From an optimization exercise on the open Yosys and OpenROAD flow, aimed at a short achievable clock period and few clock cycles; shortcuts taken in it are not production practice. At most, simulation tests tie the RTL to the original design; equivalence was not proved. The series may have gaps, and a smaller design here may also do less where the tests do not look. Only the layout flow was run in run 6; the RTL was not checked for function there. Power and IR drop assume default switching activity.

--- flow/config.mk ---
export PLATFORM = sky130hd
export DESIGN_NAME = core_model
export DESIGN_NICKNAME = core_model
export VERILOG_FILES = /design/flow/design.v
export SDC_FILE = /design/flow/constraint.sdc
export NUM_CORES = 4
export LEC_CHECK = 0
export CAP_MARGIN = 20
export CORE_MARGIN = 2
export CORE_UTILIZATION = 50
export SLEW_MARGIN = 20
export SYNTH_HIERARCHICAL = 1
--- flow/constraint.sdc ---
create_clock -name core_clock -period 25.0 [get_ports {clk_i}]
set_input_delay 5.0000 -clock core_clock [delete_from_list [all_inputs] [get_ports {clk_i}]]
set_output_delay 5.0000 -clock core_clock [all_outputs]
set_load 0.01 [all_outputs]
--- flow/design.v ---
`timescale 1ns / 1ps
module core_model (
    input  logic        clk_i,         
    input  logic        rstn_i,        
    output logic [31:0] imem_addr_o,   
    input  logic [31:0] imem_rdata_i,  
    output logic [31:0] dmem_addr_o,   
    output logic [3:0]  dmem_wmask_o,  
    output logic [31:0] dmem_wdata_o,  
    input  logic [31:0] dmem_rdata_i,  
    output logic        wb_valid_o,    
    output logic [4:0]  wb_rd_o,       
    output logic [31:0] wb_data_o      
);
  localparam int R_ADD = 0, R_SLT = 1, R_SLTU = 2, R_XOR = 3, R_OR = 4, R_AND = 5,
                 R_SLL = 6, R_SRL = 7, R_CLZ = 8, R_CTZ = 9, R_CPOP = 10, R_EARLY = 11;
  localparam int NR = 12;
  localparam logic [31:0] RESET_PC = 32'h8000_0000;
  logic [31:0] pc_f, pcn_f;     
  logic [31:0] pco_f;
  logic        v_d;
  logic [31:0] instr_d, pc_d;
  logic [31:1] s1_d, s2_d;      
  logic [31:1] s1n_d, s2n_d;    
  logic        pb_d;            
  logic        pr_d;            
  logic        pj_d;            
  logic [31:0] ras;             
  logic        ras_ok;          
  logic is_lui, is_auipc, is_jal, is_jalr, is_br, is_ld, is_st, is_opi, is_op;
  logic use1_d, use2_d, wen_d, early_d;
  logic fe1, fm1, fw1, fe2, fm2, fw2;
  logic        wen_e, ld_e, st_e, early_e, sub_e, sra_e, bimm_e, add_e;
  logic        br_e, pred_e;     
  logic [31:0] alt_e;            
  logic [4:0]  rd_e;
  logic [2:0]  f3_e;
  logic [NR-1:0] rsel_e;
  logic [31:0] a_e, b_e, imm_e, early_val_e;
  logic        fa_m_e, fa_w_e, fb_m_e, fb_w_e;
  logic        wen_m, ld_m;
  logic [4:0]  rd_m;
  logic [2:0]  f3_m;
  logic [1:0]  off_m;
  logic [31:0] res_m, resn_m, wdata_m, dao_m;    
  logic [3:0]  wmask_m;
  logic        wen_w, wenn_w, wbv_w;             
  logic [4:0]  rd_w, rdn_w, wbr_w;               
  logic [31:0] res_w, resn_w, wbd_w;
  logic [31:0] rf [1:31];
  logic [31:0] ra, rb, opb;    
  logic        mis_e;          
  logic [4:0] rs1_d, rs2_d, rd_d;
  logic [2:0] f3_d;
  assign rs1_d = instr_d[19:15];
  assign rs2_d = instr_d[24:20];
  assign rd_d  = instr_d[11:7];
  assign f3_d  = instr_d[14:12];
  logic [31:0] imm_i, imm_s, imm_b, imm_u, imm_j;
  assign imm_i = {{20{instr_d[31]}}, instr_d[31:20]};
  assign imm_s = {{20{instr_d[31]}}, instr_d[31:25], instr_d[11:7]};
  assign imm_b = {{19{instr_d[31]}}, instr_d[31], instr_d[7], instr_d[30:25], instr_d[11:8], 1'b0};
  assign imm_u = {instr_d[31:12], 12'b0};
  assign imm_j = {{11{instr_d[31]}}, instr_d[31], instr_d[19:12], instr_d[20], instr_d[30:21], 1'b0};
  logic [31:0] p4_d, tgt_pc_d;
  assign p4_d     = pc_d + 32'd4;
  assign tgt_pc_d = pc_d + (is_jal ? imm_j : imm_b);
  logic [31:0] early_val_d;
  always_comb begin
    if (is_lui)        early_val_d = imm_u;
    else if (is_auipc) early_val_d = pc_d + imm_u;
    else               early_val_d = p4_d;
  end
  logic [31:0] rf1, rf2;
  always_comb begin
    rf1 = 32'd0;
    rf2 = 32'd0;
    for (int k = 1; k < 32; k++) begin
      rf1 = rf1 | ({{16{~s1n_d[k]}}, {16{s1_d[k]}}} & rf[k]);
      rf2 = rf2 | ({{16{~s2n_d[k]}}, {16{s2_d[k]}}} & rf[k]);
    end
  end
  logic [31:0] a_d, b_d;
  always_comb begin
    if (fe1)      a_d = early_val_e;
    else if (fm1) a_d = res_m;
    else if (fw1) a_d = res_w;
    else          a_d = rf1;
    if (fe2)      b_d = early_val_e;
    else if (fm2) b_d = res_m;
    else if (fw2) b_d = res_w;
    else          b_d = rf2;
  end
  logic late1, late2, late_br, stall_d;
  logic ope1, ope2, lm1, lm2, fast_br, eq_fast;
  assign ope1    = fe1 & ~early_e;
  assign ope2    = fe2 & ~early_e;
  assign lm1     = ~fe1 & fm1 & ld_m;
  assign lm2     = ~fe2 & fm2 & ld_m;
  assign late1   = ope1 | lm1;
  assign late2   = ope2 | lm2;
  assign fast_br = ~f3_d[2] & add_e &
                   ((ope1 & ope2) | (ope1 & ~lm2) | (ope2 & ~lm1));
  assign late_br = is_br & (late1 | late2) & ~fast_br;
  assign stall_d = v_d & (
      (use1_d & fe1 & ld_e) | (use2_d & fe2 & ld_e) | (is_jalr & late1));
  logic [31:0] fx_a, fx_b, fx_c, fx_carry;
  assign fx_a     = ra;
  assign fx_b     = opb ^ {32{sub_e}};
  assign fx_c     = ope1 ? b_d : a_d;
  assign fx_carry = {(fx_a[30:0] & fx_b[30:0]) | ((fx_a[30:0] | fx_b[30:0]) & ~fx_c[30:0]), sub_e};
  assign eq_fast  = (ope1 & ope2) | ((fx_a ^ fx_b ^ fx_c) == fx_carry);
  logic cond_d, cond_n;
  br_cond u_cond_d (.a(a_d), .b(b_d), .f3(f3_d), .cond(cond_n));
  assign cond_d = (ope1 | ope2) ? (eq_fast ^ f3_d[0]) : cond_n;
  logic ret_ok, redir_d, k_br, k_jr, k_other;
  assign ret_ok  = pr_d;
  assign k_br    = is_br & ~late_br;
  assign k_jr    = is_jalr & ~pj_d;
  assign k_other = (is_jal & ~pb_d) | (~is_br & ~is_jal & ~is_jalr & pb_d);
  assign redir_d = (k_br & (cond_d ^ pb_d)) | (k_jr & ~ret_ok) | k_other;
  logic [31:0] tgt_jalr_d, tgt_pb_d;
  ks_add #(.W(32)) u_add_jalr (.a(a_d), .b(imm_i), .cin(1'b0), .s(tgt_jalr_d), .cout());
  assign tgt_pb_d = (pb_d & ~is_jal) ? p4_d : tgt_pc_d;
  logic sel_de, taken_d, act_d;
  assign sel_de  = mis_e | stall_d | (v_d & redir_d);
  assign act_d   = v_d & ~stall_d & ~mis_e;
  assign taken_d = act_d & redir_d;
  logic [NR-1:0] rsel_d;
  logic sub_d, sra_d, bimm_d;
  always_comb begin
    rsel_d = '0;
    sub_d  = 1'b0;
    sra_d  = instr_d[30];
    bimm_d = ~is_op;
    if (early_d) rsel_d[R_EARLY] = 1'b1;
    else if (is_ld | is_st) rsel_d[R_ADD] = 1'b1;
    else begin
      case (f3_d)
        3'b000: begin rsel_d[R_ADD] = 1'b1; sub_d = is_op & instr_d[30]; end
        3'b001: begin
          if (is_opi & instr_d[29]) begin
            case (instr_d[21:20])
              2'b00:   rsel_d[R_CLZ]  = 1'b1;
              2'b01:   rsel_d[R_CTZ]  = 1'b1;
              default: rsel_d[R_CPOP] = 1'b1;
            endcase
          end else rsel_d[R_SLL] = 1'b1;
        end
        3'b010: begin rsel_d[R_SLT]  = 1'b1; sub_d = 1'b1; end
        3'b011: begin rsel_d[R_SLTU] = 1'b1; sub_d = 1'b1; end
        3'b100: rsel_d[R_XOR] = 1'b1;
        3'b101: rsel_d[R_SRL] = 1'b1;
        3'b110: rsel_d[R_OR]  = 1'b1;
        default: rsel_d[R_AND] = 1'b1;
      endcase
    end
  end
  logic [31:0] w;
  assign w = imem_rdata_i;
  logic        add_d, zvalid_d, z_d, brz_f, ntz_f;
  logic [31:0] zb_d;
  assign add_d    = rsel_d[R_ADD] & ~is_ld & ~is_st;
  assign zvalid_d = v_d & add_d & wen_d & ~late1 & ~(is_op & late2);
  assign zb_d     = (is_op ? b_d : imm_i) ^ {32{sub_d}};
  assign z_d      = ((a_d ^ zb_d) == {(a_d[30:0] | zb_d[30:0]), sub_d});
  assign brz_f    = (w[6:0] == 7'b1100011) & (w[14:13] == 2'b00) &
                    (((w[19:15] == rd_d) & (w[24:20] == 5'd0)) |
                     ((w[24:20] == rd_d) & (w[19:15] == 5'd0)));
  assign ntz_f    = zvalid_d & brz_f & (w[12] ? z_d : ~z_d);
  logic ret_f, jal_f, bwd_f, jalr_f, pb_f, pj_f, pr_f, p4_f;
  assign jal_f  = (w[6:0] == 7'b1101111);
  assign bwd_f  = (w[6:0] == 7'b1100011) & w[31];
  assign jalr_f = (w[6:0] == 7'b1100111);
  assign ret_f  = jalr_f & (w[19:15] == 5'd1) & (w[31:20] == 12'd0);
  assign pj_f   = jalr_f & v_d & early_d & wen_d & (rd_d == w[19:15]);
  assign pb_f   = jal_f | (bwd_f & ~ntz_f);
  assign pr_f   = ret_f & ~pj_f & ras_ok & ~(v_d & wen_d & (rd_d == 5'd1));
  assign p4_f   = ~(pb_f | pj_f | pr_f);
  logic [31:0] imm_j_f, imm_b_f;
  assign imm_j_f = {{11{w[31]}}, w[31], w[19:12], w[20], w[30:21], 1'b0};
  assign imm_b_f = {{19{w[31]}}, w[31], w[7], w[30:25], w[11:8], 1'b0};
  logic [20:0] lo_j;
  logic [12:0] lo_b;
  logic [11:0] lo_r;
  logic        cj, cb, cr;
  ks_add #(.W(21)) u_add_j (.a(pc_f[20:0]), .b(imm_j_f[20:0]), .cin(1'b0), .s(lo_j), .cout(cj));
  ks_add #(.W(13)) u_add_b (.a(pc_f[12:0]), .b(imm_b_f[12:0]), .cin(1'b0), .s(lo_b), .cout(cb));
  ks_add #(.W(12)) u_add_r (.a(early_val_d[11:0]), .b(w[31:20]), .cin(1'b0), .s(lo_r), .cout(cr));
  logic [10:0] hj_p, hj_m;
  logic [18:0] hb_m;
  logic [19:0] hr_p, hr_m;
  assign hj_p = pc_f[31:21] + 11'd1;
  assign hj_m = pc_f[31:21] - 11'd1;
  assign hb_m = pc_f[31:13] - 19'd1;              
  assign hr_p = early_val_d[31:12] + 20'd1;
  assign hr_m = early_val_d[31:12] - 20'd1;
  logic [31:0] pc4_f;
  assign pc4_f = pc_f + 32'd4;
  logic [31:0] pc_next, pco_next;
  npc_sel u_npc (
    .rstn(rstn_i), .sel_de(sel_de), .mis_e(mis_e), .stall_d(stall_d), .jr_d(is_jalr),
    .alt_e(alt_e), .pc_f(pc_f), .tgt_pb_d(tgt_pb_d), .tgt_jalr_d(tgt_jalr_d),
    .jal_f(jal_f), .pb_f(pb_f), .pj_f(pj_f), .pr_f(pr_f), .p4_f(p4_f),
    .sgn(w[31]),
    .lo_j(lo_j), .cj(cj), .hj(pc_f[31:21]), .hj_p(hj_p), .hj_m(hj_m),
    .lo_b(lo_b), .cb(cb), .hb(pc_f[31:13]), .hb_m(hb_m),
    .lo_r(lo_r), .cr(cr), .hr(early_val_d[31:12]), .hr_p(hr_p), .hr_m(hr_m),
    .ras(ras), .pc4_f(pc4_f),
    .pc_next(pc_next), .pco_next(pco_next)
  );
  always_ff @(posedge clk_i) begin
    if (act_d & (is_jal | is_jalr) & (rd_d == 5'd1)) ras <= p4_d;
  end
  always_ff @(posedge clk_i or negedge rstn_i) begin
    if (!rstn_i) ras_ok <= 1'b0;
    else if (act_d & wen_d & (rd_d == 5'd1)) ras_ok <= is_jal | is_jalr;
  end
  assign pc_f = ~pcn_f;
  always_ff @(posedge clk_i or negedge rstn_i) begin
    if (!rstn_i) begin
      pcn_f <= ~RESET_PC;
      v_d   <= 1'b0;
    end else begin
      pcn_f <= ~pc_next;
      if (mis_e)         v_d <= 1'b0;
      else if (!stall_d) v_d <= ~taken_d;
    end
  end
  always_ff @(posedge clk_i) pco_f <= pco_next;
  logic [4:0] op_f;
  logic c_lui, c_auipc, c_jal, c_jalr, c_br, c_ld, c_st, c_opi, c_op;
  assign op_f    = w[6:2];
  assign c_lui   = (op_f == 5'b01101);
  assign c_auipc = (op_f == 5'b00101);
  assign c_jal   = (op_f == 5'b11011);
  assign c_jalr  = (op_f == 5'b11001);
  assign c_br    = (op_f == 5'b11000);
  assign c_ld    = (op_f == 5'b00000);
  assign c_st    = (op_f == 5'b01000);
  assign c_opi   = (op_f == 5'b00100);
  assign c_op    = (op_f == 5'b01100);
  logic [31:1] s1_f, s2_f;
  always_comb begin
    for (int k = 1; k < 32; k++) begin
      s1_f[k] = (w[19:15] == 5'(k));
      s2_f[k] = (w[24:20] == 5'(k));
    end
  end
  logic [4:0] rs1_f, rs2_f;
  assign rs1_f = w[19:15];
  assign rs2_f = w[24:20];
  always_ff @(posedge clk_i) begin
    if (stall_d) begin
      fe1 <= 1'b0;
      fm1 <= fe1;
      fw1 <= fm1;
      fe2 <= 1'b0;
      fm2 <= fe2;
      fw2 <= fm2;
    end else begin
      fe1 <= v_d & wen_d & (rd_d == rs1_f);
      fm1 <= wen_e & (rd_e == rs1_f);
      fw1 <= wen_m & (rd_m == rs1_f);
      fe2 <= v_d & wen_d & (rd_d == rs2_f);
      fm2 <= wen_e & (rd_e == rs2_f);
      fw2 <= wen_m & (rd_m == rs2_f);
    end
  end
  always_ff @(posedge clk_i) begin
    if (!stall_d) begin
      instr_d  <= w;
      pc_d     <= pc_f;
      s1_d     <= s1_f;
      s2_d     <= s2_f;
      s1n_d    <= ~s1_f;
      s2n_d    <= ~s2_f;
      pb_d     <= pb_f;
      pr_d     <= pr_f;
      pj_d     <= pj_f;
      is_lui   <= c_lui;
      is_auipc <= c_auipc;
      is_jal   <= c_jal;
      is_jalr  <= c_jalr;
      is_br    <= c_br;
      is_ld    <= c_ld;
      is_st    <= c_st;
      is_opi   <= c_opi;
      is_op    <= c_op;
      use1_d   <= c_jalr | c_br | c_ld | c_st | c_opi | c_op;
      use2_d   <= c_br | c_st | c_op;
      wen_d    <= (c_lui | c_auipc | c_jal | c_jalr | c_ld | c_opi | c_op) & (w[11:7] != 5'd0);
      early_d  <= c_lui | c_auipc | c_jal | c_jalr;
    end
  end
  logic go_d;
  assign go_d = v_d & ~stall_d & ~mis_e;
  always_ff @(posedge clk_i or negedge rstn_i) begin
    if (!rstn_i) begin
      wen_e <= 1'b0;
      ld_e  <= 1'b0;
      st_e  <= 1'b0;
      br_e  <= 1'b0;
    end else begin
      wen_e <= go_d & wen_d;
      ld_e  <= go_d & is_ld;
      st_e  <= go_d & is_st;
      br_e  <= go_d & late_br;
    end
  end
  always_ff @(posedge clk_i) begin
    early_e     <= early_d;
    rd_e        <= rd_d;
    f3_e        <= f3_d;
    rsel_e      <= rsel_d;
    add_e       <= rsel_d[R_ADD] & ~is_ld;
    sub_e       <= sub_d;
    sra_e       <= sra_d;
    bimm_e      <= bimm_d;
    a_e         <= a_d;
    b_e         <= b_d;
    imm_e       <= is_st ? imm_s : imm_i;
    early_val_e <= early_val_d;
    pred_e      <= pb_d;
    alt_e       <= pb_d ? p4_d : tgt_pc_d;
    fa_m_e      <= fe1;
    fa_w_e      <= ~fe1 & fm1;
    fb_m_e      <= fe2;
    fb_w_e      <= ~fe2 & fm2;
  end
  assign ra  = fa_m_e ? res_m : fa_w_e ? res_w : a_e;
  assign rb  = fb_m_e ? res_m : fb_w_e ? res_w : b_e;
  assign opb = bimm_e ? imm_e : rb;
  logic [32:0] sum;
  ks_add #(.W(32)) u_add_e (.a(ra), .b(opb ^ {32{sub_e}}), .cin(sub_e), .s(sum[31:0]), .cout(sum[32]));
  logic slt, sltu;
  assign sltu = ~sum[32];
  assign slt  = (ra[31] ^ opb[31]) ? ra[31] : sum[31];
  logic [4:0]  shamt;
  logic [31:0] sll_r, srl_r;
  assign shamt = opb[4:0];
  assign sll_r = ra << shamt;
  assign srl_r = $signed({sra_e & ra[31], ra}) >>> shamt;
  logic [5:0] clz_c, ctz_c, cpop_c;
  logic [31:0] ra_rev;
  always_comb for (int k = 0; k < 32; k++) ra_rev[k] = ra[31 - k];
  lzc32 u_clz (.x(ra),     .n(clz_c));
  lzc32 u_ctz (.x(ra_rev), .n(ctz_c));
  popc32 u_cpop (.x(ra), .n(cpop_c));
  logic cond_e;
  br_cond u_cond_e (.a(ra), .b(rb), .f3(f3_e), .cond(cond_e));
  assign mis_e = br_e & (cond_e ^ pred_e);
  logic [31:0] res_e;
  assign res_e = ({32{rsel_e[R_ADD]}}   & sum[31:0]) |
                 ({32{rsel_e[R_SLT]}}   & {31'd0, slt}) |
                 ({32{rsel_e[R_SLTU]}}  & {31'd0, sltu}) |
                 ({32{rsel_e[R_XOR]}}   & (ra ^ opb)) |
                 ({32{rsel_e[R_OR]}}    & (ra | opb)) |
                 ({32{rsel_e[R_AND]}}   & (ra & opb)) |
                 ({32{rsel_e[R_SLL]}}   & sll_r) |
                 ({32{rsel_e[R_SRL]}}   & srl_r) |
                 ({32{rsel_e[R_CLZ]}}   & {26'd0, clz_c}) |
                 ({32{rsel_e[R_CTZ]}}   & {26'd0, ctz_c}) |
                 ({32{rsel_e[R_CPOP]}}  & {26'd0, cpop_c}) |
                 ({32{rsel_e[R_EARLY]}} & early_val_e);
  logic [3:0]  wmask_e;
  logic [31:0] wdata_e;
  always_comb begin
    case (f3_e[1:0])
      2'b00:   begin wmask_e = 4'b0001 << sum[1:0];             wdata_e = {4{rb[7:0]}}; end
      2'b01:   begin wmask_e = sum[1] ? 4'b1100 : 4'b0011;      wdata_e = {2{rb[15:0]}}; end
      default: begin wmask_e = 4'b1111;                          wdata_e = rb; end
    endcase
  end
  always_ff @(posedge clk_i or negedge rstn_i) begin
    if (!rstn_i) begin
      wen_m   <= 1'b0;
      ld_m    <= 1'b0;
      wmask_m <= 4'b0;
    end else begin
      wen_m   <= wen_e;
      ld_m    <= ld_e;
      wmask_m <= st_e ? wmask_e : 4'b0;
    end
  end
  always_ff @(posedge clk_i) begin
    rd_m    <= rd_e;
    f3_m    <= f3_e;
    off_m   <= sum[1:0];
    resn_m  <= ~res_e;
    dao_m   <= res_e;
    wdata_m <= wdata_e;
  end
  assign res_m = ~resn_m;
  logic [7:0]  lbyte;
  logic [15:0] lhalf;
  logic [31:0] ldata, res_mw;
  always_comb begin
    case (off_m)
      2'b00:   lbyte = dmem_rdata_i[7:0];
      2'b01:   lbyte = dmem_rdata_i[15:8];
      2'b10:   lbyte = dmem_rdata_i[23:16];
      default: lbyte = dmem_rdata_i[31:24];
    endcase
    lhalf = off_m[1] ? dmem_rdata_i[31:16] : dmem_rdata_i[15:0];
    case (f3_m[1:0])
      2'b00:   ldata = {{24{lbyte[7] & ~f3_m[2]}}, lbyte};
      2'b01:   ldata = {{16{lhalf[15] & ~f3_m[2]}}, lhalf};
      default: ldata = dmem_rdata_i;
    endcase
  end
  assign res_mw = ld_m ? ldata : res_m;
  always_ff @(posedge clk_i or negedge rstn_i) begin
    if (!rstn_i) begin
      wenn_w <= 1'b1;
      wbv_w  <= 1'b0;
    end else begin
      wenn_w <= ~wen_m;
      wbv_w  <= wen_m;
    end
  end
  always_ff @(posedge clk_i) begin
    rdn_w  <= ~rd_m;
    resn_w <= ~res_mw;
    wbr_w  <= rd_m;
    wbd_w  <= res_mw;
  end
  assign wen_w = ~wenn_w;
  assign rd_w  = ~rdn_w;
  assign res_w = ~resn_w;
  always_ff @(posedge clk_i) begin
    for (int k = 1; k < 32; k++)
      if (!rstn_i || (wen_w && rd_w == 5'(k))) rf[k] <= rstn_i ? res_w : 32'd0;
  end
  assign imem_addr_o  = pco_f;
  assign dmem_addr_o  = dao_m;
  assign dmem_wmask_o = wmask_m;
  assign dmem_wdata_o = wdata_m;
  assign wb_valid_o   = wbv_w;
  assign wb_rd_o      = wbr_w;
  assign wb_data_o    = wbd_w;
endmodule
module npc_sel (
    input  logic        rstn,
    input  logic        sel_de, mis_e, stall_d, jr_d,
    input  logic [31:0] alt_e, pc_f, tgt_pb_d, tgt_jalr_d,
    input  logic        jal_f, pb_f, pj_f, pr_f, p4_f,
    input  logic        sgn,               
    input  logic [20:0] lo_j,
    input  logic        cj,
    input  logic [10:0] hj, hj_p, hj_m,
    input  logic [12:0] lo_b,
    input  logic        cb,
    input  logic [18:0] hb, hb_m,
    input  logic [11:0] lo_r,
    input  logic        cr,
    input  logic [19:0] hr, hr_p, hr_m,
    input  logic [31:0] ras, pc4_f,
    output logic [31:0] pc_next,
    output logic [31:0] pco_next
);
  logic [31:0] pc_de, pc_fp, tj, tb, tr;
  assign pc_de = mis_e ? alt_e : stall_d ? pc_f : jr_d ? {tgt_jalr_d[31:1], 1'b0} : tgt_pb_d;
  assign tj    = {(cj ? (sgn ? hj : hj_p) : (sgn ? hj_m : hj)), lo_j};
  assign tb    = {(cb ? hb : hb_m), lo_b};      
  assign tr    = {(cr ? (sgn ? hr : hr_p) : (sgn ? hr_m : hr)), lo_r[11:1], 1'b0};
  assign pc_fp = ({32{pb_f & jal_f}}  & tj) | ({32{pb_f & ~jal_f}} & tb) |
                 ({32{pj_f}} & tr) | ({32{pr_f}} & ras) | ({32{p4_f}} & pc4_f);
  assign pc_next  = sel_de ? pc_de : pc_fp;
  assign pco_next = rstn ? pc_next : 32'h8000_0000;
endmodule
module br_cond (
    input  logic [31:0] a,
    input  logic [31:0] b,
    input  logic [2:0]  f3,
    output logic        cond
);
  logic eq, lt, ltu, c;
  assign eq  = (a == b);
  assign lt  = ($signed(a) < $signed(b));
  assign ltu = (a < b);
  always_comb begin
    case (f3[2:1])
      2'b00:   c = eq;
      2'b10:   c = lt;
      default: c = ltu;
    endcase
  end
  assign cond = c ^ f3[0];
endmodule
module ks_add #(
    parameter int W = 32
) (
    input  logic [W-1:0] a,
    input  logic [W-1:0] b,
    input  logic         cin,
    output logic [W-1:0] s,
    output logic         cout
);
  logic [W-1:0] p, g, gg, pp;
  always_comb begin
    p  = a ^ b;
    g  = a & b;
    gg = g;
    pp = p;
    gg[0] = g[0] | (p[0] & cin);
    for (int d = 1; d < W; d = d * 2) begin
      for (int i = W - 1; i >= d; i--) begin
        gg[i] = gg[i] | (pp[i] & gg[i - d]);
        pp[i] = pp[i] & pp[i - d];
      end
    end
  end
  assign s    = p ^ {gg[W-2:0], cin};
  assign cout = gg[W-1];
endmodule
module lzc32 (
    input  logic [31:0] x,
    output logic [5:0]  n
);
  logic [15:0] v1; logic [15:0][0:0] c1;
  logic [7:0]  v2; logic [7:0][1:0]  c2;
  logic [3:0]  v3; logic [3:0][2:0]  c3;
  logic [1:0]  v4; logic [1:0][3:0]  c4;
  logic        v5; logic [4:0]       c5;
  always_comb begin
    for (int i = 0; i < 16; i++) begin
      v1[i] = x[2*i+1] | x[2*i];
      c1[i] = ~x[2*i+1];
    end
    for (int i = 0; i < 8; i++) begin
      v2[i] = v1[2*i+1] | v1[2*i];
      c2[i] = v1[2*i+1] ? {1'b0, c1[2*i+1]} : {1'b1, c1[2*i]};
    end
    for (int i = 0; i < 4; i++) begin
      v3[i] = v2[2*i+1] | v2[2*i];
      c3[i] = v2[2*i+1] ? {1'b0, c2[2*i+1]} : {1'b1, c2[2*i]};
    end
    for (int i = 0; i < 2; i++) begin
      v4[i] = v3[2*i+1] | v3[2*i];
      c4[i] = v3[2*i+1] ? {1'b0, c3[2*i+1]} : {1'b1, c3[2*i]};
    end
    v5 = v4[1] | v4[0];
    c5 = v4[1] ? {1'b0, c4[1]} : {1'b1, c4[0]};
    n  = v5 ? {1'b0, c5} : 6'd32;
  end
endmodule
module popc32 (
    input  logic [31:0] x,
    output logic [5:0]  n
);
  logic [15:0][1:0] s1;
  logic [7:0][2:0]  s2;
  logic [3:0][3:0]  s3;
  logic [1:0][4:0]  s4;
  always_comb begin
    for (int i = 0; i < 16; i++) s1[i] = {1'b0, x[2*i]} + {1'b0, x[2*i+1]};
    for (int i = 0; i < 8; i++)  s2[i] = {1'b0, s1[2*i]} + {1'b0, s1[2*i+1]};
    for (int i = 0; i < 4; i++)  s3[i] = {1'b0, s2[2*i]} + {1'b0, s2[2*i+1]};
    for (int i = 0; i < 2; i++)  s4[i] = {1'b0, s3[2*i]} + {1'b0, s3[2*i+1]};
    n = {1'b0, s4[0]} + {1'b0, s4[1]};
  end
endmodule
--- flow/flow/run.sh ---
#!/bin/bash
# The standard ORFS layout (standard.sh), tuned for speed:
#  - gates may be resized to any footprint,
#  - no full-adder cell extraction in synthesis (abc maps all logic).
# The registers are those of the standard synthesis.
set -euo pipefail
bash standard.sh SETUP_SLACK_MARGIN=19 MATCH_CELL_FOOTPRINT=0 ADDER_MAP_FILE= finish > standard_flow.log 2>&1
--- flow/standard.sh ---
#!/bin/bash
# synth_recipe.tcl (not shown) runs the flow's synth.tcl, then flattens the netlist and writes it again
# the make line also repeats each setting of config.mk as NAME=value (left out here)
make -C /OpenROAD-flow-scripts/flow DESIGN_CONFIG=/design/flow/config.mk WORK_HOME=/design/flow/orfs CLKGATE_MAP_FILE= SYNTH_SCRIPT=/design/flow/synth_recipe.tcl "${@:-finish}"
Fig. 1: run 1, metal 1
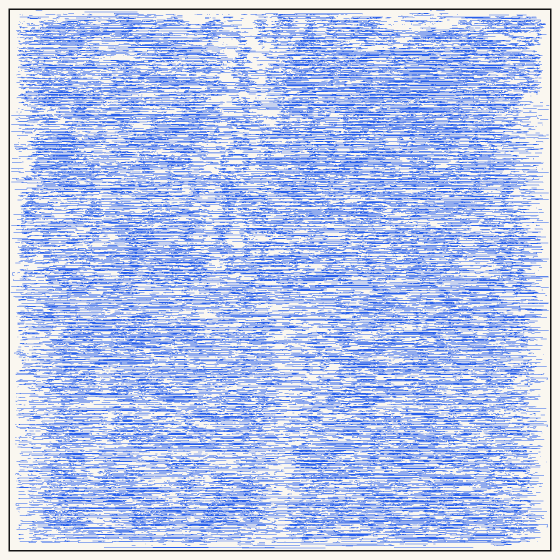
share of all routed wire: 37%
nets with wire on the layer: 9,090
longest straight run: 117 um
via count: 87,370
WL final: 479.5 mm

Fig. 2: run 1, met2 routing
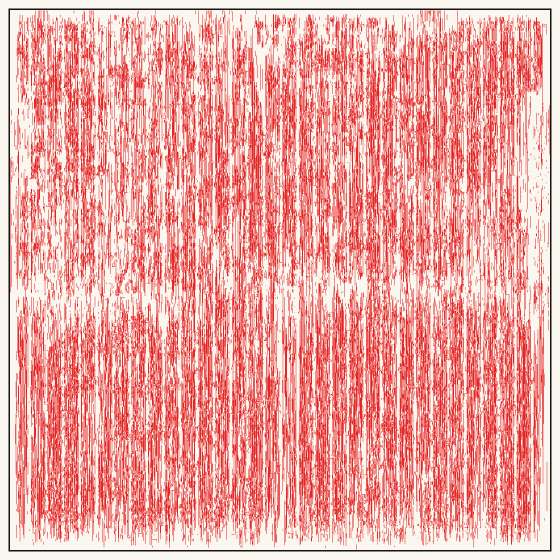
main direction: vertical
longest straight run: 141 um
nets with wire on the layer: 7,944
wire length on this layer: 186 mm
share of all routed wire: 39%
GR Util met2: 65.73%

Fig. 3: run 1, the metal 3 layer
Bar = 100 um.
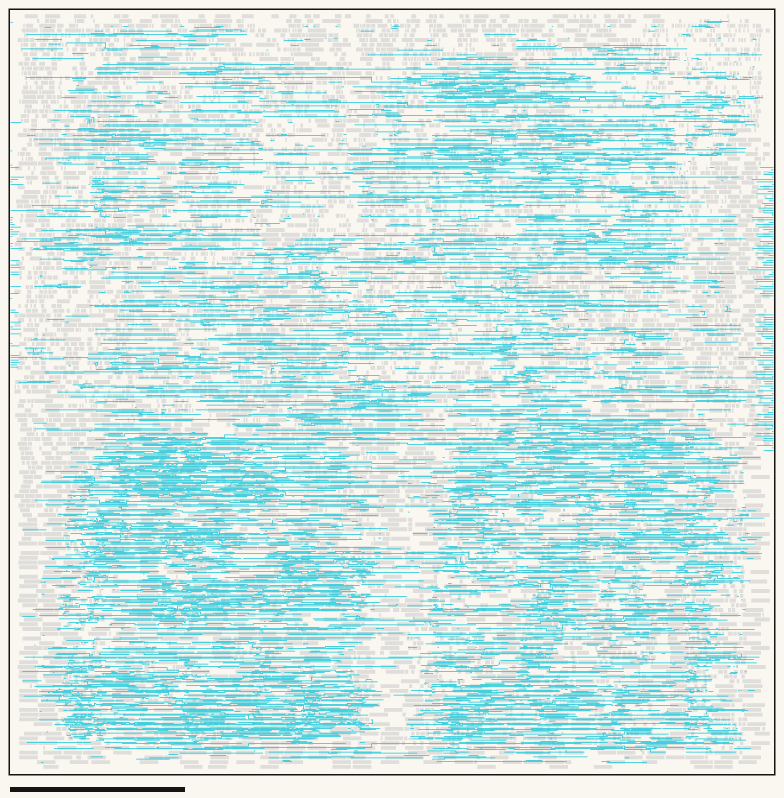
longest straight run: 208 um
main direction: horizontal
share of all routed wire: 16%
met3 usage: 19.22%

==> run_results.csv, run 1 <==
group,metric,value,unit
status,status,"timing/DRC/antenna clean",
critical_path,r2r_slack,17670,ps
final_layout,final_common_cell,"edfxtp_1",
floorplanning,dieArea,191300,um^2
floorplanning,core_area,187200,um^2
critical_path,worstPathArrival,8120,ps
sta,tns,0,ps
final_layout,multi_input_area,45880,um^2
yosys,yosys_warnings,15,
drt,wl_per_cell,39.25,um
grt,grtUsageTotal,48.43,%
clock_network,clock-sinks,1653,
final_layout,layout.nets,9603,
final_layout,syn_to_final_growth,17.15,%
critical_path,setup.worst_path.end_class,"register",
place,gp_congestion,1.025,
sta,tightest_slew,1349,ps
power_and_ir_drop,switchingPower,0.004629,W
grt,grt_max_degree,87,
clock_network,numCtsBuffers,179,
grt,grt.busiest_layer,"met2",
floorplanning,row_count,159,
clock_network,cts_max_level,4,
floorplanning,die_x,437.4,um
critical_path,rr_endpoint,"pco_f[22]",
power_and_ir_drop,pwr-share-seq,35.3,%
sta,final_max_slew_viol_count,0,
sta,worst_clock_skew,40.09,ps
critical_path,critical_path.max_fanout,7,
grt,grt_pass1_vias,79790,
yosys,syn_area_per_cell,10.23,um^2
critical_path,required,25690,ps
sta,relSlewSlack,10.06,%
hold_path,hold_depth,0,
final_layout,layout_common_cells,"edfxtp_1, nor2b_1, nand2_1, nor2_1, inv_1",
final_layout,fill_cells,15910,
grt,grt_pass1_wl,647.1,mm
clock_network,clk_pin_slew,60,ps
Testbench counts for the RTL of run 1, summed over its fixed seeds: cycles 80,748.
## run 1: routing by layer
metal,vias up,part of all wire [%]
met3,2036,16
li1,34780,-
met2,8161,39
met5,-,0.034
met4,26,8.1
met1,42380,37
## run 1: sequential cells by signal, summed over array words and instances, names as in the netlist, 32 cells and up
name and count:
dao_m 32, b_e 32, early_val_e 32, pco_f 32, ras 32, pc_d 32
alt_e 32, a_e 32, wdata_m 32, resn_m 32, pcn_f 32, resn_w 32
rf 992, wbd_w 32
## run 1: power by group through the flow
stage / Clock, W / Sequential (W) / Combinational (W)
final: 0.00279 / 0.00411 / 0.00474
after global routing: 0.00289 / 0.00411 / 0.00499
after CTS: 0.00278 / 0.00405 / 0.00449
after detailed placement: 0 / 0.00409 / 0.00413
after global placement: 0 / 0.00409 / 0.00407
after floorplan: 0 / 0.00375 / 0.00290
## run 1: worst max-delay path: stages
cell and delay [ps]:
buf_6 100, buf_12 120, maj3_2 310, maj3_2 320, maj3_2 320, a221o_1 370, a211o_1 300, maj3_4 450
buf_12 190, mux2i_1 190, o22ai_2 120, nor4b_2 230, a41oi_1 80
## run 1: repair_timing
item	4_1_cts	5_1_grt
pin swaps	67	38
gates resized for setup	929	157
cloned	19	6
setup buffers	112	27
endpoints found under the setup margin	1834	408
## run 1: worst max path at each step
stage                                start   endpoint  slack [ps]  cells past startpoint
final                     imem_rdata_i[20]  pco_f[31]       17570                     13
after global routing      imem_rdata_i[20]  pcn_f[24]       17480                     14
after CTS                 imem_rdata_i[20]  pco_f[31]       17670                     13
after detailed placement  imem_rdata_i[21]  pco_f[18]       15810                     14
after global placement    imem_rdata_i[18]  pcn_f[14]       15880                     17
after floorplan           imem_rdata_i[21]  pco_f[31]       17350                     11
## run 1: area by class of cell
cell class / instances / share of cell area (%)
Timing Repair inverter: 1 / 0.004549
Clock inverter: 98 / 1.105
Tap cell: 2495 / 2.838
Clock buffer: 233 / 4.434
Inverter: 525 / 1.857
Sequential cell: 1653 / 41.61
Timing Repair Buffer: 725 / 6.369
Antenna cell: 35 / 0.07961
Multi-Input combinational cell: 6452 / 41.70
## run 1: per-stage QoR
step	instances	cell area [um^2]	hold slack (ps)	setup slack, ps
3_3_place_gp	11680	100500	386.3	15880
6_report	12220	110000	398.5	17570
3_5_place_dp	11690	100500	388.7	15810
2_1_floorplan	9191	94940	346.2	17350
4_1_cts	12150	109000	398.9	17670
5_1_grt	12190	109900	404.1	17480
Fig. 4: run 1, critical path on the layout
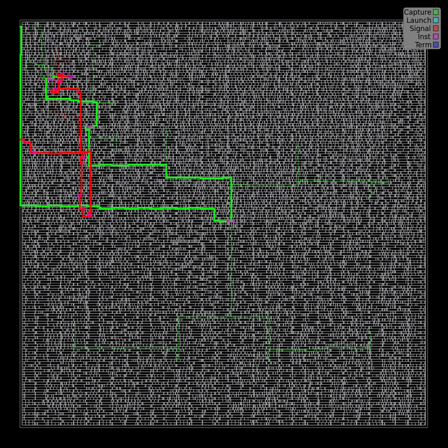

==> run 1 -> run 2 <==
--- a/flow/design.v
+++ b/flow/design.v
@@ -49,3 +49,3 @@
   logic [31:0] res_w, resn_w, wbd_w;
-  logic [31:0] rf [1:31];
+  logic [31:1][31:0] rf;
   logic [31:0] ra, rb, opb;    
@@ -74,21 +74,9 @@
   logic [31:0] rf1, rf2;
-  always_comb begin
-    rf1 = 32'd0;
-    rf2 = 32'd0;
-    for (int k = 1; k < 32; k++) begin
-      rf1 = rf1 | ({{16{~s1n_d[k]}}, {16{s1_d[k]}}} & rf[k]);
-      rf2 = rf2 | ({{16{~s2n_d[k]}}, {16{s2_d[k]}}} & rf[k]);
-    end
-  end
+  rf_read u_rd1 (.rf(rf), .s_lo(s1_d), .sn_hi(s1n_d), .q(rf1));
+  rf_read u_rd2 (.rf(rf), .s_lo(s2_d), .sn_hi(s2n_d), .q(rf2));
   logic [31:0] a_d, b_d;
-  always_comb begin
-    if (fe1)      a_d = early_val_e;
-    else if (fm1) a_d = res_m;
-    else if (fw1) a_d = res_w;
-    else          a_d = rf1;
-    if (fe2)      b_d = early_val_e;
-    else if (fm2) b_d = res_m;
-    else if (fw2) b_d = res_w;
-    else          b_d = rf2;
-  end
+  fwd_mux u_fwd1 (.fe(fe1), .fm(fm1), .fw(fw1), .ve(early_val_e), .vm(res_m), .vw(res_w),
+                  .vr(rf1), .q(a_d));
+  fwd_mux u_fwd2 (.fe(fe2), .fm(fm2), .fw(fw2), .ve(early_val_e), .vm(res_m), .vw(res_w),
+                  .vr(rf2), .q(b_d));
   logic late1, late2, late_br, stall_d;
@@ -106,8 +94,5 @@
       (use1_d & fe1 & ld_e) | (use2_d & fe2 & ld_e) | (is_jalr & late1));
-  logic [31:0] fx_a, fx_b, fx_c, fx_carry;
-  assign fx_a     = ra;
-  assign fx_b     = opb ^ {32{sub_e}};
-  assign fx_c     = ope1 ? b_d : a_d;
-  assign fx_carry = {(fx_a[30:0] & fx_b[30:0]) | ((fx_a[30:0] | fx_b[30:0]) & ~fx_c[30:0]), sub_e};
-  assign eq_fast  = (ope1 & ope2) | ((fx_a ^ fx_b ^ fx_c) == fx_carry);
+  logic fx_eq;
+  sum_eq u_fx (.a(ra), .b(opb ^ {32{sub_e}}), .cin(sub_e), .c(ope1 ? b_d : a_d), .eq(fx_eq));
+  assign eq_fast  = (ope1 & ope2) | fx_eq;
   logic cond_d, cond_n;
@@ -120,3 +105,2 @@
   assign k_other = (is_jal & ~pb_d) | (~is_br & ~is_jal & ~is_jalr & pb_d);
-  assign redir_d = (k_br & (cond_d ^ pb_d)) | (k_jr & ~ret_ok) | k_other;
   logic [31:0] tgt_jalr_d, tgt_pb_d;
@@ -125,3 +109,5 @@
   logic sel_de, taken_d, act_d;
-  assign sel_de  = mis_e | stall_d | (v_d & redir_d);
+  d_sel u_dsel (.k_br(k_br), .cond_d(cond_d), .pb_d(pb_d), .k_jr(k_jr), .ret_ok(ret_ok),
+                .k_other(k_other), .v_d(v_d), .mis_e(mis_e), .stall_d(stall_d),
+                .redir_d(redir_d), .sel_de(sel_de));
   assign act_d   = v_d & ~stall_d & ~mis_e;
@@ -160,21 +146,11 @@
   assign w = imem_rdata_i;
-  logic        add_d, zvalid_d, z_d, brz_f, ntz_f;
-  logic [31:0] zb_d;
-  assign add_d    = rsel_d[R_ADD] & ~is_ld & ~is_st;
-  assign zvalid_d = v_d & add_d & wen_d & ~late1 & ~(is_op & late2);
-  assign zb_d     = (is_op ? b_d : imm_i) ^ {32{sub_d}};
-  assign z_d      = ((a_d ^ zb_d) == {(a_d[30:0] | zb_d[30:0]), sub_d});
-  assign brz_f    = (w[6:0] == 7'b1100011) & (w[14:13] == 2'b00) &
-                    (((w[19:15] == rd_d) & (w[24:20] == 5'd0)) |
-                     ((w[24:20] == rd_d) & (w[19:15] == 5'd0)));
-  assign ntz_f    = zvalid_d & brz_f & (w[12] ? z_d : ~z_d);
-  logic ret_f, jal_f, bwd_f, jalr_f, pb_f, pj_f, pr_f, p4_f;
-  assign jal_f  = (w[6:0] == 7'b1101111);
-  assign bwd_f  = (w[6:0] == 7'b1100011) & w[31];
-  assign jalr_f = (w[6:0] == 7'b1100111);
-  assign ret_f  = jalr_f & (w[19:15] == 5'd1) & (w[31:20] == 12'd0);
-  assign pj_f   = jalr_f & v_d & early_d & wen_d & (rd_d == w[19:15]);
+  logic        addi_d, zvalid_d, z_d, brz_f, ntz_f;
+  assign addi_d   = is_opi & (f3_d == 3'b000);
+  assign zvalid_d = v_d & addi_d & wen_d & ~late1;
+  sum_zero u_z (.a(a_d), .b(imm_i), .z(z_d));
+  logic jal_f, bwd_f, pb_f, pj_f, pr_f;
+  f_dec u_fdec (.w(w), .rd_d(rd_d), .v_d(v_d), .early_d(early_d), .wen_d(wen_d),
+                .zvalid_d(zvalid_d), .z_d(z_d), .ras_ok(ras_ok),
+                .jal_f(jal_f), .bwd_f(bwd_f), .ntz_f(ntz_f), .pj_f(pj_f), .pr_f(pr_f));
   assign pb_f   = jal_f | (bwd_f & ~ntz_f);
-  assign pr_f   = ret_f & ~pj_f & ras_ok & ~(v_d & wen_d & (rd_d == 5'd1));
-  assign p4_f   = ~(pb_f | pj_f | pr_f);
   logic [31:0] imm_j_f, imm_b_f;
@@ -186,3 +162,3 @@
   logic        cj, cb, cr;
-  ks_add #(.W(21)) u_add_j (.a(pc_f[20:0]), .b(imm_j_f[20:0]), .cin(1'b0), .s(lo_j), .cout(cj));
+  csel_add21 u_add_j (.a(pc_f[20:0]), .b(imm_j_f[20:0]), .s(lo_j), .cout(cj));
   ks_add #(.W(13)) u_add_b (.a(pc_f[12:0]), .b(imm_b_f[12:0]), .cin(1'b0), .s(lo_b), .cout(cb));
@@ -203,3 +179,3 @@
     .alt_e(alt_e), .pc_f(pc_f), .tgt_pb_d(tgt_pb_d), .tgt_jalr_d(tgt_jalr_d),
-    .jal_f(jal_f), .pb_f(pb_f), .pj_f(pj_f), .pr_f(pr_f), .p4_f(p4_f),
+    .jal_f(jal_f), .bwd_f(bwd_f), .ntz_f(ntz_f), .pj_f(pj_f), .pr_f(pr_f),
     .sgn(w[31]),
@@ -446,3 +422,3 @@
     input  logic [31:0] alt_e, pc_f, tgt_pb_d, tgt_jalr_d,
-    input  logic        jal_f, pb_f, pj_f, pr_f, p4_f,
+    input  logic        jal_f, bwd_f, ntz_f, pj_f, pr_f,
     input  logic        sgn,               
@@ -461,11 +437,16 @@
 );
-  logic [31:0] pc_de, pc_fp, tj, tb, tr;
+  logic [31:0] pc_de, pc_fo, tb, tr;
+  logic [10:0] hj0, hj1;
+  logic        sj;
   assign pc_de = mis_e ? alt_e : stall_d ? pc_f : jr_d ? {tgt_jalr_d[31:1], 1'b0} : tgt_pb_d;
-  assign tj    = {(cj ? (sgn ? hj : hj_p) : (sgn ? hj_m : hj)), lo_j};
+  assign hj0   = sgn ? hj_m : hj;
+  assign hj1   = sgn ? hj : hj_p;
   assign tb    = {(cb ? hb : hb_m), lo_b};      
   assign tr    = {(cr ? (sgn ? hr : hr_p) : (sgn ? hr_m : hr)), lo_r[11:1], 1'b0};
-  assign pc_fp = ({32{pb_f & jal_f}}  & tj) | ({32{pb_f & ~jal_f}} & tb) |
-                 ({32{pj_f}} & tr) | ({32{pr_f}} & ras) | ({32{p4_f}} & pc4_f);
-  assign pc_next  = sel_de ? pc_de : pc_fp;
-  assign pco_next = rstn ? pc_next : 32'h8000_0000;
+  logic [31:0] base;
+  assign base  = pj_f ? tr : pr_f ? ras : pc4_f;
+  assign pc_fo = (bwd_f & ~ntz_f) ? tb : base;
+  assign sj    = jal_f;
+  npc_last u_last (.rstn(rstn), .sel_de(sel_de), .pc_de(pc_de), .sj(sj), .cj(cj), .hj0(hj0),
+                   .hj1(hj1), .lo_j(lo_j), .pc_fo(pc_fo), .pc_next(pc_next), .pco_next(pco_next));
 endmodule
@@ -499,18 +480,31 @@
 );
-  logic [W-1:0] p, g, gg, pp;
+  localparam int L = (W > 16) ? 5 : (W > 8) ? 4 : (W > 4) ? 3 : (W > 2) ? 2 : 1;
+  logic [W-1:0] p;
+  logic [L:0][W-1:0] gg, pp;
+  assign p     = a ^ b;
+  assign gg[0] = {(a[W-1:1] & b[W-1:1]), (a[0] & b[0]) | (p[0] & cin)};
+  assign pp[0] = p;
+  for (genvar l = 0; l < L; l++) begin : g_lvl
+    ks_level #(.W(W), .D(1 << l)) u_lvl (.gi(gg[l]), .pi(pp[l]), .go(gg[l+1]), .po(pp[l+1]));
+  end
+  assign s    = p ^ {gg[L][W-2:0], cin};
+  assign cout = gg[L][W-1];
+endmodule
+module ks_level #(
+    parameter int W = 32,
+    parameter int D = 1
+) (
+    input  logic [W-1:0] gi,
+    input  logic [W-1:0] pi,
+    output logic [W-1:0] go,
+    output logic [W-1:0] po
+);
   always_comb begin
-    p  = a ^ b;
-    g  = a & b;
-    gg = g;
-    pp = p;
-    gg[0] = g[0] | (p[0] & cin);
-    for (int d = 1; d < W; d = d * 2) begin
-      for (int i = W - 1; i >= d; i--) begin
-        gg[i] = gg[i] | (pp[i] & gg[i - d]);
-        pp[i] = pp[i] & pp[i - d];
-      end
+    go = gi;
+    po = pi;
+    for (int i = D; i < W; i++) begin
+      go[i] = gi[i] | (pi[i] & gi[i - D]);
+      po[i] = pi[i] & pi[i - D];
     end
   end
-  assign s    = p ^ {gg[W-2:0], cin};
-  assign cout = gg[W-1];
 endmodule
@@ -563 +557,93 @@
 endmodule
+module rf_read (
+    input  logic [31:1][31:0] rf,
+    input  logic [31:1]       s_lo,
+    input  logic [31:1]       sn_hi,
+    output logic [31:0]       q
+);
+  always_comb begin
+    q = 32'd0;
+    for (int k = 1; k < 32; k++) q = q | ({{16{~sn_hi[k]}}, {16{s_lo[k]}}} & rf[k]);
+  end
+endmodule
+module fwd_mux (
+    input  logic        fe, fm, fw,
+    input  logic [31:0] ve, vm, vw, vr,
+    output logic [31:0] q
+);
+  assign q = fe ? ve : fm ? vm : fw ? vw : vr;
+endmodule
+module sum_eq (
+    input  logic [31:0] a,
+    input  logic [31:0] b,
+    input  logic        cin,
+    input  logic [31:0] c,
+    output logic        eq
+);
+  logic [31:0] carry;
+  assign carry = {(a[30:0] & b[30:0]) | ((a[30:0] | b[30:0]) & ~c[30:0]), cin};
+  assign eq    = ((a ^ b ^ c) == carry);
+endmodule
+module npc_last (
+    input  logic        rstn,
+    input  logic        sel_de,
+    input  logic [31:0] pc_de,
+    input  logic        sj, cj,
+    input  logic [10:0] hj0, hj1,
+    input  logic [20:0] lo_j,
+    input  logic [31:0] pc_fo,
+    output logic [31:0] pc_next,
+    output logic [31:0] pco_next
+);
+  logic [31:0] pc_fp;
+  assign pc_fp    = sj ? {(cj ? hj1 : hj0), lo_j} : pc_fo;
+  assign pc_next  = sel_de ? pc_de : pc_fp;
+  assign pco_next = rstn ? pc_next : 32'h8000_0000;
+endmodule
+module csel_add21 (
+    input  logic [20:0] a,
+    input  logic [20:0] b,
+    output logic [20:0] s,
+    output logic        cout
+);
+  logic [10:0] sl;
+  logic [9:0]  s0, s1;
+  logic        cl, c0, c1;
+  ks_add #(.W(11)) u_l  (.a(a[10:0]),  .b(b[10:0]),  .cin(1'b0), .s(sl), .cout(cl));
+  ks_add #(.W(10)) u_h0 (.a(a[20:11]), .b(b[20:11]), .cin(1'b0), .s(s0), .cout(c0));
+  ks_add #(.W(10)) u_h1 (.a(a[20:11]), .b(b[20:11]), .cin(1'b1), .s(s1), .cout(c1));
+  assign s    = {(cl ? s1 : s0), sl};
+  assign cout = cl ? c1 : c0;
+endmodule
+module sum_zero (
+    input  logic [31:0] a,
+    input  logic [31:0] b,
+    output logic        z
+);
+  assign z = ((a ^ b) == {(a[30:0] | b[30:0]), 1'b0});
+endmodule
+module d_sel (
+    input  logic k_br, cond_d, pb_d, k_jr, ret_ok, k_other, v_d, mis_e, stall_d,
+    output logic redir_d,
+    output logic sel_de
+);
+  assign redir_d = (k_br & (cond_d ^ pb_d)) | (k_jr & ~ret_ok) | k_other;
+  assign sel_de  = mis_e | stall_d | (v_d & redir_d);
+endmodule
+module f_dec (
+    input  logic [31:0] w,
+    input  logic [4:0]  rd_d,
+    input  logic        v_d, early_d, wen_d, zvalid_d, z_d, ras_ok,
+    output logic        jal_f, bwd_f, ntz_f, pj_f, pr_f
+);
+  logic jalr_f, ret_f, brz_f;
+  assign jal_f  = (w[6:0] == 7'b1101111);
+  assign bwd_f  = (w[6:0] == 7'b1100011) & w[31];
+  assign jalr_f = (w[6:0] == 7'b1100111);
+  assign ret_f  = jalr_f & (w[19:15] == 5'd1) & (w[31:20] == 12'd0);
+  assign pj_f   = jalr_f & v_d & early_d & wen_d & (rd_d == w[19:15]);
+  assign pr_f   = ret_f & ~pj_f & ras_ok & ~(v_d & wen_d & (rd_d == 5'd1));
+  assign brz_f  = (w[6:0] == 7'b1100011) & (w[14:13] == 2'b00) &
+                  (w[19:15] == rd_d) & (w[24:20] == 5'd0);
+  assign ntz_f  = zvalid_d & brz_f & (w[12] ? z_d : ~z_d);
+endmodule
Fig. 5: run 2, critical path on the layout
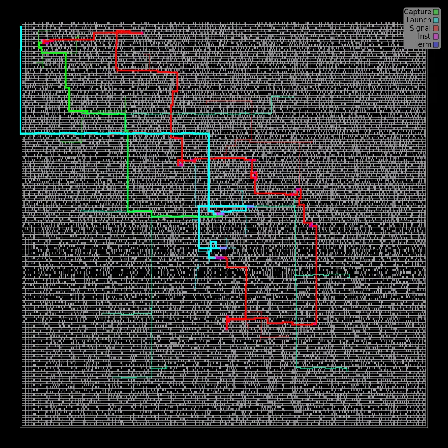
Post-Layout Cell Count: 13,220
TNS Setup: 0 ps
final worst setup slack: 18,050 ps
Final Core Density: 58.28%
Final Critical Period: 6948 ps

Fig. 6: run 2, the metal 3 layer
Bar = 100 um.
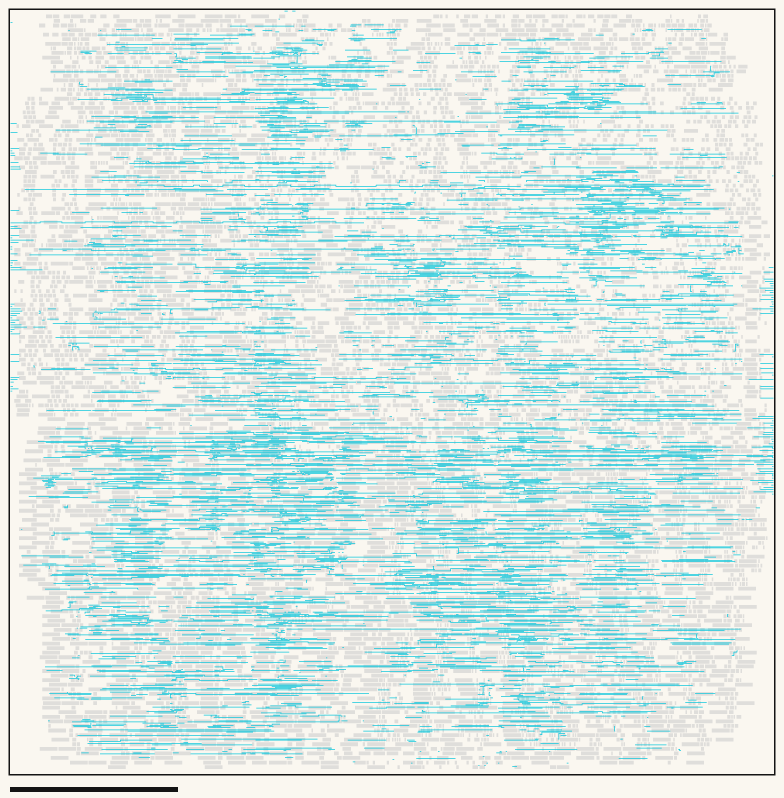
wire length on this layer: 54.4 mm
share of all routed wire: 13%
via count: 86,130
met3 usage: 10.45%
WL final: 432.2 mm

Fig. 7: run 2, metal 1
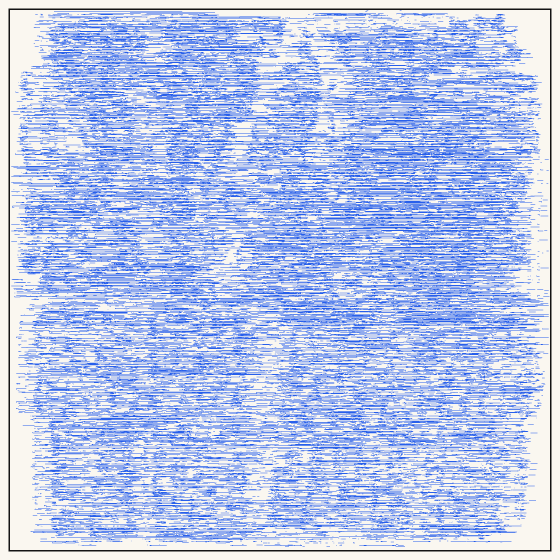
wire length on this layer: 172 mm
nets with wire on the layer: 9,933
longest straight run: 108 um
share of all routed wire: 40%
main direction: horizontal
global routing usage on met1: 57.04%

Fig. 8: run 2, met2 routing
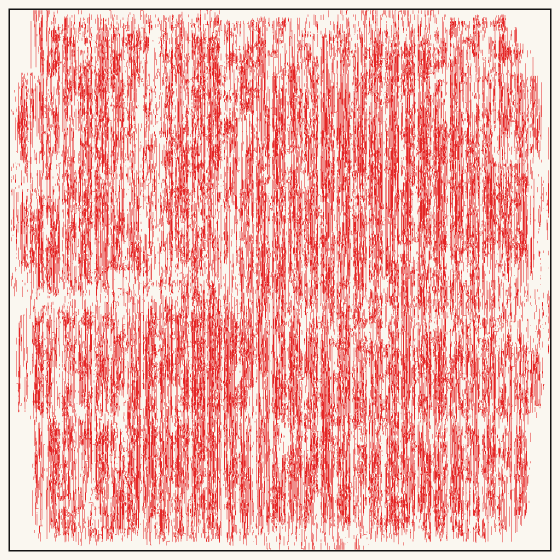
longest straight run: 130 um
main direction: vertical
nets with wire on the layer: 8,838
GR Util met2: 57.30%

==> run 2 against run 1 <==
Effect of this change:
- still clean on timing, DRC and antenna
- clock power grew 1%
- global-route usage shrank 7.7 points
- worst hold slack lost 14 ps
- first-iteration DRC count shrank 15%
- highest routed layer unchanged
==> run_results.csv, run 2 <==
group,metric,value,unit
status,status,"timing/DRC/antenna clean",
final_layout,largest_reg_flops,992,
yosys,yosys_warnings,32,
grt,grt_max_degree,130,
floorplanning,dieArea,206000,um^2
sta,worst_clock_skew,62.83,ps
clock_network,numCtsBuffers,178,
power_and_ir_drop,switchingPower,0.005131,W
critical_path,setup.worst_path.end_class,"register",
power_and_ir_drop,pwr-share-seq,31.9,%
place,gp_congestion,1.051,
sta,tightest_slew,1225,ps
sta,final_max_slew_viol_count,0,
critical_path,critical_path.max_fanout,10,
yosys,syn_area_per_cell,10.02,um^2
place,dp_cells,12560,
grt,grt_pass1_vias,79190,
clock_network,cts_max_level,4,
critical_path,cp-startpoint,"s1n_d[1]",
final_layout,syn_to_final_growth,16.13,%
floorplanning,row_count,165,
floorplanning,core_area,201700,um^2
place,placed_cell_area,106400,um^2
place,dp_slack,15980,ps
grt,grtUsageTotal,40.74,%
floorplanning,die_x,453.9,um
final_layout,layout_common_cells,"inv_1, edfxtp_1, buf_4, nand2_1, and2_1",
final_layout,layout.nets,10430,
clock_network,clk_pin_slew,70,ps
final_layout,final_common_cell,"inv_1",
critical_path,required,25720,ps
critical_path,worstPathArrival,7670,ps
grt,grt_pass1_wl,598.3,mm
final_layout,regMostFlops,"rf",
sta,relSlewSlack,18.35,%
Testbench counts for the RTL of run 2, summed over its fixed seeds: cycles 80,748.
[run 2: cell count changes in the layout (fill, tap and decap cells not counted), sizes merged, moves of 180 or more]
cell / before / now
a21o: 47 / 427
a22oi: 206 / 420
and2: 63 / 469
inv: 512 / 1254
nor2: 555 / 375
nor2b: 856 / 300
o22ai: 75 / 445
[run 2: stage by stage]
step	hold WS [ps]	total power, W
finish	384.7	0.01269
global route	393.3	0.01311
CTS	376.5	0.01231
detailed placement	367.0	0.009209
global placement	362.8	0.009145
floorplan	351.3	0.007505
[run 2: path summary, 6_finish.rpt]
kind | to | slack (ps) | cells past startpoint
max in group asynchronous | pcn_f[1] | 19320 | 3
max | pco_f[28] | 18050 | 22
min in group asynchronous | wen_m | 4110 | 1
max reg2reg | pco_f[28] | 18050 | 22
min reg2reg | wbv_w | 380 | 0
min | wbv_w | 380 | 0
[run 2: power by group through the flow]
stage / combinational (W) / clock, W / sequential (W)
global placement: 0.00511 / 0 / 0.00404
detailed placement: 0.00515 / 0 / 0.00405
CTS: 0.00545 / 0.00284 / 0.00401
global route: 0.00608 / 0.00295 / 0.00407
finish: 0.00581 / 0.00283 / 0.00405
floorplan: 0.00372 / 0 / 0.00378
[run 2: critical path, cell delays in order, from the launching register on]
cell      delay, ps
edfxtp_1        540
buf_4           230
o22ai_1         110
nor4_1          920
nand4_1         450
mux2i_1         280
a211oi_2         90
buf_4           250
nor2b_4         160
or4_1           520
or3_1           380
or2_0           250
nor4_1          340
o31ai_1         160
xor2_1          160
o22a_1          300
xor2_2          200
a311oi_2        320
nand2_2         180
buf_4           240
and2_1          240
a221o_1         300
and2_1          160
[run 2: per-layer routing]
layer / share of wire (%) / track usage [%] / wire length [um] / up-vias
li1: - / - / - / 36790
met1: 40 / 57.04 / 172100 / 42300
met2: 41 / 57.30 / 177400 / 6004
met3: 13 / 10.45 / 54360 / 1016
met4: 6.5 / 22.38 / 28240 / 20
met5: 0.032 / 0 / 137 / -
[run 2: area by class of cell]
| type | instances | area, um^2 |
|---|---|---|
| diodes | 26 | 65.06 |
| clock inverters | 103 | 1368 |
| fillers | 16920 | 84160 |
| repair buffers | 799 | 7679 |
| clock buffers | 231 | 4852 |
| well taps | 2672 | 3343 |
| repair inverters | 1 | 7.507 |
| multi-input cells | 6477 | 49750 |
| flip-flops and latches | 1653 | 45750 |
| inverters | 1253 | 4726 |
[run 2: what timing repair did]
item / in CTS / in global routing
hold buffers: 0 / 0
gates resized for setup: 904 / 190
setup buffers: 241 / 26
pin swaps: 62 / 54
gates cloned: 27 / 1
setup endpoints to repair: 1509 / 301
Fig. 9: run 2, signal wires on met4
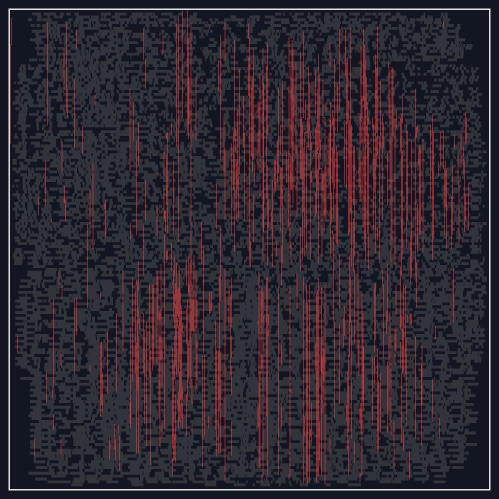

==> run 2 -> run 3 <==
--- a/flow/design.v
+++ b/flow/design.v
@@ -33,2 +33,3 @@
   logic        wen_e, ld_e, st_e, early_e, sub_e, sra_e, bimm_e, add_e;
+  logic        eld_e;            
   logic        br_e, pred_e;     
@@ -42,4 +43,4 @@
   logic [4:0]  rd_m;
-  logic [2:0]  f3_m;
-  logic [1:0]  off_m;
+  logic [2:0]  f3_a;            
+  logic [1:0]  off_a;
   logic [31:0] res_m, resn_m, wdata_m, dao_m;    
@@ -51,2 +52,3 @@
   logic [31:0] ra, rb, opb;    
+  logic [31:0] ldata;          
   logic        mis_e;          
@@ -107,2 +109,4 @@
   ks_add #(.W(32)) u_add_jalr (.a(a_d), .b(imm_i), .cin(1'b0), .s(tgt_jalr_d), .cout());
+  logic eld_d;
+  assign eld_d = is_ld & ~late1 & ~ld_e & ~st_e;
   assign tgt_pb_d = (pb_d & ~is_jal) ? p4_d : tgt_pc_d;
@@ -277,2 +281,3 @@
       ld_e  <= 1'b0;
+      eld_e <= 1'b0;
       st_e  <= 1'b0;
@@ -281,3 +286,4 @@
       wen_e <= go_d & wen_d;
-      ld_e  <= go_d & is_ld;
+      ld_e  <= go_d & is_ld & ~eld_d;
+      eld_e <= go_d & eld_d;
       st_e  <= go_d & is_st;
@@ -363,6 +369,6 @@
     rd_m    <= rd_e;
-    f3_m    <= f3_e;
-    off_m   <= sum[1:0];
-    resn_m  <= ~res_e;
-    dao_m   <= res_e;
+    f3_a    <= eld_d ? f3_d : f3_e;
+    off_a   <= eld_d ? tgt_jalr_d[1:0] : sum[1:0];
+    dao_m   <= eld_d ? tgt_jalr_d : res_e;
+    resn_m  <= ~(eld_e ? ldata : res_e);
     wdata_m <= wdata_e;
@@ -372,5 +378,5 @@
   logic [15:0] lhalf;
-  logic [31:0] ldata, res_mw;
+  logic [31:0] res_mw;
   always_comb begin
-    case (off_m)
+    case (off_a)
       2'b00:   lbyte = dmem_rdata_i[7:0];
@@ -380,6 +386,6 @@
     endcase
-    lhalf = off_m[1] ? dmem_rdata_i[31:16] : dmem_rdata_i[15:0];
-    case (f3_m[1:0])
-      2'b00:   ldata = {{24{lbyte[7] & ~f3_m[2]}}, lbyte};
-      2'b01:   ldata = {{16{lhalf[15] & ~f3_m[2]}}, lhalf};
+    lhalf = off_a[1] ? dmem_rdata_i[31:16] : dmem_rdata_i[15:0];
+    case (f3_a[1:0])
+      2'b00:   ldata = {{24{lbyte[7] & ~f3_a[2]}}, lbyte};
+      2'b01:   ldata = {{16{lhalf[15] & ~f3_a[2]}}, lhalf};
       default: ldata = dmem_rdata_i;
@@ -597,6 +603,17 @@
 );
-  logic [31:0] pc_fp;
-  assign pc_fp    = sj ? {(cj ? hj1 : hj0), lo_j} : pc_fo;
-  assign pc_next  = sel_de ? pc_de : pc_fp;
-  assign pco_next = rstn ? pc_next : 32'h8000_0000;
+  localparam logic [31:0] RESET_PC = 32'h8000_0000;
+  logic [31:0] e;
+  logic [10:0] e0, e1, r0, r1;
+  logic [20:0] er;
+  logic        use_lo, use_lo_r;
+  assign e        = sel_de ? pc_de : pc_fo;
+  assign use_lo   = ~sel_de & sj;
+  assign use_lo_r = rstn & use_lo;
+  assign e0 = use_lo ? hj0 : e[31:21];
+  assign e1 = use_lo ? hj1 : e[31:21];
+  assign r0 = rstn ? e0 : RESET_PC[31:21];
+  assign r1 = rstn ? e1 : RESET_PC[31:21];
+  assign er = rstn ? e[20:0] : RESET_PC[20:0];
+  assign pc_next  = {(cj ? e1 : e0), (use_lo ? lo_j : e[20:0])};
+  assign pco_next = {(cj ? r1 : r0), (use_lo_r ? lo_j : er)};
 endmodule
Fig. 10: run 3, signal wires on met4
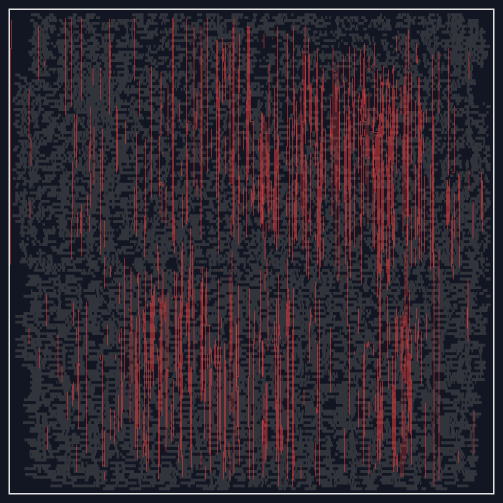
nets with wire on the layer: 433
wire length on this layer: 32.4 mm
main direction: vertical
via count: 87,620
WL final: 447.9 mm

Fig. 11: run 3, metal 1
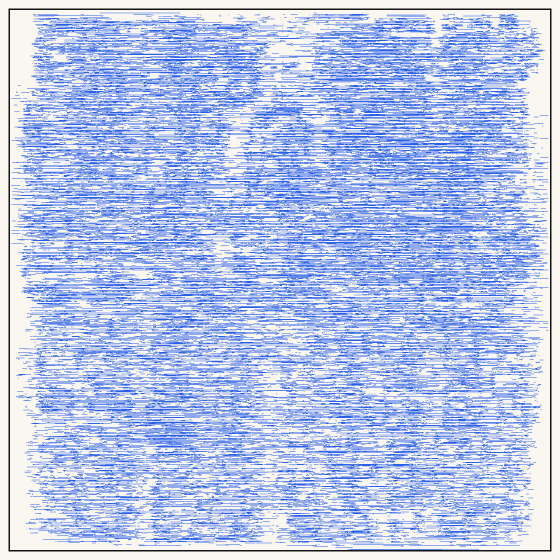
main direction: horizontal
wire length on this layer: 175 mm
global routing usage on met1: 56.15%

==> run 3 against run 2 <==
Effect of this change:
- clock power shrank 4%
- clock skew increased by 1.8 ps
- design area is 2.0% higher
- critical path type is now in -> reg
- critical endpoint is now pcn_f[31]
- largest cell class unchanged
- largest power group unchanged
==> run_results.csv, run 3 <==
group,metric,value,unit
sta,max_clock_freq,145.8,MHz
clock_network,cts_max_level,4,
sta,tns,0,ps
grt,grt_max_degree,140,
final_layout,largest_reg_flops,992,
final_layout,layout_common_cells,"inv_1, edfxtp_1, buf_4, nand2_1, a21o_1",
drt,drc,0,
critical_path,rr_endpoint,"pcn_f[27]",
floorplanning,core_area,204400,um^2
grt,grtUsageTotal,41.27,%
clock_network,numCtsBuffers,176,
hold_path,min_to,"wbv_w",
floorplanning,die_x,457.4,um
sta,relSlewSlack,10.98,%
drt,wl_per_cell,33.59,um
grt,grt_pass1_vias,80910,
critical_path,worstPathArrival,7600,ps
critical_path,required,25740,ps
grt,grt_antenna_before_repair,51,
clock_network,clock-sinks,1654,
yosys,syn_area_per_cell,10.11,um^2
grt,grt_pass1_wl,616.2,mm
critical_path,r2r_slack,18260,ps
hold_path,hold_depth,0,
critical_path,worstRegToRegCells,21,
yosys,syn-instance-count,10170,
floorplanning,initial_core_util,50.28,%
final_layout,layout.nets,10540,
critical_path,critical_path.max_fanout,8,
floorplanning,fp.dieH,457.4,um
sta,tightest_slew,1326,ps
clock_network,holdBufCountCts,0,
floorplanning,dieArea,209200,um^2
place,dp_slack,16160,ps
clock_network,clk_pin_slew,70,ps
yosys,yosys_warnings,32,
final_layout,syn_to_final_growth,16.64,%
final_layout,final_common_cell,"inv_1",
sta,final_max_slew_viol_count,0,
place,gp_congestion,1.043,
sta,hold_viol,0,
hold_path,hold_start,"wen_m",
status,status,"timing/DRC/antenna clean",
sta,worst_clock_skew,64.65,ps
final_layout,regMostFlops,"rf",
floorplanning,row_count,166,
critical_path,setup.worst_path.end_class,"register",
Testbench counts for the RTL of run 3, summed over its fixed seeds: cycles 79,146.
Fig. 12: run 3, the metal 3 layer
Bar = 100 um.
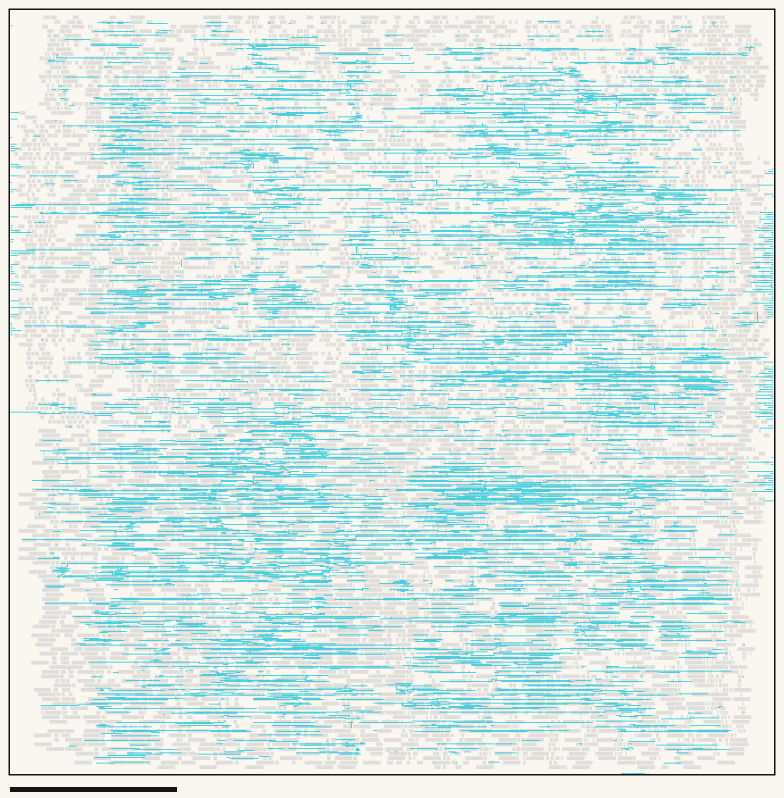
nets with wire on the layer: 1,800
main direction: horizontal
met3 usage: 11.41%

Fig. 13: run 3, critical path on the layout
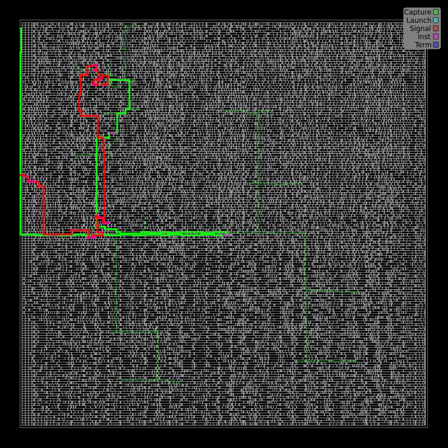
Post-Layout Cell Count: 13,330
final worst setup slack: 18,140 ps
Final Critical Period: 6860 ps

==> run 3: layer usage <==
metal  vias up  wire (um)  GRT usage (%)
met3      1234      57200          11.41
met2      5960     182700          58.32
met5         -        288              0
li1      37220          -              -
met4        48      32450          24.91
met1     43160     175200          56.15
==> run 3: metrics by stage <==
stage                     hold slack (ps)  std cells  area, um^2  utilization [%]  total power, W
after floorplan                     353.7      10180      103700                -        0.007428
after global placement              360.8      12600      107300            52.52        0.009025
after detailed placement            365.5      12600      107400            52.55        0.009082
after CTS                           372.2      13220      118000            57.73         0.01237
after global routing                386.6      13320      119800            58.63         0.01333
final                               369.5      13330      119900            58.65         0.01292
==> run 3: critical path: stages <==
cell,delay (ps)
buf_6,100
buf_12,130
xor2_4,180
a21o_1,230
a21o_1,170
a21o_1,170
a21o_4,200
buf_12,150
mux2i_2,150
mux2_4,290
a221oi_2,240
or3b_4,410
o211ai_1,90
inv_1,80
==> run 3: cell type report <==
cell class	count	area (um^2)
clock inverter	93	1057
antenna	20	50.05
timing repair buffer	863	8647
multi-input combinational	6525	51280
timing repair inverter	1	5.005
fill	17210	84510
inverter	1255	4768
clock buffer	235	4875
sequential	1654	45830
tap	2688	3363
==> run 3: how the worst max path moves through the flow <==
stage,start,end,slack [ps],depth (start not counted)
6_report,imem_rdata_i[25],pcn_f[31],18140,14
2_1_floorplan,imem_rdata_i[26],pcn_f[31],17700,13
3_3_place_gp,imem_rdata_i[26],pco_f[12],16230,10
3_5_place_dp,imem_rdata_i[26],pco_f[12],16160,10
5_1_grt,imem_rdata_i[25],pcn_f[31],18050,14
4_1_cts,imem_rdata_i[25],pcn_f[31],18250,14
==> run 3: repair_timing <==
item,CTS,global route
endpoints found under the setup margin,1656,380
cloned,25,4
pin swaps,81,81
endpoints found under the hold margin,0,0
buffers inserted,269,90
resized for setup,1024,248
==> run 3: power by group <==
group / total, W / switching, W / internal (W)
clock network: 0.00272 / 0.00118 / 0.00154
logic: 0.00614 / 0.00351 / 0.00263
registers: 0.00406 / 0.000540 / 0.00352
Fig. 14: run 3, met2 routing
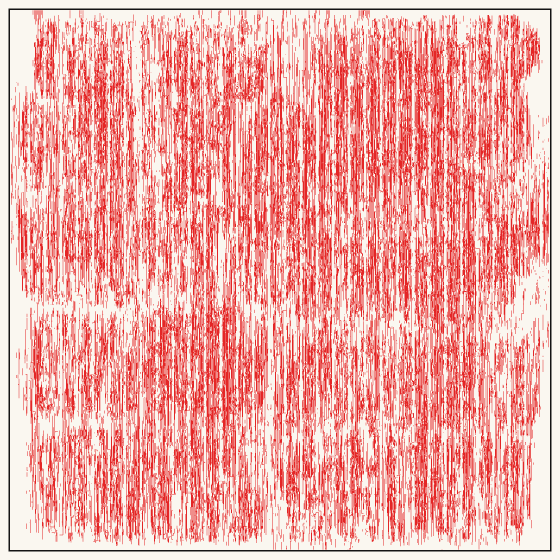

==> run 3 -> run 4 <==
--- a/flow/design.v
+++ b/flow/design.v
@@ -443,5 +443,4 @@
 );
-  logic [31:0] pc_de, pc_fo, tb, tr;
+  logic [31:0] pc_de, tr;
   logic [10:0] hj0, hj1;
-  logic        sj;
   assign pc_de = mis_e ? alt_e : stall_d ? pc_f : jr_d ? {tgt_jalr_d[31:1], 1'b0} : tgt_pb_d;
@@ -449,3 +448,2 @@
   assign hj1   = sgn ? hj : hj_p;
-  assign tb    = {(cb ? hb : hb_m), lo_b};      
   assign tr    = {(cr ? (sgn ? hr : hr_p) : (sgn ? hr_m : hr)), lo_r[11:1], 1'b0};
@@ -453,6 +451,6 @@
   assign base  = pj_f ? tr : pr_f ? ras : pc4_f;
-  assign pc_fo = (bwd_f & ~ntz_f) ? tb : base;
-  assign sj    = jal_f;
-  npc_last u_last (.rstn(rstn), .sel_de(sel_de), .pc_de(pc_de), .sj(sj), .cj(cj), .hj0(hj0),
-                   .hj1(hj1), .lo_j(lo_j), .pc_fo(pc_fo), .pc_next(pc_next), .pco_next(pco_next));
+  npc_last u_last (.rstn(rstn), .sel_de(sel_de), .pc_de(pc_de), .base(base),
+                   .sj(jal_f), .cj(cj), .hj0(hj0), .hj1(hj1), .lo_j(lo_j),
+                   .sb(bwd_f & ~ntz_f), .cb(cb), .hb0(hb_m), .hb1(hb), .lo_b(lo_b),
+                   .pc_next(pc_next), .pco_next(pco_next));
 endmodule
@@ -595,3 +593,3 @@
     input  logic        sel_de,
-    input  logic [31:0] pc_de,
+    input  logic [31:0] pc_de, base,
     input  logic        sj, cj,
@@ -599,3 +597,5 @@
     input  logic [20:0] lo_j,
-    input  logic [31:0] pc_fo,
+    input  logic        sb, cb,
+    input  logic [18:0] hb0, hb1,
+    input  logic [12:0] lo_b,
     output logic [31:0] pc_next,
@@ -604,16 +604,14 @@
   localparam logic [31:0] RESET_PC = 32'h8000_0000;
-  logic [31:0] e;
-  logic [10:0] e0, e1, r0, r1;
-  logic [20:0] er;
-  logic        use_lo, use_lo_r;
-  assign e        = sel_de ? pc_de : pc_fo;
-  assign use_lo   = ~sel_de & sj;
-  assign use_lo_r = rstn & use_lo;
-  assign e0 = use_lo ? hj0 : e[31:21];
-  assign e1 = use_lo ? hj1 : e[31:21];
-  assign r0 = rstn ? e0 : RESET_PC[31:21];
-  assign r1 = rstn ? e1 : RESET_PC[31:21];
-  assign er = rstn ? e[20:0] : RESET_PC[20:0];
-  assign pc_next  = {(cj ? e1 : e0), (use_lo ? lo_j : e[20:0])};
-  assign pco_next = {(cj ? r1 : r0), (use_lo_r ? lo_j : er)};
+  logic [31:0] e, x0, x1, y0, y1, n;
+  logic        uj, ub;
+  assign e  = sel_de ? pc_de : base;
+  assign uj = ~sel_de & sj;
+  assign ub = ~sel_de & ~sj & sb;
+  assign x0 = {hj0, lo_j};
+  assign x1 = {hj1, lo_j};
+  assign y0 = {hb0, lo_b};
+  assign y1 = {hb1, lo_b};
+  assign n  = uj ? (cj ? x1 : x0) : ub ? (cb ? y1 : y0) : e;
+  assign pc_next  = n;
+  assign pco_next = rstn ? n : RESET_PC;
 endmodule
Fig. 15: run 4, met2 routing
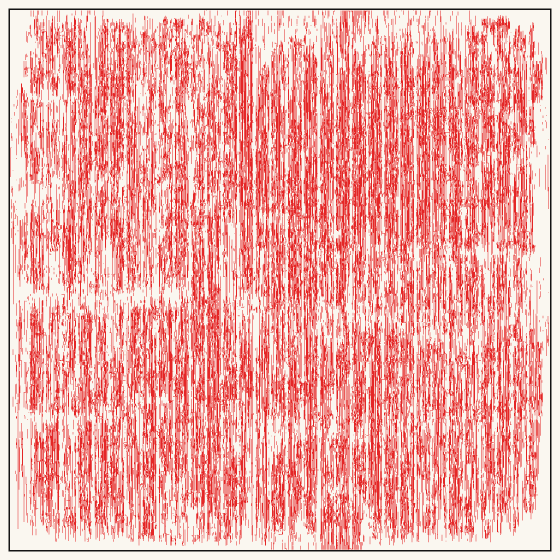
nets with wire on the layer: 8,847
longest straight run: 159 um
GR Util met2: 60.13%
via count: 86,370
WL final: 445.8 mm

Fig. 16: run 4, critical path on the layout
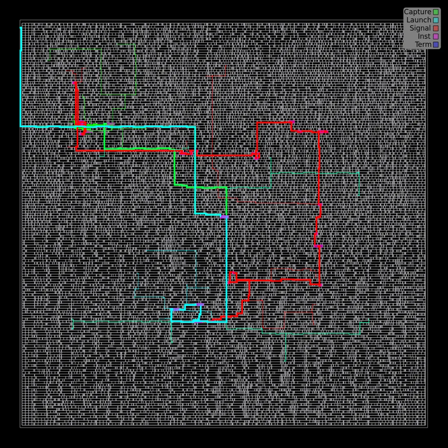
Final Critical Period: 6753 ps
Final Core Density: 59.17%

==> run 4 against run 3 <==
Effect of this change:
- still clean
- global-route usage rose by 0.43 points
- sequential power is essentially flat
- count of clock-buffer cells in the layout is 3 lower
- synthesized area shrank 1.0%
- core utilization grew 0.52 points
- sequential share of layout area rose by 0.096 points
- first-iteration DRC count fell by 0.87%
- cell count decreased by 0.72%
==> run_results.csv, run 4 <==
group,metric,value,unit
sta,hold_viol,0,
drt,drc,0,
final_layout,seqCellArea,45840,um^2
grt,grt_antenna_before_repair,44,
final_layout,regMostFlops,"rf",
critical_path,worstPathCellList,"buf_4, o22ai_1, nor4_1, nand4_1, mux2i_1, a211oi_2, buf_4, mux2_2, xor2_1, xnor2_1, xnor2_1, nor4_1, nand4_1, nor3_4, maj3_2, a21oi_1, o22a_1, xor2_1, a311oi_1, nand2_2, buf_12, or3b_4, a211oi_2, a211oi_1",
final_layout,syn_to_final_growth,17.60,%
floorplanning,dieArea,207000,um^2
sta,max_clock_freq,148.1,MHz
clock_network,clk_pin_slew,60,ps
floorplanning,die_x,455.0,um
grt,grt_pass1_wl,611.4,mm
sta,tightest_slew,1313,ps
critical_path,critPathCapture,"pco_f[14]",
yosys,yosys_warnings,32,
yosys,syn_area_per_cell,10.12,um^2
critical_path,cp.depth,24,
critical_path,r2r_slack,18250,ps
clock_network,numCtsBuffers,181,
final_layout,fill_cells,16830,
critical_path,critical_path.top_delay_family,"simple AND/OR/NAND/NOR gates",
sta,tns,0,ps
hold_path,hold_depth,0,
place,dp_cells,12530,
drt,wl_per_cell,33.68,um
power_and_ir_drop,pwr-share-seq,31.6,%
critical_path,rr_endpoint,"pco_f[14]",
critical_path,required,25720,ps
critical_path,setup.worst_path.end_class,"register",
yosys,syn-instance-count,10050,
sta,worst_clock_skew,94.91,ps
status,status,"timing/DRC/antenna clean",
critical_path,worstRegToRegCells,24,
final_layout,layout_common_cells,"edfxtp_1, inv_1, buf_4, nand2_1, and2_1",
final_layout,multi_input_area,50940,um^2
power_and_ir_drop,p_clk_share,21.3,%
clock_network,clock-sinks,1654,
critical_path,critical_path.max_fanout,16,
floorplanning,initial_core_util,50.32,%
power_and_ir_drop,p_int,0.007736,W
grt,grtUsageTotal,41.70,%
floorplanning,fp.dieH,455.0,um
power_and_ir_drop,netSwitchingFraction,40.30,%
grt,grt_pass1_vias,79980,
critical_path,crit_buf_inv,3,
critical_path,worstPathArrival,7480,ps
sta,relSlewSlack,11.57,%
final_layout,final_cells,13240,
floorplanning,row_count,165,
place,gp_congestion,1.049,
critical_path,cpPeakStageDelay,950,ps
Testbench counts for the RTL of run 4, summed over its fixed seeds: cycles 79,146.
Fig. 17: run 4, the metal 3 layer
Bar = 100 um.
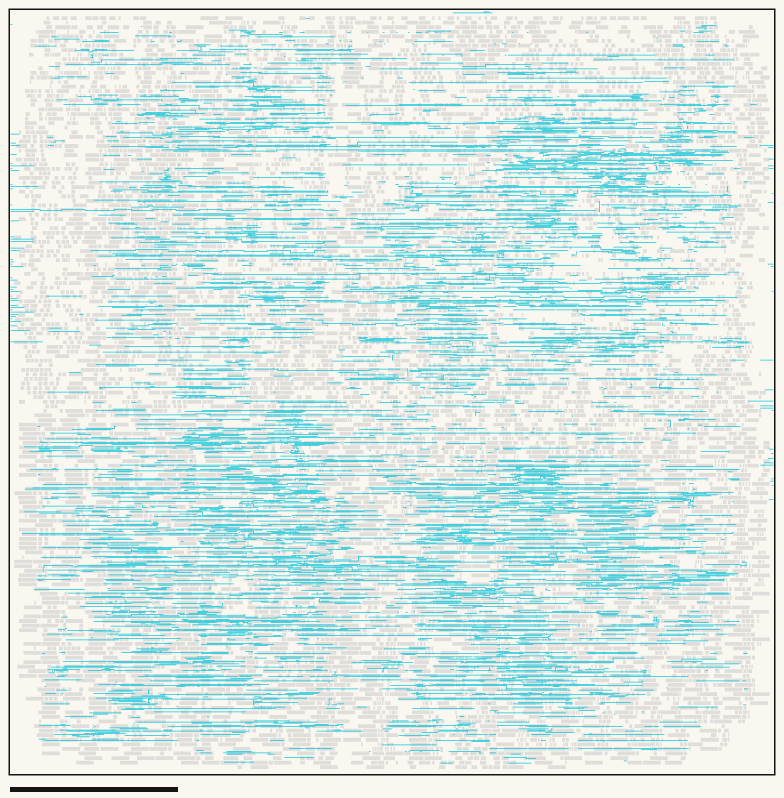
share of all routed wire: 12%
longest straight run: 224 um
met3 usage: 11.19%

Fig. 18: run 4, signal wires on met4
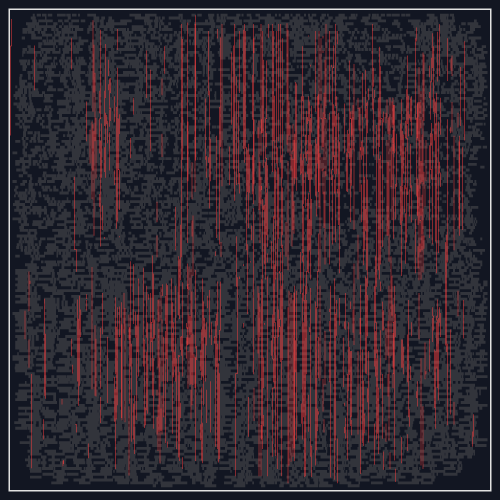
nets with wire on the layer: 480
longest straight run: 237 um
share of all routed wire: 8.2%
wire length on this layer: 36.5 mm

## run 4: power groups by stage
| stage | Combinational (W) | Sequential [W] | Clock [W] |
|---|---|---|---|
| after floorplan | 0.00363 | 0.00380 | 0 |
| after global placement | 0.00498 | 0.00406 | 0 |
| after detailed placement | 0.00503 | 0.00408 | 0 |
| after CTS | 0.00559 | 0.00405 | 0.00276 |
| after global routing | 0.00639 | 0.00412 | 0.00287 |
| final | 0.00611 | 0.00409 | 0.00276 |
## run 4: cell type report
type                       instances  area share, %
antenna                           26        0.05440
tap                             2672          2.795
clock inverter                   103          1.038
multi-input combinational       6455          42.60
clock buffer                     232          4.057
inverter                        1243          3.932
timing repair buffer             852          7.196
sequential                      1654          38.33
timing repair inverter             1       0.004185
## run 4: worst min path at each step
stage,startpoint,to,slack [ps]
after global placement,rd_e[3],rd_m[3],380
after global routing,rd_e[3],rd_m[3],400
after floorplan,wen_m,wbv_w,350
after detailed placement,rd_e[2],rd_m[2],380
after CTS,rd_e[3],rd_m[3],400
final,rd_e[3],rd_m[3],400
## run 4: metrics by stage
step	total power (W)	util, %	hold WS [ps]	cell area (um^2)	setup slack [ps]
after CTS	0.01240	58.08	395.2	117400	18390
final	0.01296	59.17	396.7	119600	18250
after detailed placement	0.009110	52.78	383.9	106700	16270
after global placement	0.009039	52.77	384.0	106700	16310
after floorplan	0.007438	-	353.7	102600	17890
after global routing	0.01337	59.15	403.3	119500	18240
## run 4: worst register-to-register path: stages, from the launching register on
cell      delay [ps]
edfxtp_1         330
buf_4            310
o22ai_1          170
nor4_1           950
nand4_1          280
mux2i_1          220
a211oi_2          90
buf_4            260
mux2_2           360
xor2_1           170
xnor2_1          150
xnor2_1          180
nor4_1           280
nand4_1          200
nor3_4           330
maj3_2           240
a21oi_1           60
o22a_1           300
xor2_1           200
a311oi_1         330
nand2_2          140
buf_12           180
or3b_4           500
a211oi_2         280
a211oi_1          90
## run 4: routing by layer
| metal | GRT usage, % | vias to the layer above | wire length (um) |
|---|---|---|---|
| met5 | 0 | - | 202 |
| met4 | 27.85 | 30 | 36530 |
| met3 | 11.19 | 1352 | 53880 |
| met2 | 60.13 | 5767 | 185400 |
| met1 | 54.93 | 42370 | 169800 |
| li1 | - | 36850 | - |
## run 4: what timing repair did
action	4_1_cts	5_1_grt
buffers inserted	225	83
gates cloned	36	6
setup endpoints to repair	1719	618
pin swaps	108	123
gates resized for setup	1089	300
Fig. 19: run 4, metal 1
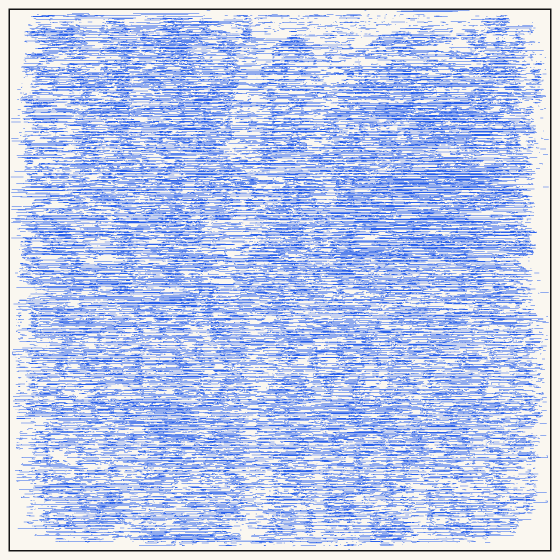

==> run 4 -> run 5 <==
--- a/flow/design.v
+++ b/flow/design.v
@@ -116,2 +116,6 @@
                 .redir_d(redir_d), .sel_de(sel_de));
+  logic sel_de2;
+  d_sel u_dsel2 (.k_br(k_br), .cond_d(cond_d), .pb_d(pb_d), .k_jr(k_jr), .ret_ok(ret_ok),
+                 .k_other(k_other), .v_d(v_d), .mis_e(mis_e), .stall_d(stall_d),
+                 .redir_d(), .sel_de(sel_de2));
   assign act_d   = v_d & ~stall_d & ~mis_e;
@@ -181,3 +185,3 @@
   npc_sel u_npc (
-    .rstn(rstn_i), .sel_de(sel_de), .mis_e(mis_e), .stall_d(stall_d), .jr_d(is_jalr),
+    .rstn(rstn_i), .sel_de(sel_de), .sel_de2(sel_de2), .mis_e(mis_e), .stall_d(stall_d), .jr_d(is_jalr),
     .alt_e(alt_e), .pc_f(pc_f), .tgt_pb_d(tgt_pb_d), .tgt_jalr_d(tgt_jalr_d),
@@ -426,3 +430,3 @@
     input  logic        rstn,
-    input  logic        sel_de, mis_e, stall_d, jr_d,
+    input  logic        sel_de, sel_de2, mis_e, stall_d, jr_d,
     input  logic [31:0] alt_e, pc_f, tgt_pb_d, tgt_jalr_d,
@@ -451,6 +455,10 @@
   assign base  = pj_f ? tr : pr_f ? ras : pc4_f;
-  npc_last u_last (.rstn(rstn), .sel_de(sel_de), .pc_de(pc_de), .base(base),
+  npc_last #(.RST(0)) u_last (.rstn(rstn), .sel_de(sel_de), .pc_de(pc_de), .base(base),
                    .sj(jal_f), .cj(cj), .hj0(hj0), .hj1(hj1), .lo_j(lo_j),
                    .sb(bwd_f & ~ntz_f), .cb(cb), .hb0(hb_m), .hb1(hb), .lo_b(lo_b),
-                   .pc_next(pc_next), .pco_next(pco_next));
+                   .q(pc_next));
+  npc_last #(.RST(1)) u_last_o (.rstn(rstn), .sel_de(sel_de2), .pc_de(pc_de), .base(base),
+                   .sj(jal_f), .cj(cj), .hj0(hj0), .hj1(hj1), .lo_j(lo_j),
+                   .sb(bwd_f & ~ntz_f), .cb(cb), .hb0(hb_m), .hb1(hb), .lo_b(lo_b),
+                   .q(pco_next));
 endmodule
@@ -590,3 +598,5 @@
 endmodule
-module npc_last (
+module npc_last #(
+    parameter bit RST = 1'b0
+) (
     input  logic        rstn,
@@ -600,4 +610,3 @@
     input  logic [12:0] lo_b,
-    output logic [31:0] pc_next,
-    output logic [31:0] pco_next
+    output logic [31:0] q
 );
@@ -614,4 +623,3 @@
   assign n  = uj ? (cj ? x1 : x0) : ub ? (cb ? y1 : y0) : e;
-  assign pc_next  = n;
-  assign pco_next = rstn ? n : RESET_PC;
+  assign q  = (RST && !rstn) ? RESET_PC : n;
 endmodule
Fig. 20: run 5, metal 1
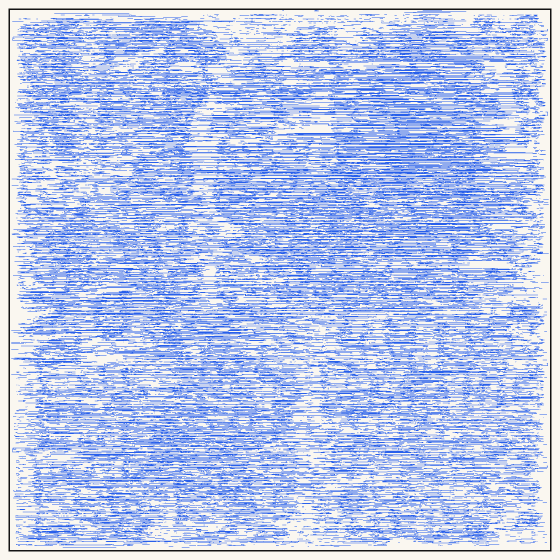
main direction: horizontal
longest straight run: 154 um
global routing usage on met1: 56.04%
WL final: 460.3 mm

Fig. 21: run 5, critical path on the layout
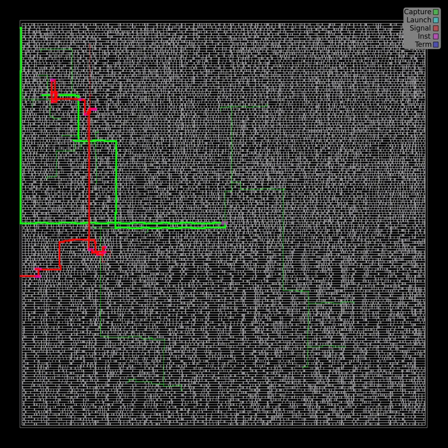
final worst setup slack: 18,350 ps
Final Core Density: 59.58%

Fig. 22: run 5, the metal 3 layer
Bar = 100 um.
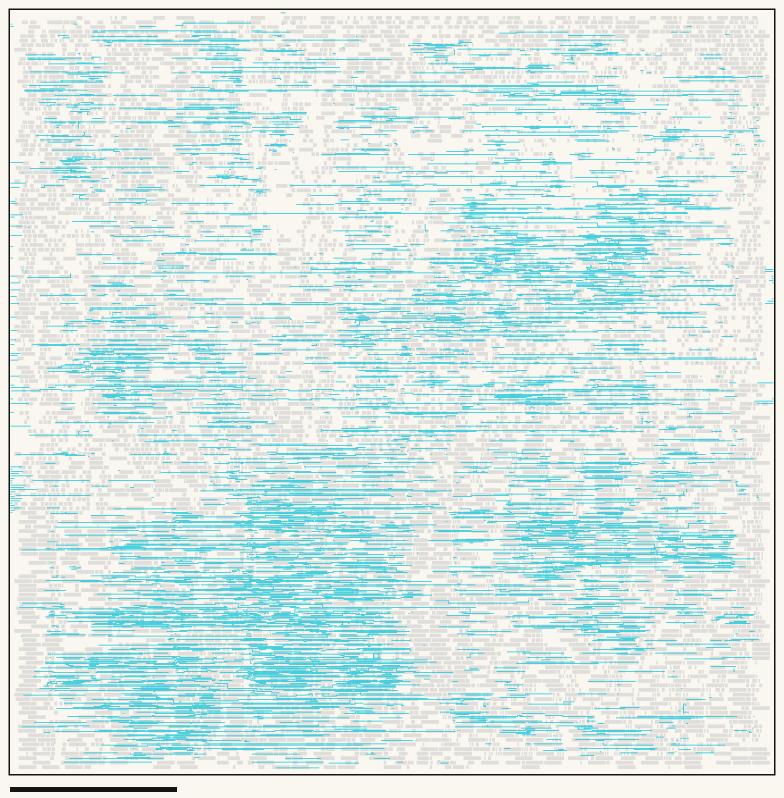
longest straight run: 205 um
share of all routed wire: 12%
wire length on this layer: 55.2 mm
nets with wire on the layer: 1,735
main direction: horizontal
via count: 88,940
met3 usage: 11.10%

Fig. 23: run 5, met2 routing
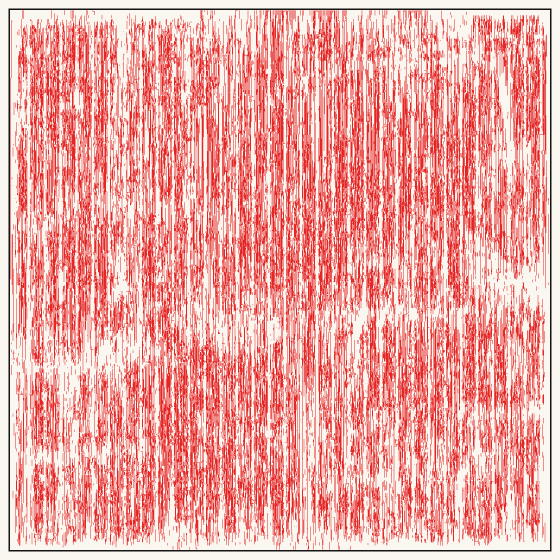
main direction: vertical
nets with wire on the layer: 9,115
longest straight run: 171 um
GR Util met2: 61.52%

==> run 5 against run 4 <==
Effect of this change:
- total power barely moved
- design area is 1.9% higher
- sequential share of layout area is 0.76 points lower
- synthesized cell count up 2.0%
- combinational power up 0.7%
- clock skew decreased by 16 ps
- sequential power fell by 1%
- worst setup slack better by 100 ps
- worst hold slack lost 20 ps
- synthesized area increased by 1.2%
- die area is 1.2% higher
- register-to-register slack better by 100 ps
- largest power group unchanged
==> run_results.csv, run 5 <==
group,metric,value,unit
status,status,"timing/DRC/antenna clean",
sta,period_minus_slack,6648,ps
critical_path,cp_common_cell,"and2_4",
critical_path,rr_endpoint,"pco_f[31]",
critical_path,worstPathCellList,"buf_12, buf_12, xor2_2, and2_4, and2_4, and2_4, a21o_4, clkbuf_16, mux2i_1, a221oi_2, nor2_1, a2bb2oi_2, o21ai_1, inv_1",
critical_path,cpMaxStageDelayCell,"a221oi_2",
sta,final_max_slew_viol_count,0,
place,gp_congestion,1.043,
critical_path,setup.worst_path.end_class,"register",
grt,grtUsageTotal,42.21,%
floorplanning,die_x,457.6,um
sta,fin_hold_ws,376.7,ps
sta,tns,0,ps
floorplanning,row_count,166,
floorplanning,fp.dieH,457.6,um
final_layout,fill_cells,16970,
final_layout,multi_input_area,52560,um^2
critical_path,r2r_slack,18350,ps
critical_path,worstPathArrival,7450,ps
sta,hold_viol,0,
yosys,yosys_warnings,32,
sta,worst_clock_skew,78.74,ps
drt,drc,0,
grt,grt_antenna_before_repair,44,
sta,tightest_slew,1319,ps
place,placed_cell_area,107600,um^2
sta,relSlewSlack,11.56,%
critical_path,required,25810,ps
hold_path,hold_depth,0,
clock_network,clock-sinks,1654,
final_layout,design_area,121900,um^2
floorplanning,core_area,204600,um^2
clock_network,cts_tree,"yes",
final_layout,syn_to_final_growth,18.46,%
final_layout,final_common_cell,"edfxtp_1",
power_and_ir_drop,finalPower,0.01295,W
clock_network,cts_max_level,4,
hold_path,min_to,"wbv_w",
clock_network,clk_pin_slew,60,ps
critical_path,worstRegToRegCells,25,
drt,wl_per_cell,34.04,um
grt,grt_pass1_vias,82570,
power_and_ir_drop,power.density,106.3,nW/um^2
sta,max_clock_freq,150.4,MHz
grt,grt_max_degree,145,
final_layout,largest_reg_flops,992,
final_layout,regMostFlops,"rf",
floorplanning,dieArea,209400,um^2
critical_path,cpPeakStageDelay,430,ps
yosys,syn-instance-count,10250,
grt,grt_pass1_wl,630.0,mm
critical_path,critical_path.max_fanout,6,
clock_network,holdBufCountCts,0,
hold_path,hold_start,"wen_m",
place,io_buffer_count,203,
clock_network,numCtsBuffers,179,
floorplanning,initial_core_util,50.29,%
final_layout,seqCellArea,45790,um^2
final_layout,layout.nets,10730,
Testbench counts for the RTL of run 5, summed over its fixed seeds: cycles 79,146.
run 5: per-stage QoR:
stage / worst slack [ps] / cells
after global routing: 18340 / 13500
final: 18350 / 13520
after floorplan: 18000 / 10270
after detailed placement: 15730 / 12700
after CTS: 18420 / 13410
after global placement: 15810 / 12700
run 5: how the worst max path moves through the flow:
stage                     startpoint          to  cells past startpoint
floorplan            imem_rdata_i[4]   pcn_f[11]                     11
CTS                            wbv_w  wb_valid_o                      1
global route        imem_rdata_i[31]   pcn_f[26]                     16
global placement     imem_rdata_i[2]   pcn_f[12]                     11
detailed placement   imem_rdata_i[2]   pcn_f[12]                     11
finish              imem_rdata_i[24]   pcn_f[19]                     14
run 5: what timing repair did:
item / in CTS / in global routing
endpoints found under the setup margin: 2426 / 1044
buffers inserted: 327 / 74
gates resized for setup: 1195 / 319
gates cloned: 53 / 12
pin swaps: 177 / 123
run 5: critical path, delay by kind of cell:
family | cells | cell delay, ps
and+or+nand+nor | 4 | 630
muxes | 1 | 140
AOI/OAI and AO/OA | 4 | 1020
buffers and inverters | 4 | 480
xor gates and xnor gates | 1 | 180
run 5: layer usage:
layer / part of all wire, % / GRT usage (%) / vias up
met5: 0.048 / 0 / -
met1: 38 / 56.04 / 43850
li1: - / - / 37680
met4: 7.4 / 25.86 / 26
met3: 12 / 11.10 / 1319
met2: 42 / 61.52 / 6063
run 5: power by group:
group,total [W],internal (W),switching (W)
Clock,0.00277,0.00157,0.00119
Combinational,0.00615,0.00257,0.00358
Sequential,0.00404,0.00351,0.000526
run 5: area by class of cell:
cell class / instances / area share (%)
clock buffers: 238 / 4.107
multi-input cells: 6649 / 43.12
inverters: 1242 / 3.877
diodes: 23 / 0.04722
flip-flops and latches: 1654 / 37.57
clock inverters: 94 / 0.8828
repair buffers: 933 / 7.633
well taps: 2688 / 2.759
Fig. 24: run 5, signal wires on met4
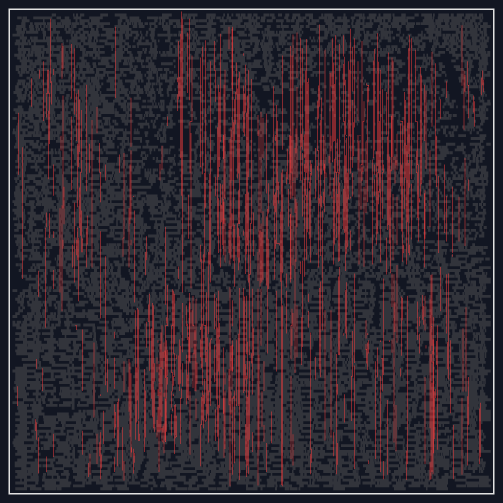

--- run 6 (changed files replaced; the others as in run 5) ---
removed: flow/flow/run.sh
removed: flow/standard.sh
==> flow/design.v <==
`timescale 1ns / 1ps
module core_model (
    input  logic        clk_i,         
    input  logic        rstn_i,        
    output logic [31:0] imem_addr_o,   
    input  logic [31:0] imem_rdata_i,  
    output logic [31:0] dmem_addr_o,   
    output logic [3:0]  dmem_wmask_o,  
    output logic [31:0] dmem_wdata_o,  
    input  logic [31:0] dmem_rdata_i,  
    output logic        wb_valid_o,    
    output logic [4:0]  wb_rd_o,       
    output logic [31:0] wb_data_o      
);
  localparam int R_ADD = 0, R_SLT = 1, R_SLTU = 2, R_XOR = 3, R_OR = 4, R_AND = 5,
                 R_SLL = 6, R_SRL = 7, R_CLZ = 8, R_CTZ = 9, R_CPOP = 10, R_EARLY = 11;
  localparam int NR = 12;
  logic [31:0] pc_f;
  logic        v_d;
  logic [31:0] instr_d, pc_d;
  logic        wen_e, ld_e, st_e, early_e, sub_e, sra_e, bimm_e;
  logic [4:0]  rd_e;
  logic [2:0]  f3_e;
  logic [NR-1:0] rsel_e;
  logic [31:0] a_e, b_e, imm_e, early_val_e;
  logic        fa_m_e, fa_w_e, fb_m_e, fb_w_e;
  logic        wen_m, ld_m;
  logic [4:0]  rd_m;
  logic [2:0]  f3_m;
  logic [1:0]  off_m;
  logic [31:0] res_m, wdata_m;
  logic [3:0]  wmask_m;
  logic        wen_w;
  logic [4:0]  rd_w;
  logic [31:0] res_w;
  logic [31:0] rf [1:31];
  logic [31:1] rf_v;           
  logic [4:0] op_d, rs1_d, rs2_d, rd_d;
  logic [2:0] f3_d;
  logic is_lui, is_auipc, is_jal, is_jalr, is_br, is_ld, is_st, is_opi, is_op;
  assign op_d  = instr_d[6:2];
  assign rs1_d = instr_d[19:15];
  assign rs2_d = instr_d[24:20];
  assign rd_d  = instr_d[11:7];
  assign f3_d  = instr_d[14:12];
  assign is_lui   = (op_d == 5'b01101);
  assign is_auipc = (op_d == 5'b00101);
  assign is_jal   = (op_d == 5'b11011);
  assign is_jalr  = (op_d == 5'b11001);
  assign is_br    = (op_d == 5'b11000);
  assign is_ld    = (op_d == 5'b00000);
  assign is_st    = (op_d == 5'b01000);
  assign is_opi   = (op_d == 5'b00100);
  assign is_op    = (op_d == 5'b01100);
  logic use1_d, use2_d, wen_d, early_d;
  assign use1_d  = is_jalr | is_br | is_ld | is_st | is_opi | is_op;
  assign use2_d  = is_br | is_st | is_op;
  assign wen_d   = (is_lui | is_auipc | is_jal | is_jalr | is_ld | is_opi | is_op) &
                   (rd_d != 5'd0);
  assign early_d = is_lui | is_auipc | is_jal | is_jalr;
  logic [31:0] imm_i, imm_s, imm_b, imm_u, imm_j;
  assign imm_i = {{20{instr_d[31]}}, instr_d[31:20]};
  assign imm_s = {{20{instr_d[31]}}, instr_d[31:25], instr_d[11:7]};
  assign imm_b = {{19{instr_d[31]}}, instr_d[31], instr_d[7], instr_d[30:25], instr_d[11:8], 1'b0};
  assign imm_u = {instr_d[31:12], 12'b0};
  assign imm_j = {{11{instr_d[31]}}, instr_d[31], instr_d[19:12], instr_d[20], instr_d[30:21], 1'b0};
  logic [31:0] early_val_d;
  always_comb begin
    if (is_lui)        early_val_d = imm_u;
    else if (is_auipc) early_val_d = pc_d + imm_u;
    else               early_val_d = pc_d + 32'd4;
  end
  logic [31:0] rf1, rf2;
  assign rf1 = (rs1_d != 5'd0 && rf_v[rs1_d]) ? rf[rs1_d] : 32'd0;
  assign rf2 = (rs2_d != 5'd0 && rf_v[rs2_d]) ? rf[rs2_d] : 32'd0;
  logic fe1, fm1, fw1, fe2, fm2, fw2;
  assign fe1 = wen_e & (rd_e == rs1_d);
  assign fm1 = wen_m & (rd_m == rs1_d);
  assign fw1 = wen_w & (rd_w == rs1_d);
  assign fe2 = wen_e & (rd_e == rs2_d);
  assign fm2 = wen_m & (rd_m == rs2_d);
  assign fw2 = wen_w & (rd_w == rs2_d);
  logic [31:0] a_d, b_d;
  always_comb begin
    if (fe1)      a_d = early_val_e;
    else if (fm1) a_d = res_m;
    else if (fw1) a_d = res_w;
    else          a_d = rf1;
    if (fe2)      b_d = early_val_e;
    else if (fm2) b_d = res_m;
    else if (fw2) b_d = res_w;
    else          b_d = rf2;
  end
  logic needd1, needd2, stall_d;
  assign needd1 = is_jalr | is_br;
  assign needd2 = is_br;
  assign stall_d = v_d & (
      (use1_d & fe1 & ld_e) | (use2_d & fe2 & ld_e) |
      (needd1 & ((fe1 & ~early_e) | (~fe1 & fm1 & ld_m))) |
      (needd2 & ((fe2 & ~early_e) | (~fe2 & fm2 & ld_m))));
  logic eq_d, lt_d, ltu_d, cond_d, taken_d;
  assign eq_d  = (a_d == b_d);
  assign lt_d  = ($signed(a_d) < $signed(b_d));
  assign ltu_d = (a_d < b_d);
  always_comb begin
    case (f3_d[2:1])
      2'b00:   cond_d = eq_d;
      2'b10:   cond_d = lt_d;
      default: cond_d = ltu_d;
    endcase
    cond_d = cond_d ^ f3_d[0];
  end
  assign taken_d = v_d & ~stall_d & (is_jal | is_jalr | (is_br & cond_d));
  logic [31:0] tgt_pc_d, tgt_jalr_d, tgt_d;
  assign tgt_pc_d   = pc_d + (is_jal ? imm_j : imm_b);
  assign tgt_jalr_d = a_d + imm_i;
  assign tgt_d      = is_jalr ? {tgt_jalr_d[31:1], 1'b0} : tgt_pc_d;
  logic [NR-1:0] rsel_d;
  logic sub_d, sra_d, bimm_d;
  always_comb begin
    rsel_d = '0;
    sub_d  = 1'b0;
    sra_d  = instr_d[30];
    bimm_d = ~is_op;
    if (early_d) rsel_d[R_EARLY] = 1'b1;
    else if (is_ld | is_st) rsel_d[R_ADD] = 1'b1;
    else begin
      case (f3_d)
        3'b000: begin rsel_d[R_ADD] = 1'b1; sub_d = is_op & instr_d[30]; end
        3'b001: begin
          if (is_opi & instr_d[29]) begin
            case (instr_d[21:20])
              2'b00:   rsel_d[R_CLZ]  = 1'b1;
              2'b01:   rsel_d[R_CTZ]  = 1'b1;
              default: rsel_d[R_CPOP] = 1'b1;
            endcase
          end else rsel_d[R_SLL] = 1'b1;
        end
        3'b010: begin rsel_d[R_SLT]  = 1'b1; sub_d = 1'b1; end
        3'b011: begin rsel_d[R_SLTU] = 1'b1; sub_d = 1'b1; end
        3'b100: rsel_d[R_XOR] = 1'b1;
        3'b101: rsel_d[R_SRL] = 1'b1;
        3'b110: rsel_d[R_OR]  = 1'b1;
        default: rsel_d[R_AND] = 1'b1;
      endcase
    end
  end
  logic [31:0] pc_next;
  always_comb begin
    if (taken_d)      pc_next = tgt_d;
    else if (stall_d) pc_next = pc_f;
    else              pc_next = pc_f + 32'd4;
  end
  always_ff @(posedge clk_i or negedge rstn_i) begin
    if (!rstn_i) begin
      pc_f <= 32'h8000_0000;
      v_d  <= 1'b0;
    end else begin
      pc_f <= pc_next;
      if (!stall_d) v_d <= ~taken_d;
    end
  end
  always_ff @(posedge clk_i) begin
    if (!stall_d) begin
      instr_d <= imem_rdata_i;
      pc_d    <= pc_f;
    end
  end
  logic go_d;
  assign go_d = v_d & ~stall_d;
  always_ff @(posedge clk_i or negedge rstn_i) begin
    if (!rstn_i) begin
      wen_e <= 1'b0;
      ld_e  <= 1'b0;
      st_e  <= 1'b0;
    end else begin
      wen_e <= go_d & wen_d;
      ld_e  <= go_d & is_ld;
      st_e  <= go_d & is_st;
    end
  end
  always_ff @(posedge clk_i) begin
    early_e     <= early_d;
    rd_e        <= rd_d;
    f3_e        <= f3_d;
    rsel_e      <= rsel_d;
    sub_e       <= sub_d;
    sra_e       <= sra_d;
    bimm_e      <= bimm_d;
    a_e         <= a_d;
    b_e         <= b_d;
    imm_e       <= is_st ? imm_s : imm_i;
    early_val_e <= early_val_d;
    fa_m_e      <= fe1;
    fa_w_e      <= ~fe1 & fm1;
    fb_m_e      <= fe2;
    fb_w_e      <= ~fe2 & fm2;
  end
  logic [31:0] ra, rb, opb;
  assign ra  = fa_m_e ? res_m : fa_w_e ? res_w : a_e;
  assign rb  = fb_m_e ? res_m : fb_w_e ? res_w : b_e;
  assign opb = bimm_e ? imm_e : rb;
  logic [32:0] sum;
  assign sum = {1'b0, ra} + {1'b0, opb ^ {32{sub_e}}} + {32'd0, sub_e};
  logic slt, sltu;
  assign sltu = ~sum[32];
  assign slt  = (ra[31] ^ opb[31]) ? ra[31] : sum[31];
  logic [4:0]  shamt;
  logic [31:0] sll_r, srl_r;
  assign shamt = opb[4:0];
  assign sll_r = ra << shamt;
  assign srl_r = $signed({sra_e & ra[31], ra}) >>> shamt;
  logic [5:0] clz_c, ctz_c, cpop_c;
  always_comb begin
    clz_c = 6'd32;
    for (int k = 0; k < 32; k++) if (ra[k]) clz_c = 6'(31 - k);
  end
  always_comb begin
    ctz_c = 6'd32;
    for (int k = 31; k >= 0; k--) if (ra[k]) ctz_c = 6'(k);
  end
  always_comb begin
    cpop_c = 6'd0;
    for (int k = 0; k < 32; k++) cpop_c = cpop_c + {5'd0, ra[k]};
  end
  logic [31:0] res_e;
  assign res_e = ({32{rsel_e[R_ADD]}}   & sum[31:0]) |
                 ({32{rsel_e[R_SLT]}}   & {31'd0, slt}) |
                 ({32{rsel_e[R_SLTU]}}  & {31'd0, sltu}) |
                 ({32{rsel_e[R_XOR]}}   & (ra ^ opb)) |
                 ({32{rsel_e[R_OR]}}    & (ra | opb)) |
                 ({32{rsel_e[R_AND]}}   & (ra & opb)) |
                 ({32{rsel_e[R_SLL]}}   & sll_r) |
                 ({32{rsel_e[R_SRL]}}   & srl_r) |
                 ({32{rsel_e[R_CLZ]}}   & {26'd0, clz_c}) |
                 ({32{rsel_e[R_CTZ]}}   & {26'd0, ctz_c}) |
                 ({32{rsel_e[R_CPOP]}}  & {26'd0, cpop_c}) |
                 ({32{rsel_e[R_EARLY]}} & early_val_e);
  logic [3:0]  wmask_e;
  logic [31:0] wdata_e;
  always_comb begin
    case (f3_e[1:0])
      2'b00:   begin wmask_e = 4'b0001 << sum[1:0];             wdata_e = {4{rb[7:0]}}; end
      2'b01:   begin wmask_e = sum[1] ? 4'b1100 : 4'b0011;      wdata_e = {2{rb[15:0]}}; end
      default: begin wmask_e = 4'b1111;                          wdata_e = rb; end
    endcase
  end
  always_ff @(posedge clk_i or negedge rstn_i) begin
    if (!rstn_i) begin
      wen_m   <= 1'b0;
      ld_m    <= 1'b0;
      wmask_m <= 4'b0;
    end else begin
      wen_m   <= wen_e;
      ld_m    <= ld_e;
      wmask_m <= st_e ? wmask_e : 4'b0;
    end
  end
  always_ff @(posedge clk_i) begin
    rd_m    <= rd_e;
    f3_m    <= f3_e;
    off_m   <= sum[1:0];
    res_m   <= res_e;
    wdata_m <= wdata_e;
  end
  logic [7:0]  lbyte;
  logic [15:0] lhalf;
  logic [31:0] ldata, res_mw;
  always_comb begin
    case (off_m)
      2'b00:   lbyte = dmem_rdata_i[7:0];
      2'b01:   lbyte = dmem_rdata_i[15:8];
      2'b10:   lbyte = dmem_rdata_i[23:16];
      default: lbyte = dmem_rdata_i[31:24];
    endcase
    lhalf = off_m[1] ? dmem_rdata_i[31:16] : dmem_rdata_i[15:0];
    case (f3_m[1:0])
      2'b00:   ldata = {{24{lbyte[7] & ~f3_m[2]}}, lbyte};
      2'b01:   ldata = {{16{lhalf[15] & ~f3_m[2]}}, lhalf};
      default: ldata = dmem_rdata_i;
    endcase
  end
  assign res_mw = ld_m ? ldata : res_m;
  always_ff @(posedge clk_i or negedge rstn_i) begin
    if (!rstn_i) wen_w <= 1'b0;
    else         wen_w <= wen_m;
  end
  always_ff @(posedge clk_i) begin
    rd_w  <= rd_m;
    res_w <= res_mw;
  end
  always_ff @(posedge clk_i) begin
    if (wen_w) rf[rd_w] <= res_w;
  end
  always_ff @(posedge clk_i or negedge rstn_i) begin
    if (!rstn_i) rf_v <= '0;
    else if (wen_w) rf_v[rd_w] <= 1'b1;
  end
  assign imem_addr_o  = pc_f;
  assign dmem_addr_o  = res_m;
  assign dmem_wmask_o = wmask_m;
  assign dmem_wdata_o = wdata_m;
  assign wb_valid_o   = wen_w;
  assign wb_rd_o      = rd_w;
  assign wb_data_o    = res_w;
endmodule
==> flow/run.sh <==
#!/bin/bash
# synth_recipe.tcl (not shown) runs the flow's synth.tcl, then flattens the netlist and writes it again
# the make line also repeats each setting of config.mk as NAME=value (left out here)
make -C /OpenROAD-flow-scripts/flow DESIGN_CONFIG=/design/flow/config.mk WORK_HOME=/design/flow/orfs CLKGATE_MAP_FILE= SYNTH_SCRIPT=/design/flow/synth_recipe.tcl finish
==> flow/config.mk <==
export PLATFORM = sky130hd
export DESIGN_NAME = core_model
export DESIGN_NICKNAME = core_model
export VERILOG_FILES = /design/flow/design.v
export SDC_FILE = /design/flow/constraint.sdc
export NUM_CORES = 4
export LEC_CHECK = 0
export ABC_CLOCK_PERIOD_IN_PS = 4000
export CAP_MARGIN = 20
export CORE_MARGIN = 2
export CORE_UTILIZATION = 40
export SLEW_MARGIN = 20
Fig. 25: run 6, signal wires on met4
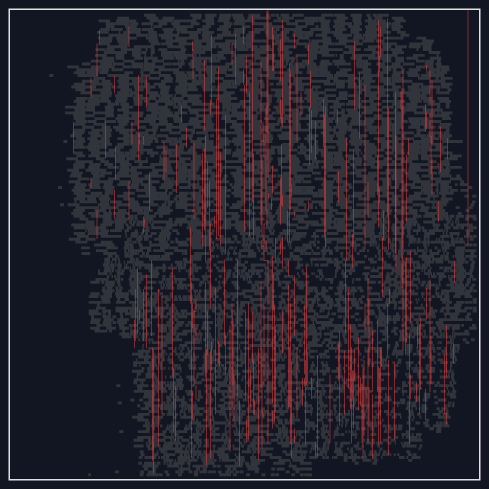
wire length on this layer: 15,100 um
nets with wire on the layer: 185
longest straight run: 222 um
share of all routed wire: 5.3%
main direction: vertical
via count: 55,420
WL final: 284.4 mm

Fig. 26: run 6, critical path on the layout
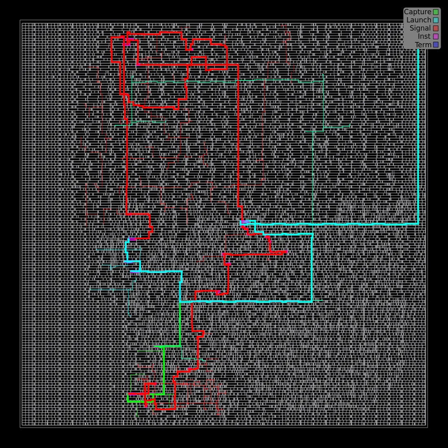
final worst setup slack: 15,230 ps
Final Critical Period: 9775 ps

Fig. 27: run 6, metal 1
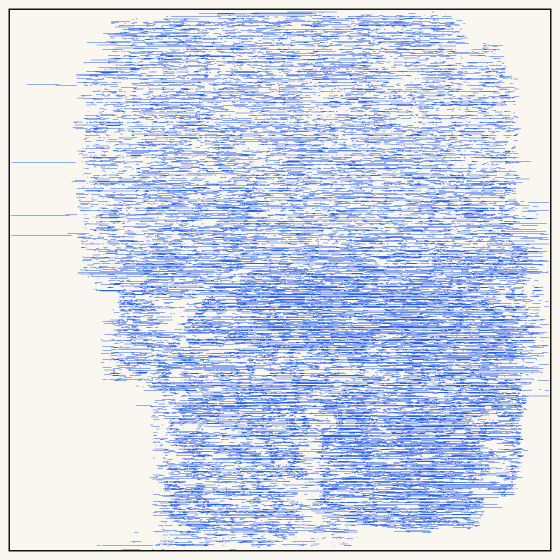
nets with wire on the layer: 6,024
main direction: horizontal
global routing usage on met1: 38.06%

Fig. 28: run 6, the metal 3 layer
Bar = 100 um.
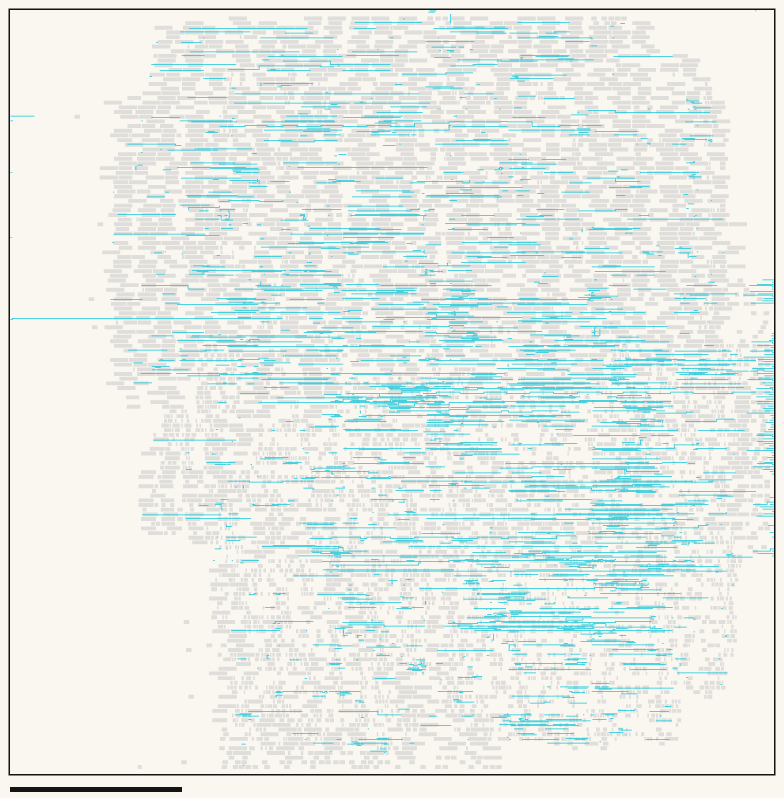
main direction: horizontal
wire length on this layer: 25.2 mm
met3 usage: 5.205%

==> run 6 against run 5 <==
Effect of this change:
- synthesized area decreased by 25%
- critical path type is now reg -> reg
- sequential share of layout area increased by 6.5 points
- critical endpoint is now pc_f[20]
- first-iteration DRC count decreased by 50%
- combinational power decreased by 68%
- total power decreased by 44%
- critical path depth increased by 8
- global-route usage decreased by 14 points
- worst setup slack got worse by 3100 ps
- still clean
- largest power group is now registers
- via count decreased by 38%
- routed wire length decreased by 38%
==> run_results.csv, run 6 <==
group,metric,value,unit
status,status,"timing/DRC/antenna clean",
grt,grt_antenna_before_repair,17,
final_layout,syn_to_final_growth,13.08,%
clock_network,post_cts.repair.setup_buffers,0,
yosys,syn-instance-count,5930,
grt,grt_max_degree,111,
critical_path,required,25630,ps
sta,hold_viol,0,
critical_path,worstPathArrival,10400,ps
drt,met1_length,112.5,mm
place,gp_congestion,0.9822,
sta,max_clock_freq,102.3,MHz
sta,worst_clock_skew,70.87,ps
final_layout,seqCellArea,38650,um^2
critical_path,r2r_slack,15230,ps
final_layout,final_cells,8696,
place,io_buffer_count,201,
floorplanning,dieArea,197300,um^2
critical_path,setup.worst_path.end_class,"register",
clock_network,cts_resized,0,
clock_network,cts_tree,"yes",
final_layout,regMostFlops,"rf",
drt,drc,0,
sta,final_max_slew_viol_count,0,
clock_network,numCtsBuffers,148,
sta,relSlewSlack,8.150,%
power_and_ir_drop,power.density,83.17,nW/um^2
final_layout,largest_reg_flops,992,
drt,wl_per_cell,32.70,um
clock_network,cts_max_level,4,
floorplanning,row_count,161,
grt,grt_pass1_vias,53820,
final_layout,layout.nets,6363,
drt,met2_length,131.6,mm
final_layout,multi_input_area,36820,um^2
-- run 6: where the power goes --
part / leakage, nW / total, W / internal [W] / switching [W]
clock: 2.45 / 0.00228 / 0.00129 / 0.000985
sequential: 12.7 / 0.00304 / 0.00272 / 0.000313
combinational: 15.7 / 0.00197 / 0.000769 / 0.00120
total: 30.9 / 0.00729 / 0.00479 / 0.00250
-- run 6: stage by stage --
stage | cell area (um^2) | util, %
floorplan | 77510 | -
global placement | 82550 | 42.86
detailed placement | 82550 | 42.87
CTS | 87590 | 45.48
global route | 87630 | 45.50
finish | 87640 | 45.51
-- run 6: layout make-up --
| class | count | area share [%] |
|---|---|---|
| antenna | 7 | 0.01999 |
| clock buffer | 172 | 4.421 |
| tap | 2526 | 3.606 |
| sequential | 1383 | 44.10 |
| timing repair buffer | 363 | 3.789 |
| multi-input combinational | 3972 | 42.01 |
| clock inverter | 105 | 1.325 |
| inverter | 168 | 0.7224 |
-- run 6: worst max-delay path: stages, from the launching register on --
cell      delay [ps]
dfxtp_4          740
buf_4            820
buf_4            790
buf_4            570
mux4_2           560
mux4_2           480
mux2i_1          900
o311ai_0         220
o21ai_0          120
o21ai_0          360
ha_1             480
nand3_1           90
nor2_1           120
nand4_1          250
or4_1            610
nor2b_1          150
and3_1           220
o21ai_0          150
and3b_4          360
buf_4            600
nand2_2          340
inv_1            320
a311oi_1         150
-- run 6: kinds of logic (layout without fill, tap and decap cells) --
family          Yosys count  in the layout  share of synthesized area (%)
fa+ha+maj               261            261                          4.484
mux                    1004           1004                          22.63
simple gates           1220           1220                          7.148
compound gates         1309           1309                          10.90
xor+xnor                178            178                          2.011
other cells               0              7                              0
buf+inv                 575            808                          3.009
flops                  1383           1383                          49.81
-- run 6: worst paths after layout --
check                            to  cells past startpoint
hold / removal              f3_m[2]                      0
hold reg to reg             f3_m[2]                      0
min in group asynchronous  pc_f[19]                      1
max in group asynchronous      ld_m                      2
setup reg to reg           pc_f[20]                     22
setup / recovery           pc_f[20]                     22
-- run 6: routing by layer --
| metal | track usage, % | vias up |
|---|---|---|
| li1 | - | 23470 |
| met1 | 38.06 | 28350 |
| met2 | 44.67 | 3023 |
| met3 | 5.205 | 575 |
| met4 | 13.44 | 6 |
| met5 | 0 | - |

-- separate check: timing with driven ports --
Ports are ideal in the flow. The routed layouts listed here were re-timed in OpenROAD. Step 1 sets driving cells, clkbuf_16 on the clock port and buf_2 on the other inputs (assumed; they add their load-dependent delay and slew). Step 2 also shifts input and output timing later by t, the mid clock arrival at the registers, as if the neighbouring blocks saw the same clock. Three values: ideal ports, drivers, drivers and shift; two values: the first two.
run | shift t [ns] | slack for setup (ns) | worst setup path at the end | worst slew at a driven data input, ns
run 1 | 0.940 | 17.571 / 17.629 / 16.689 | input to register | 0.37
run 2 | 0.945 | 18.052 / 18.052 / 17.238 | input to register | 0.15
run 3 | 0.944 | 18.140 / 18.198 / 17.254 | input to register | 0.10
run 4 | 0.929 | 18.247 / 18.247 / 17.453 | input to register | 0.06
run 5 | 0.938 | 18.352 / 18.316 / 17.378 | input to register | 0.27
run 6 | 0.881 | 15.225 / 15.225 / 15.225 | register to register | 0.19
After both steps every run listed still meets setup and hold. The setup slack of run 5, which loses most, moves by -0.036 ns with the drivers and by -0.974 ns with both steps.
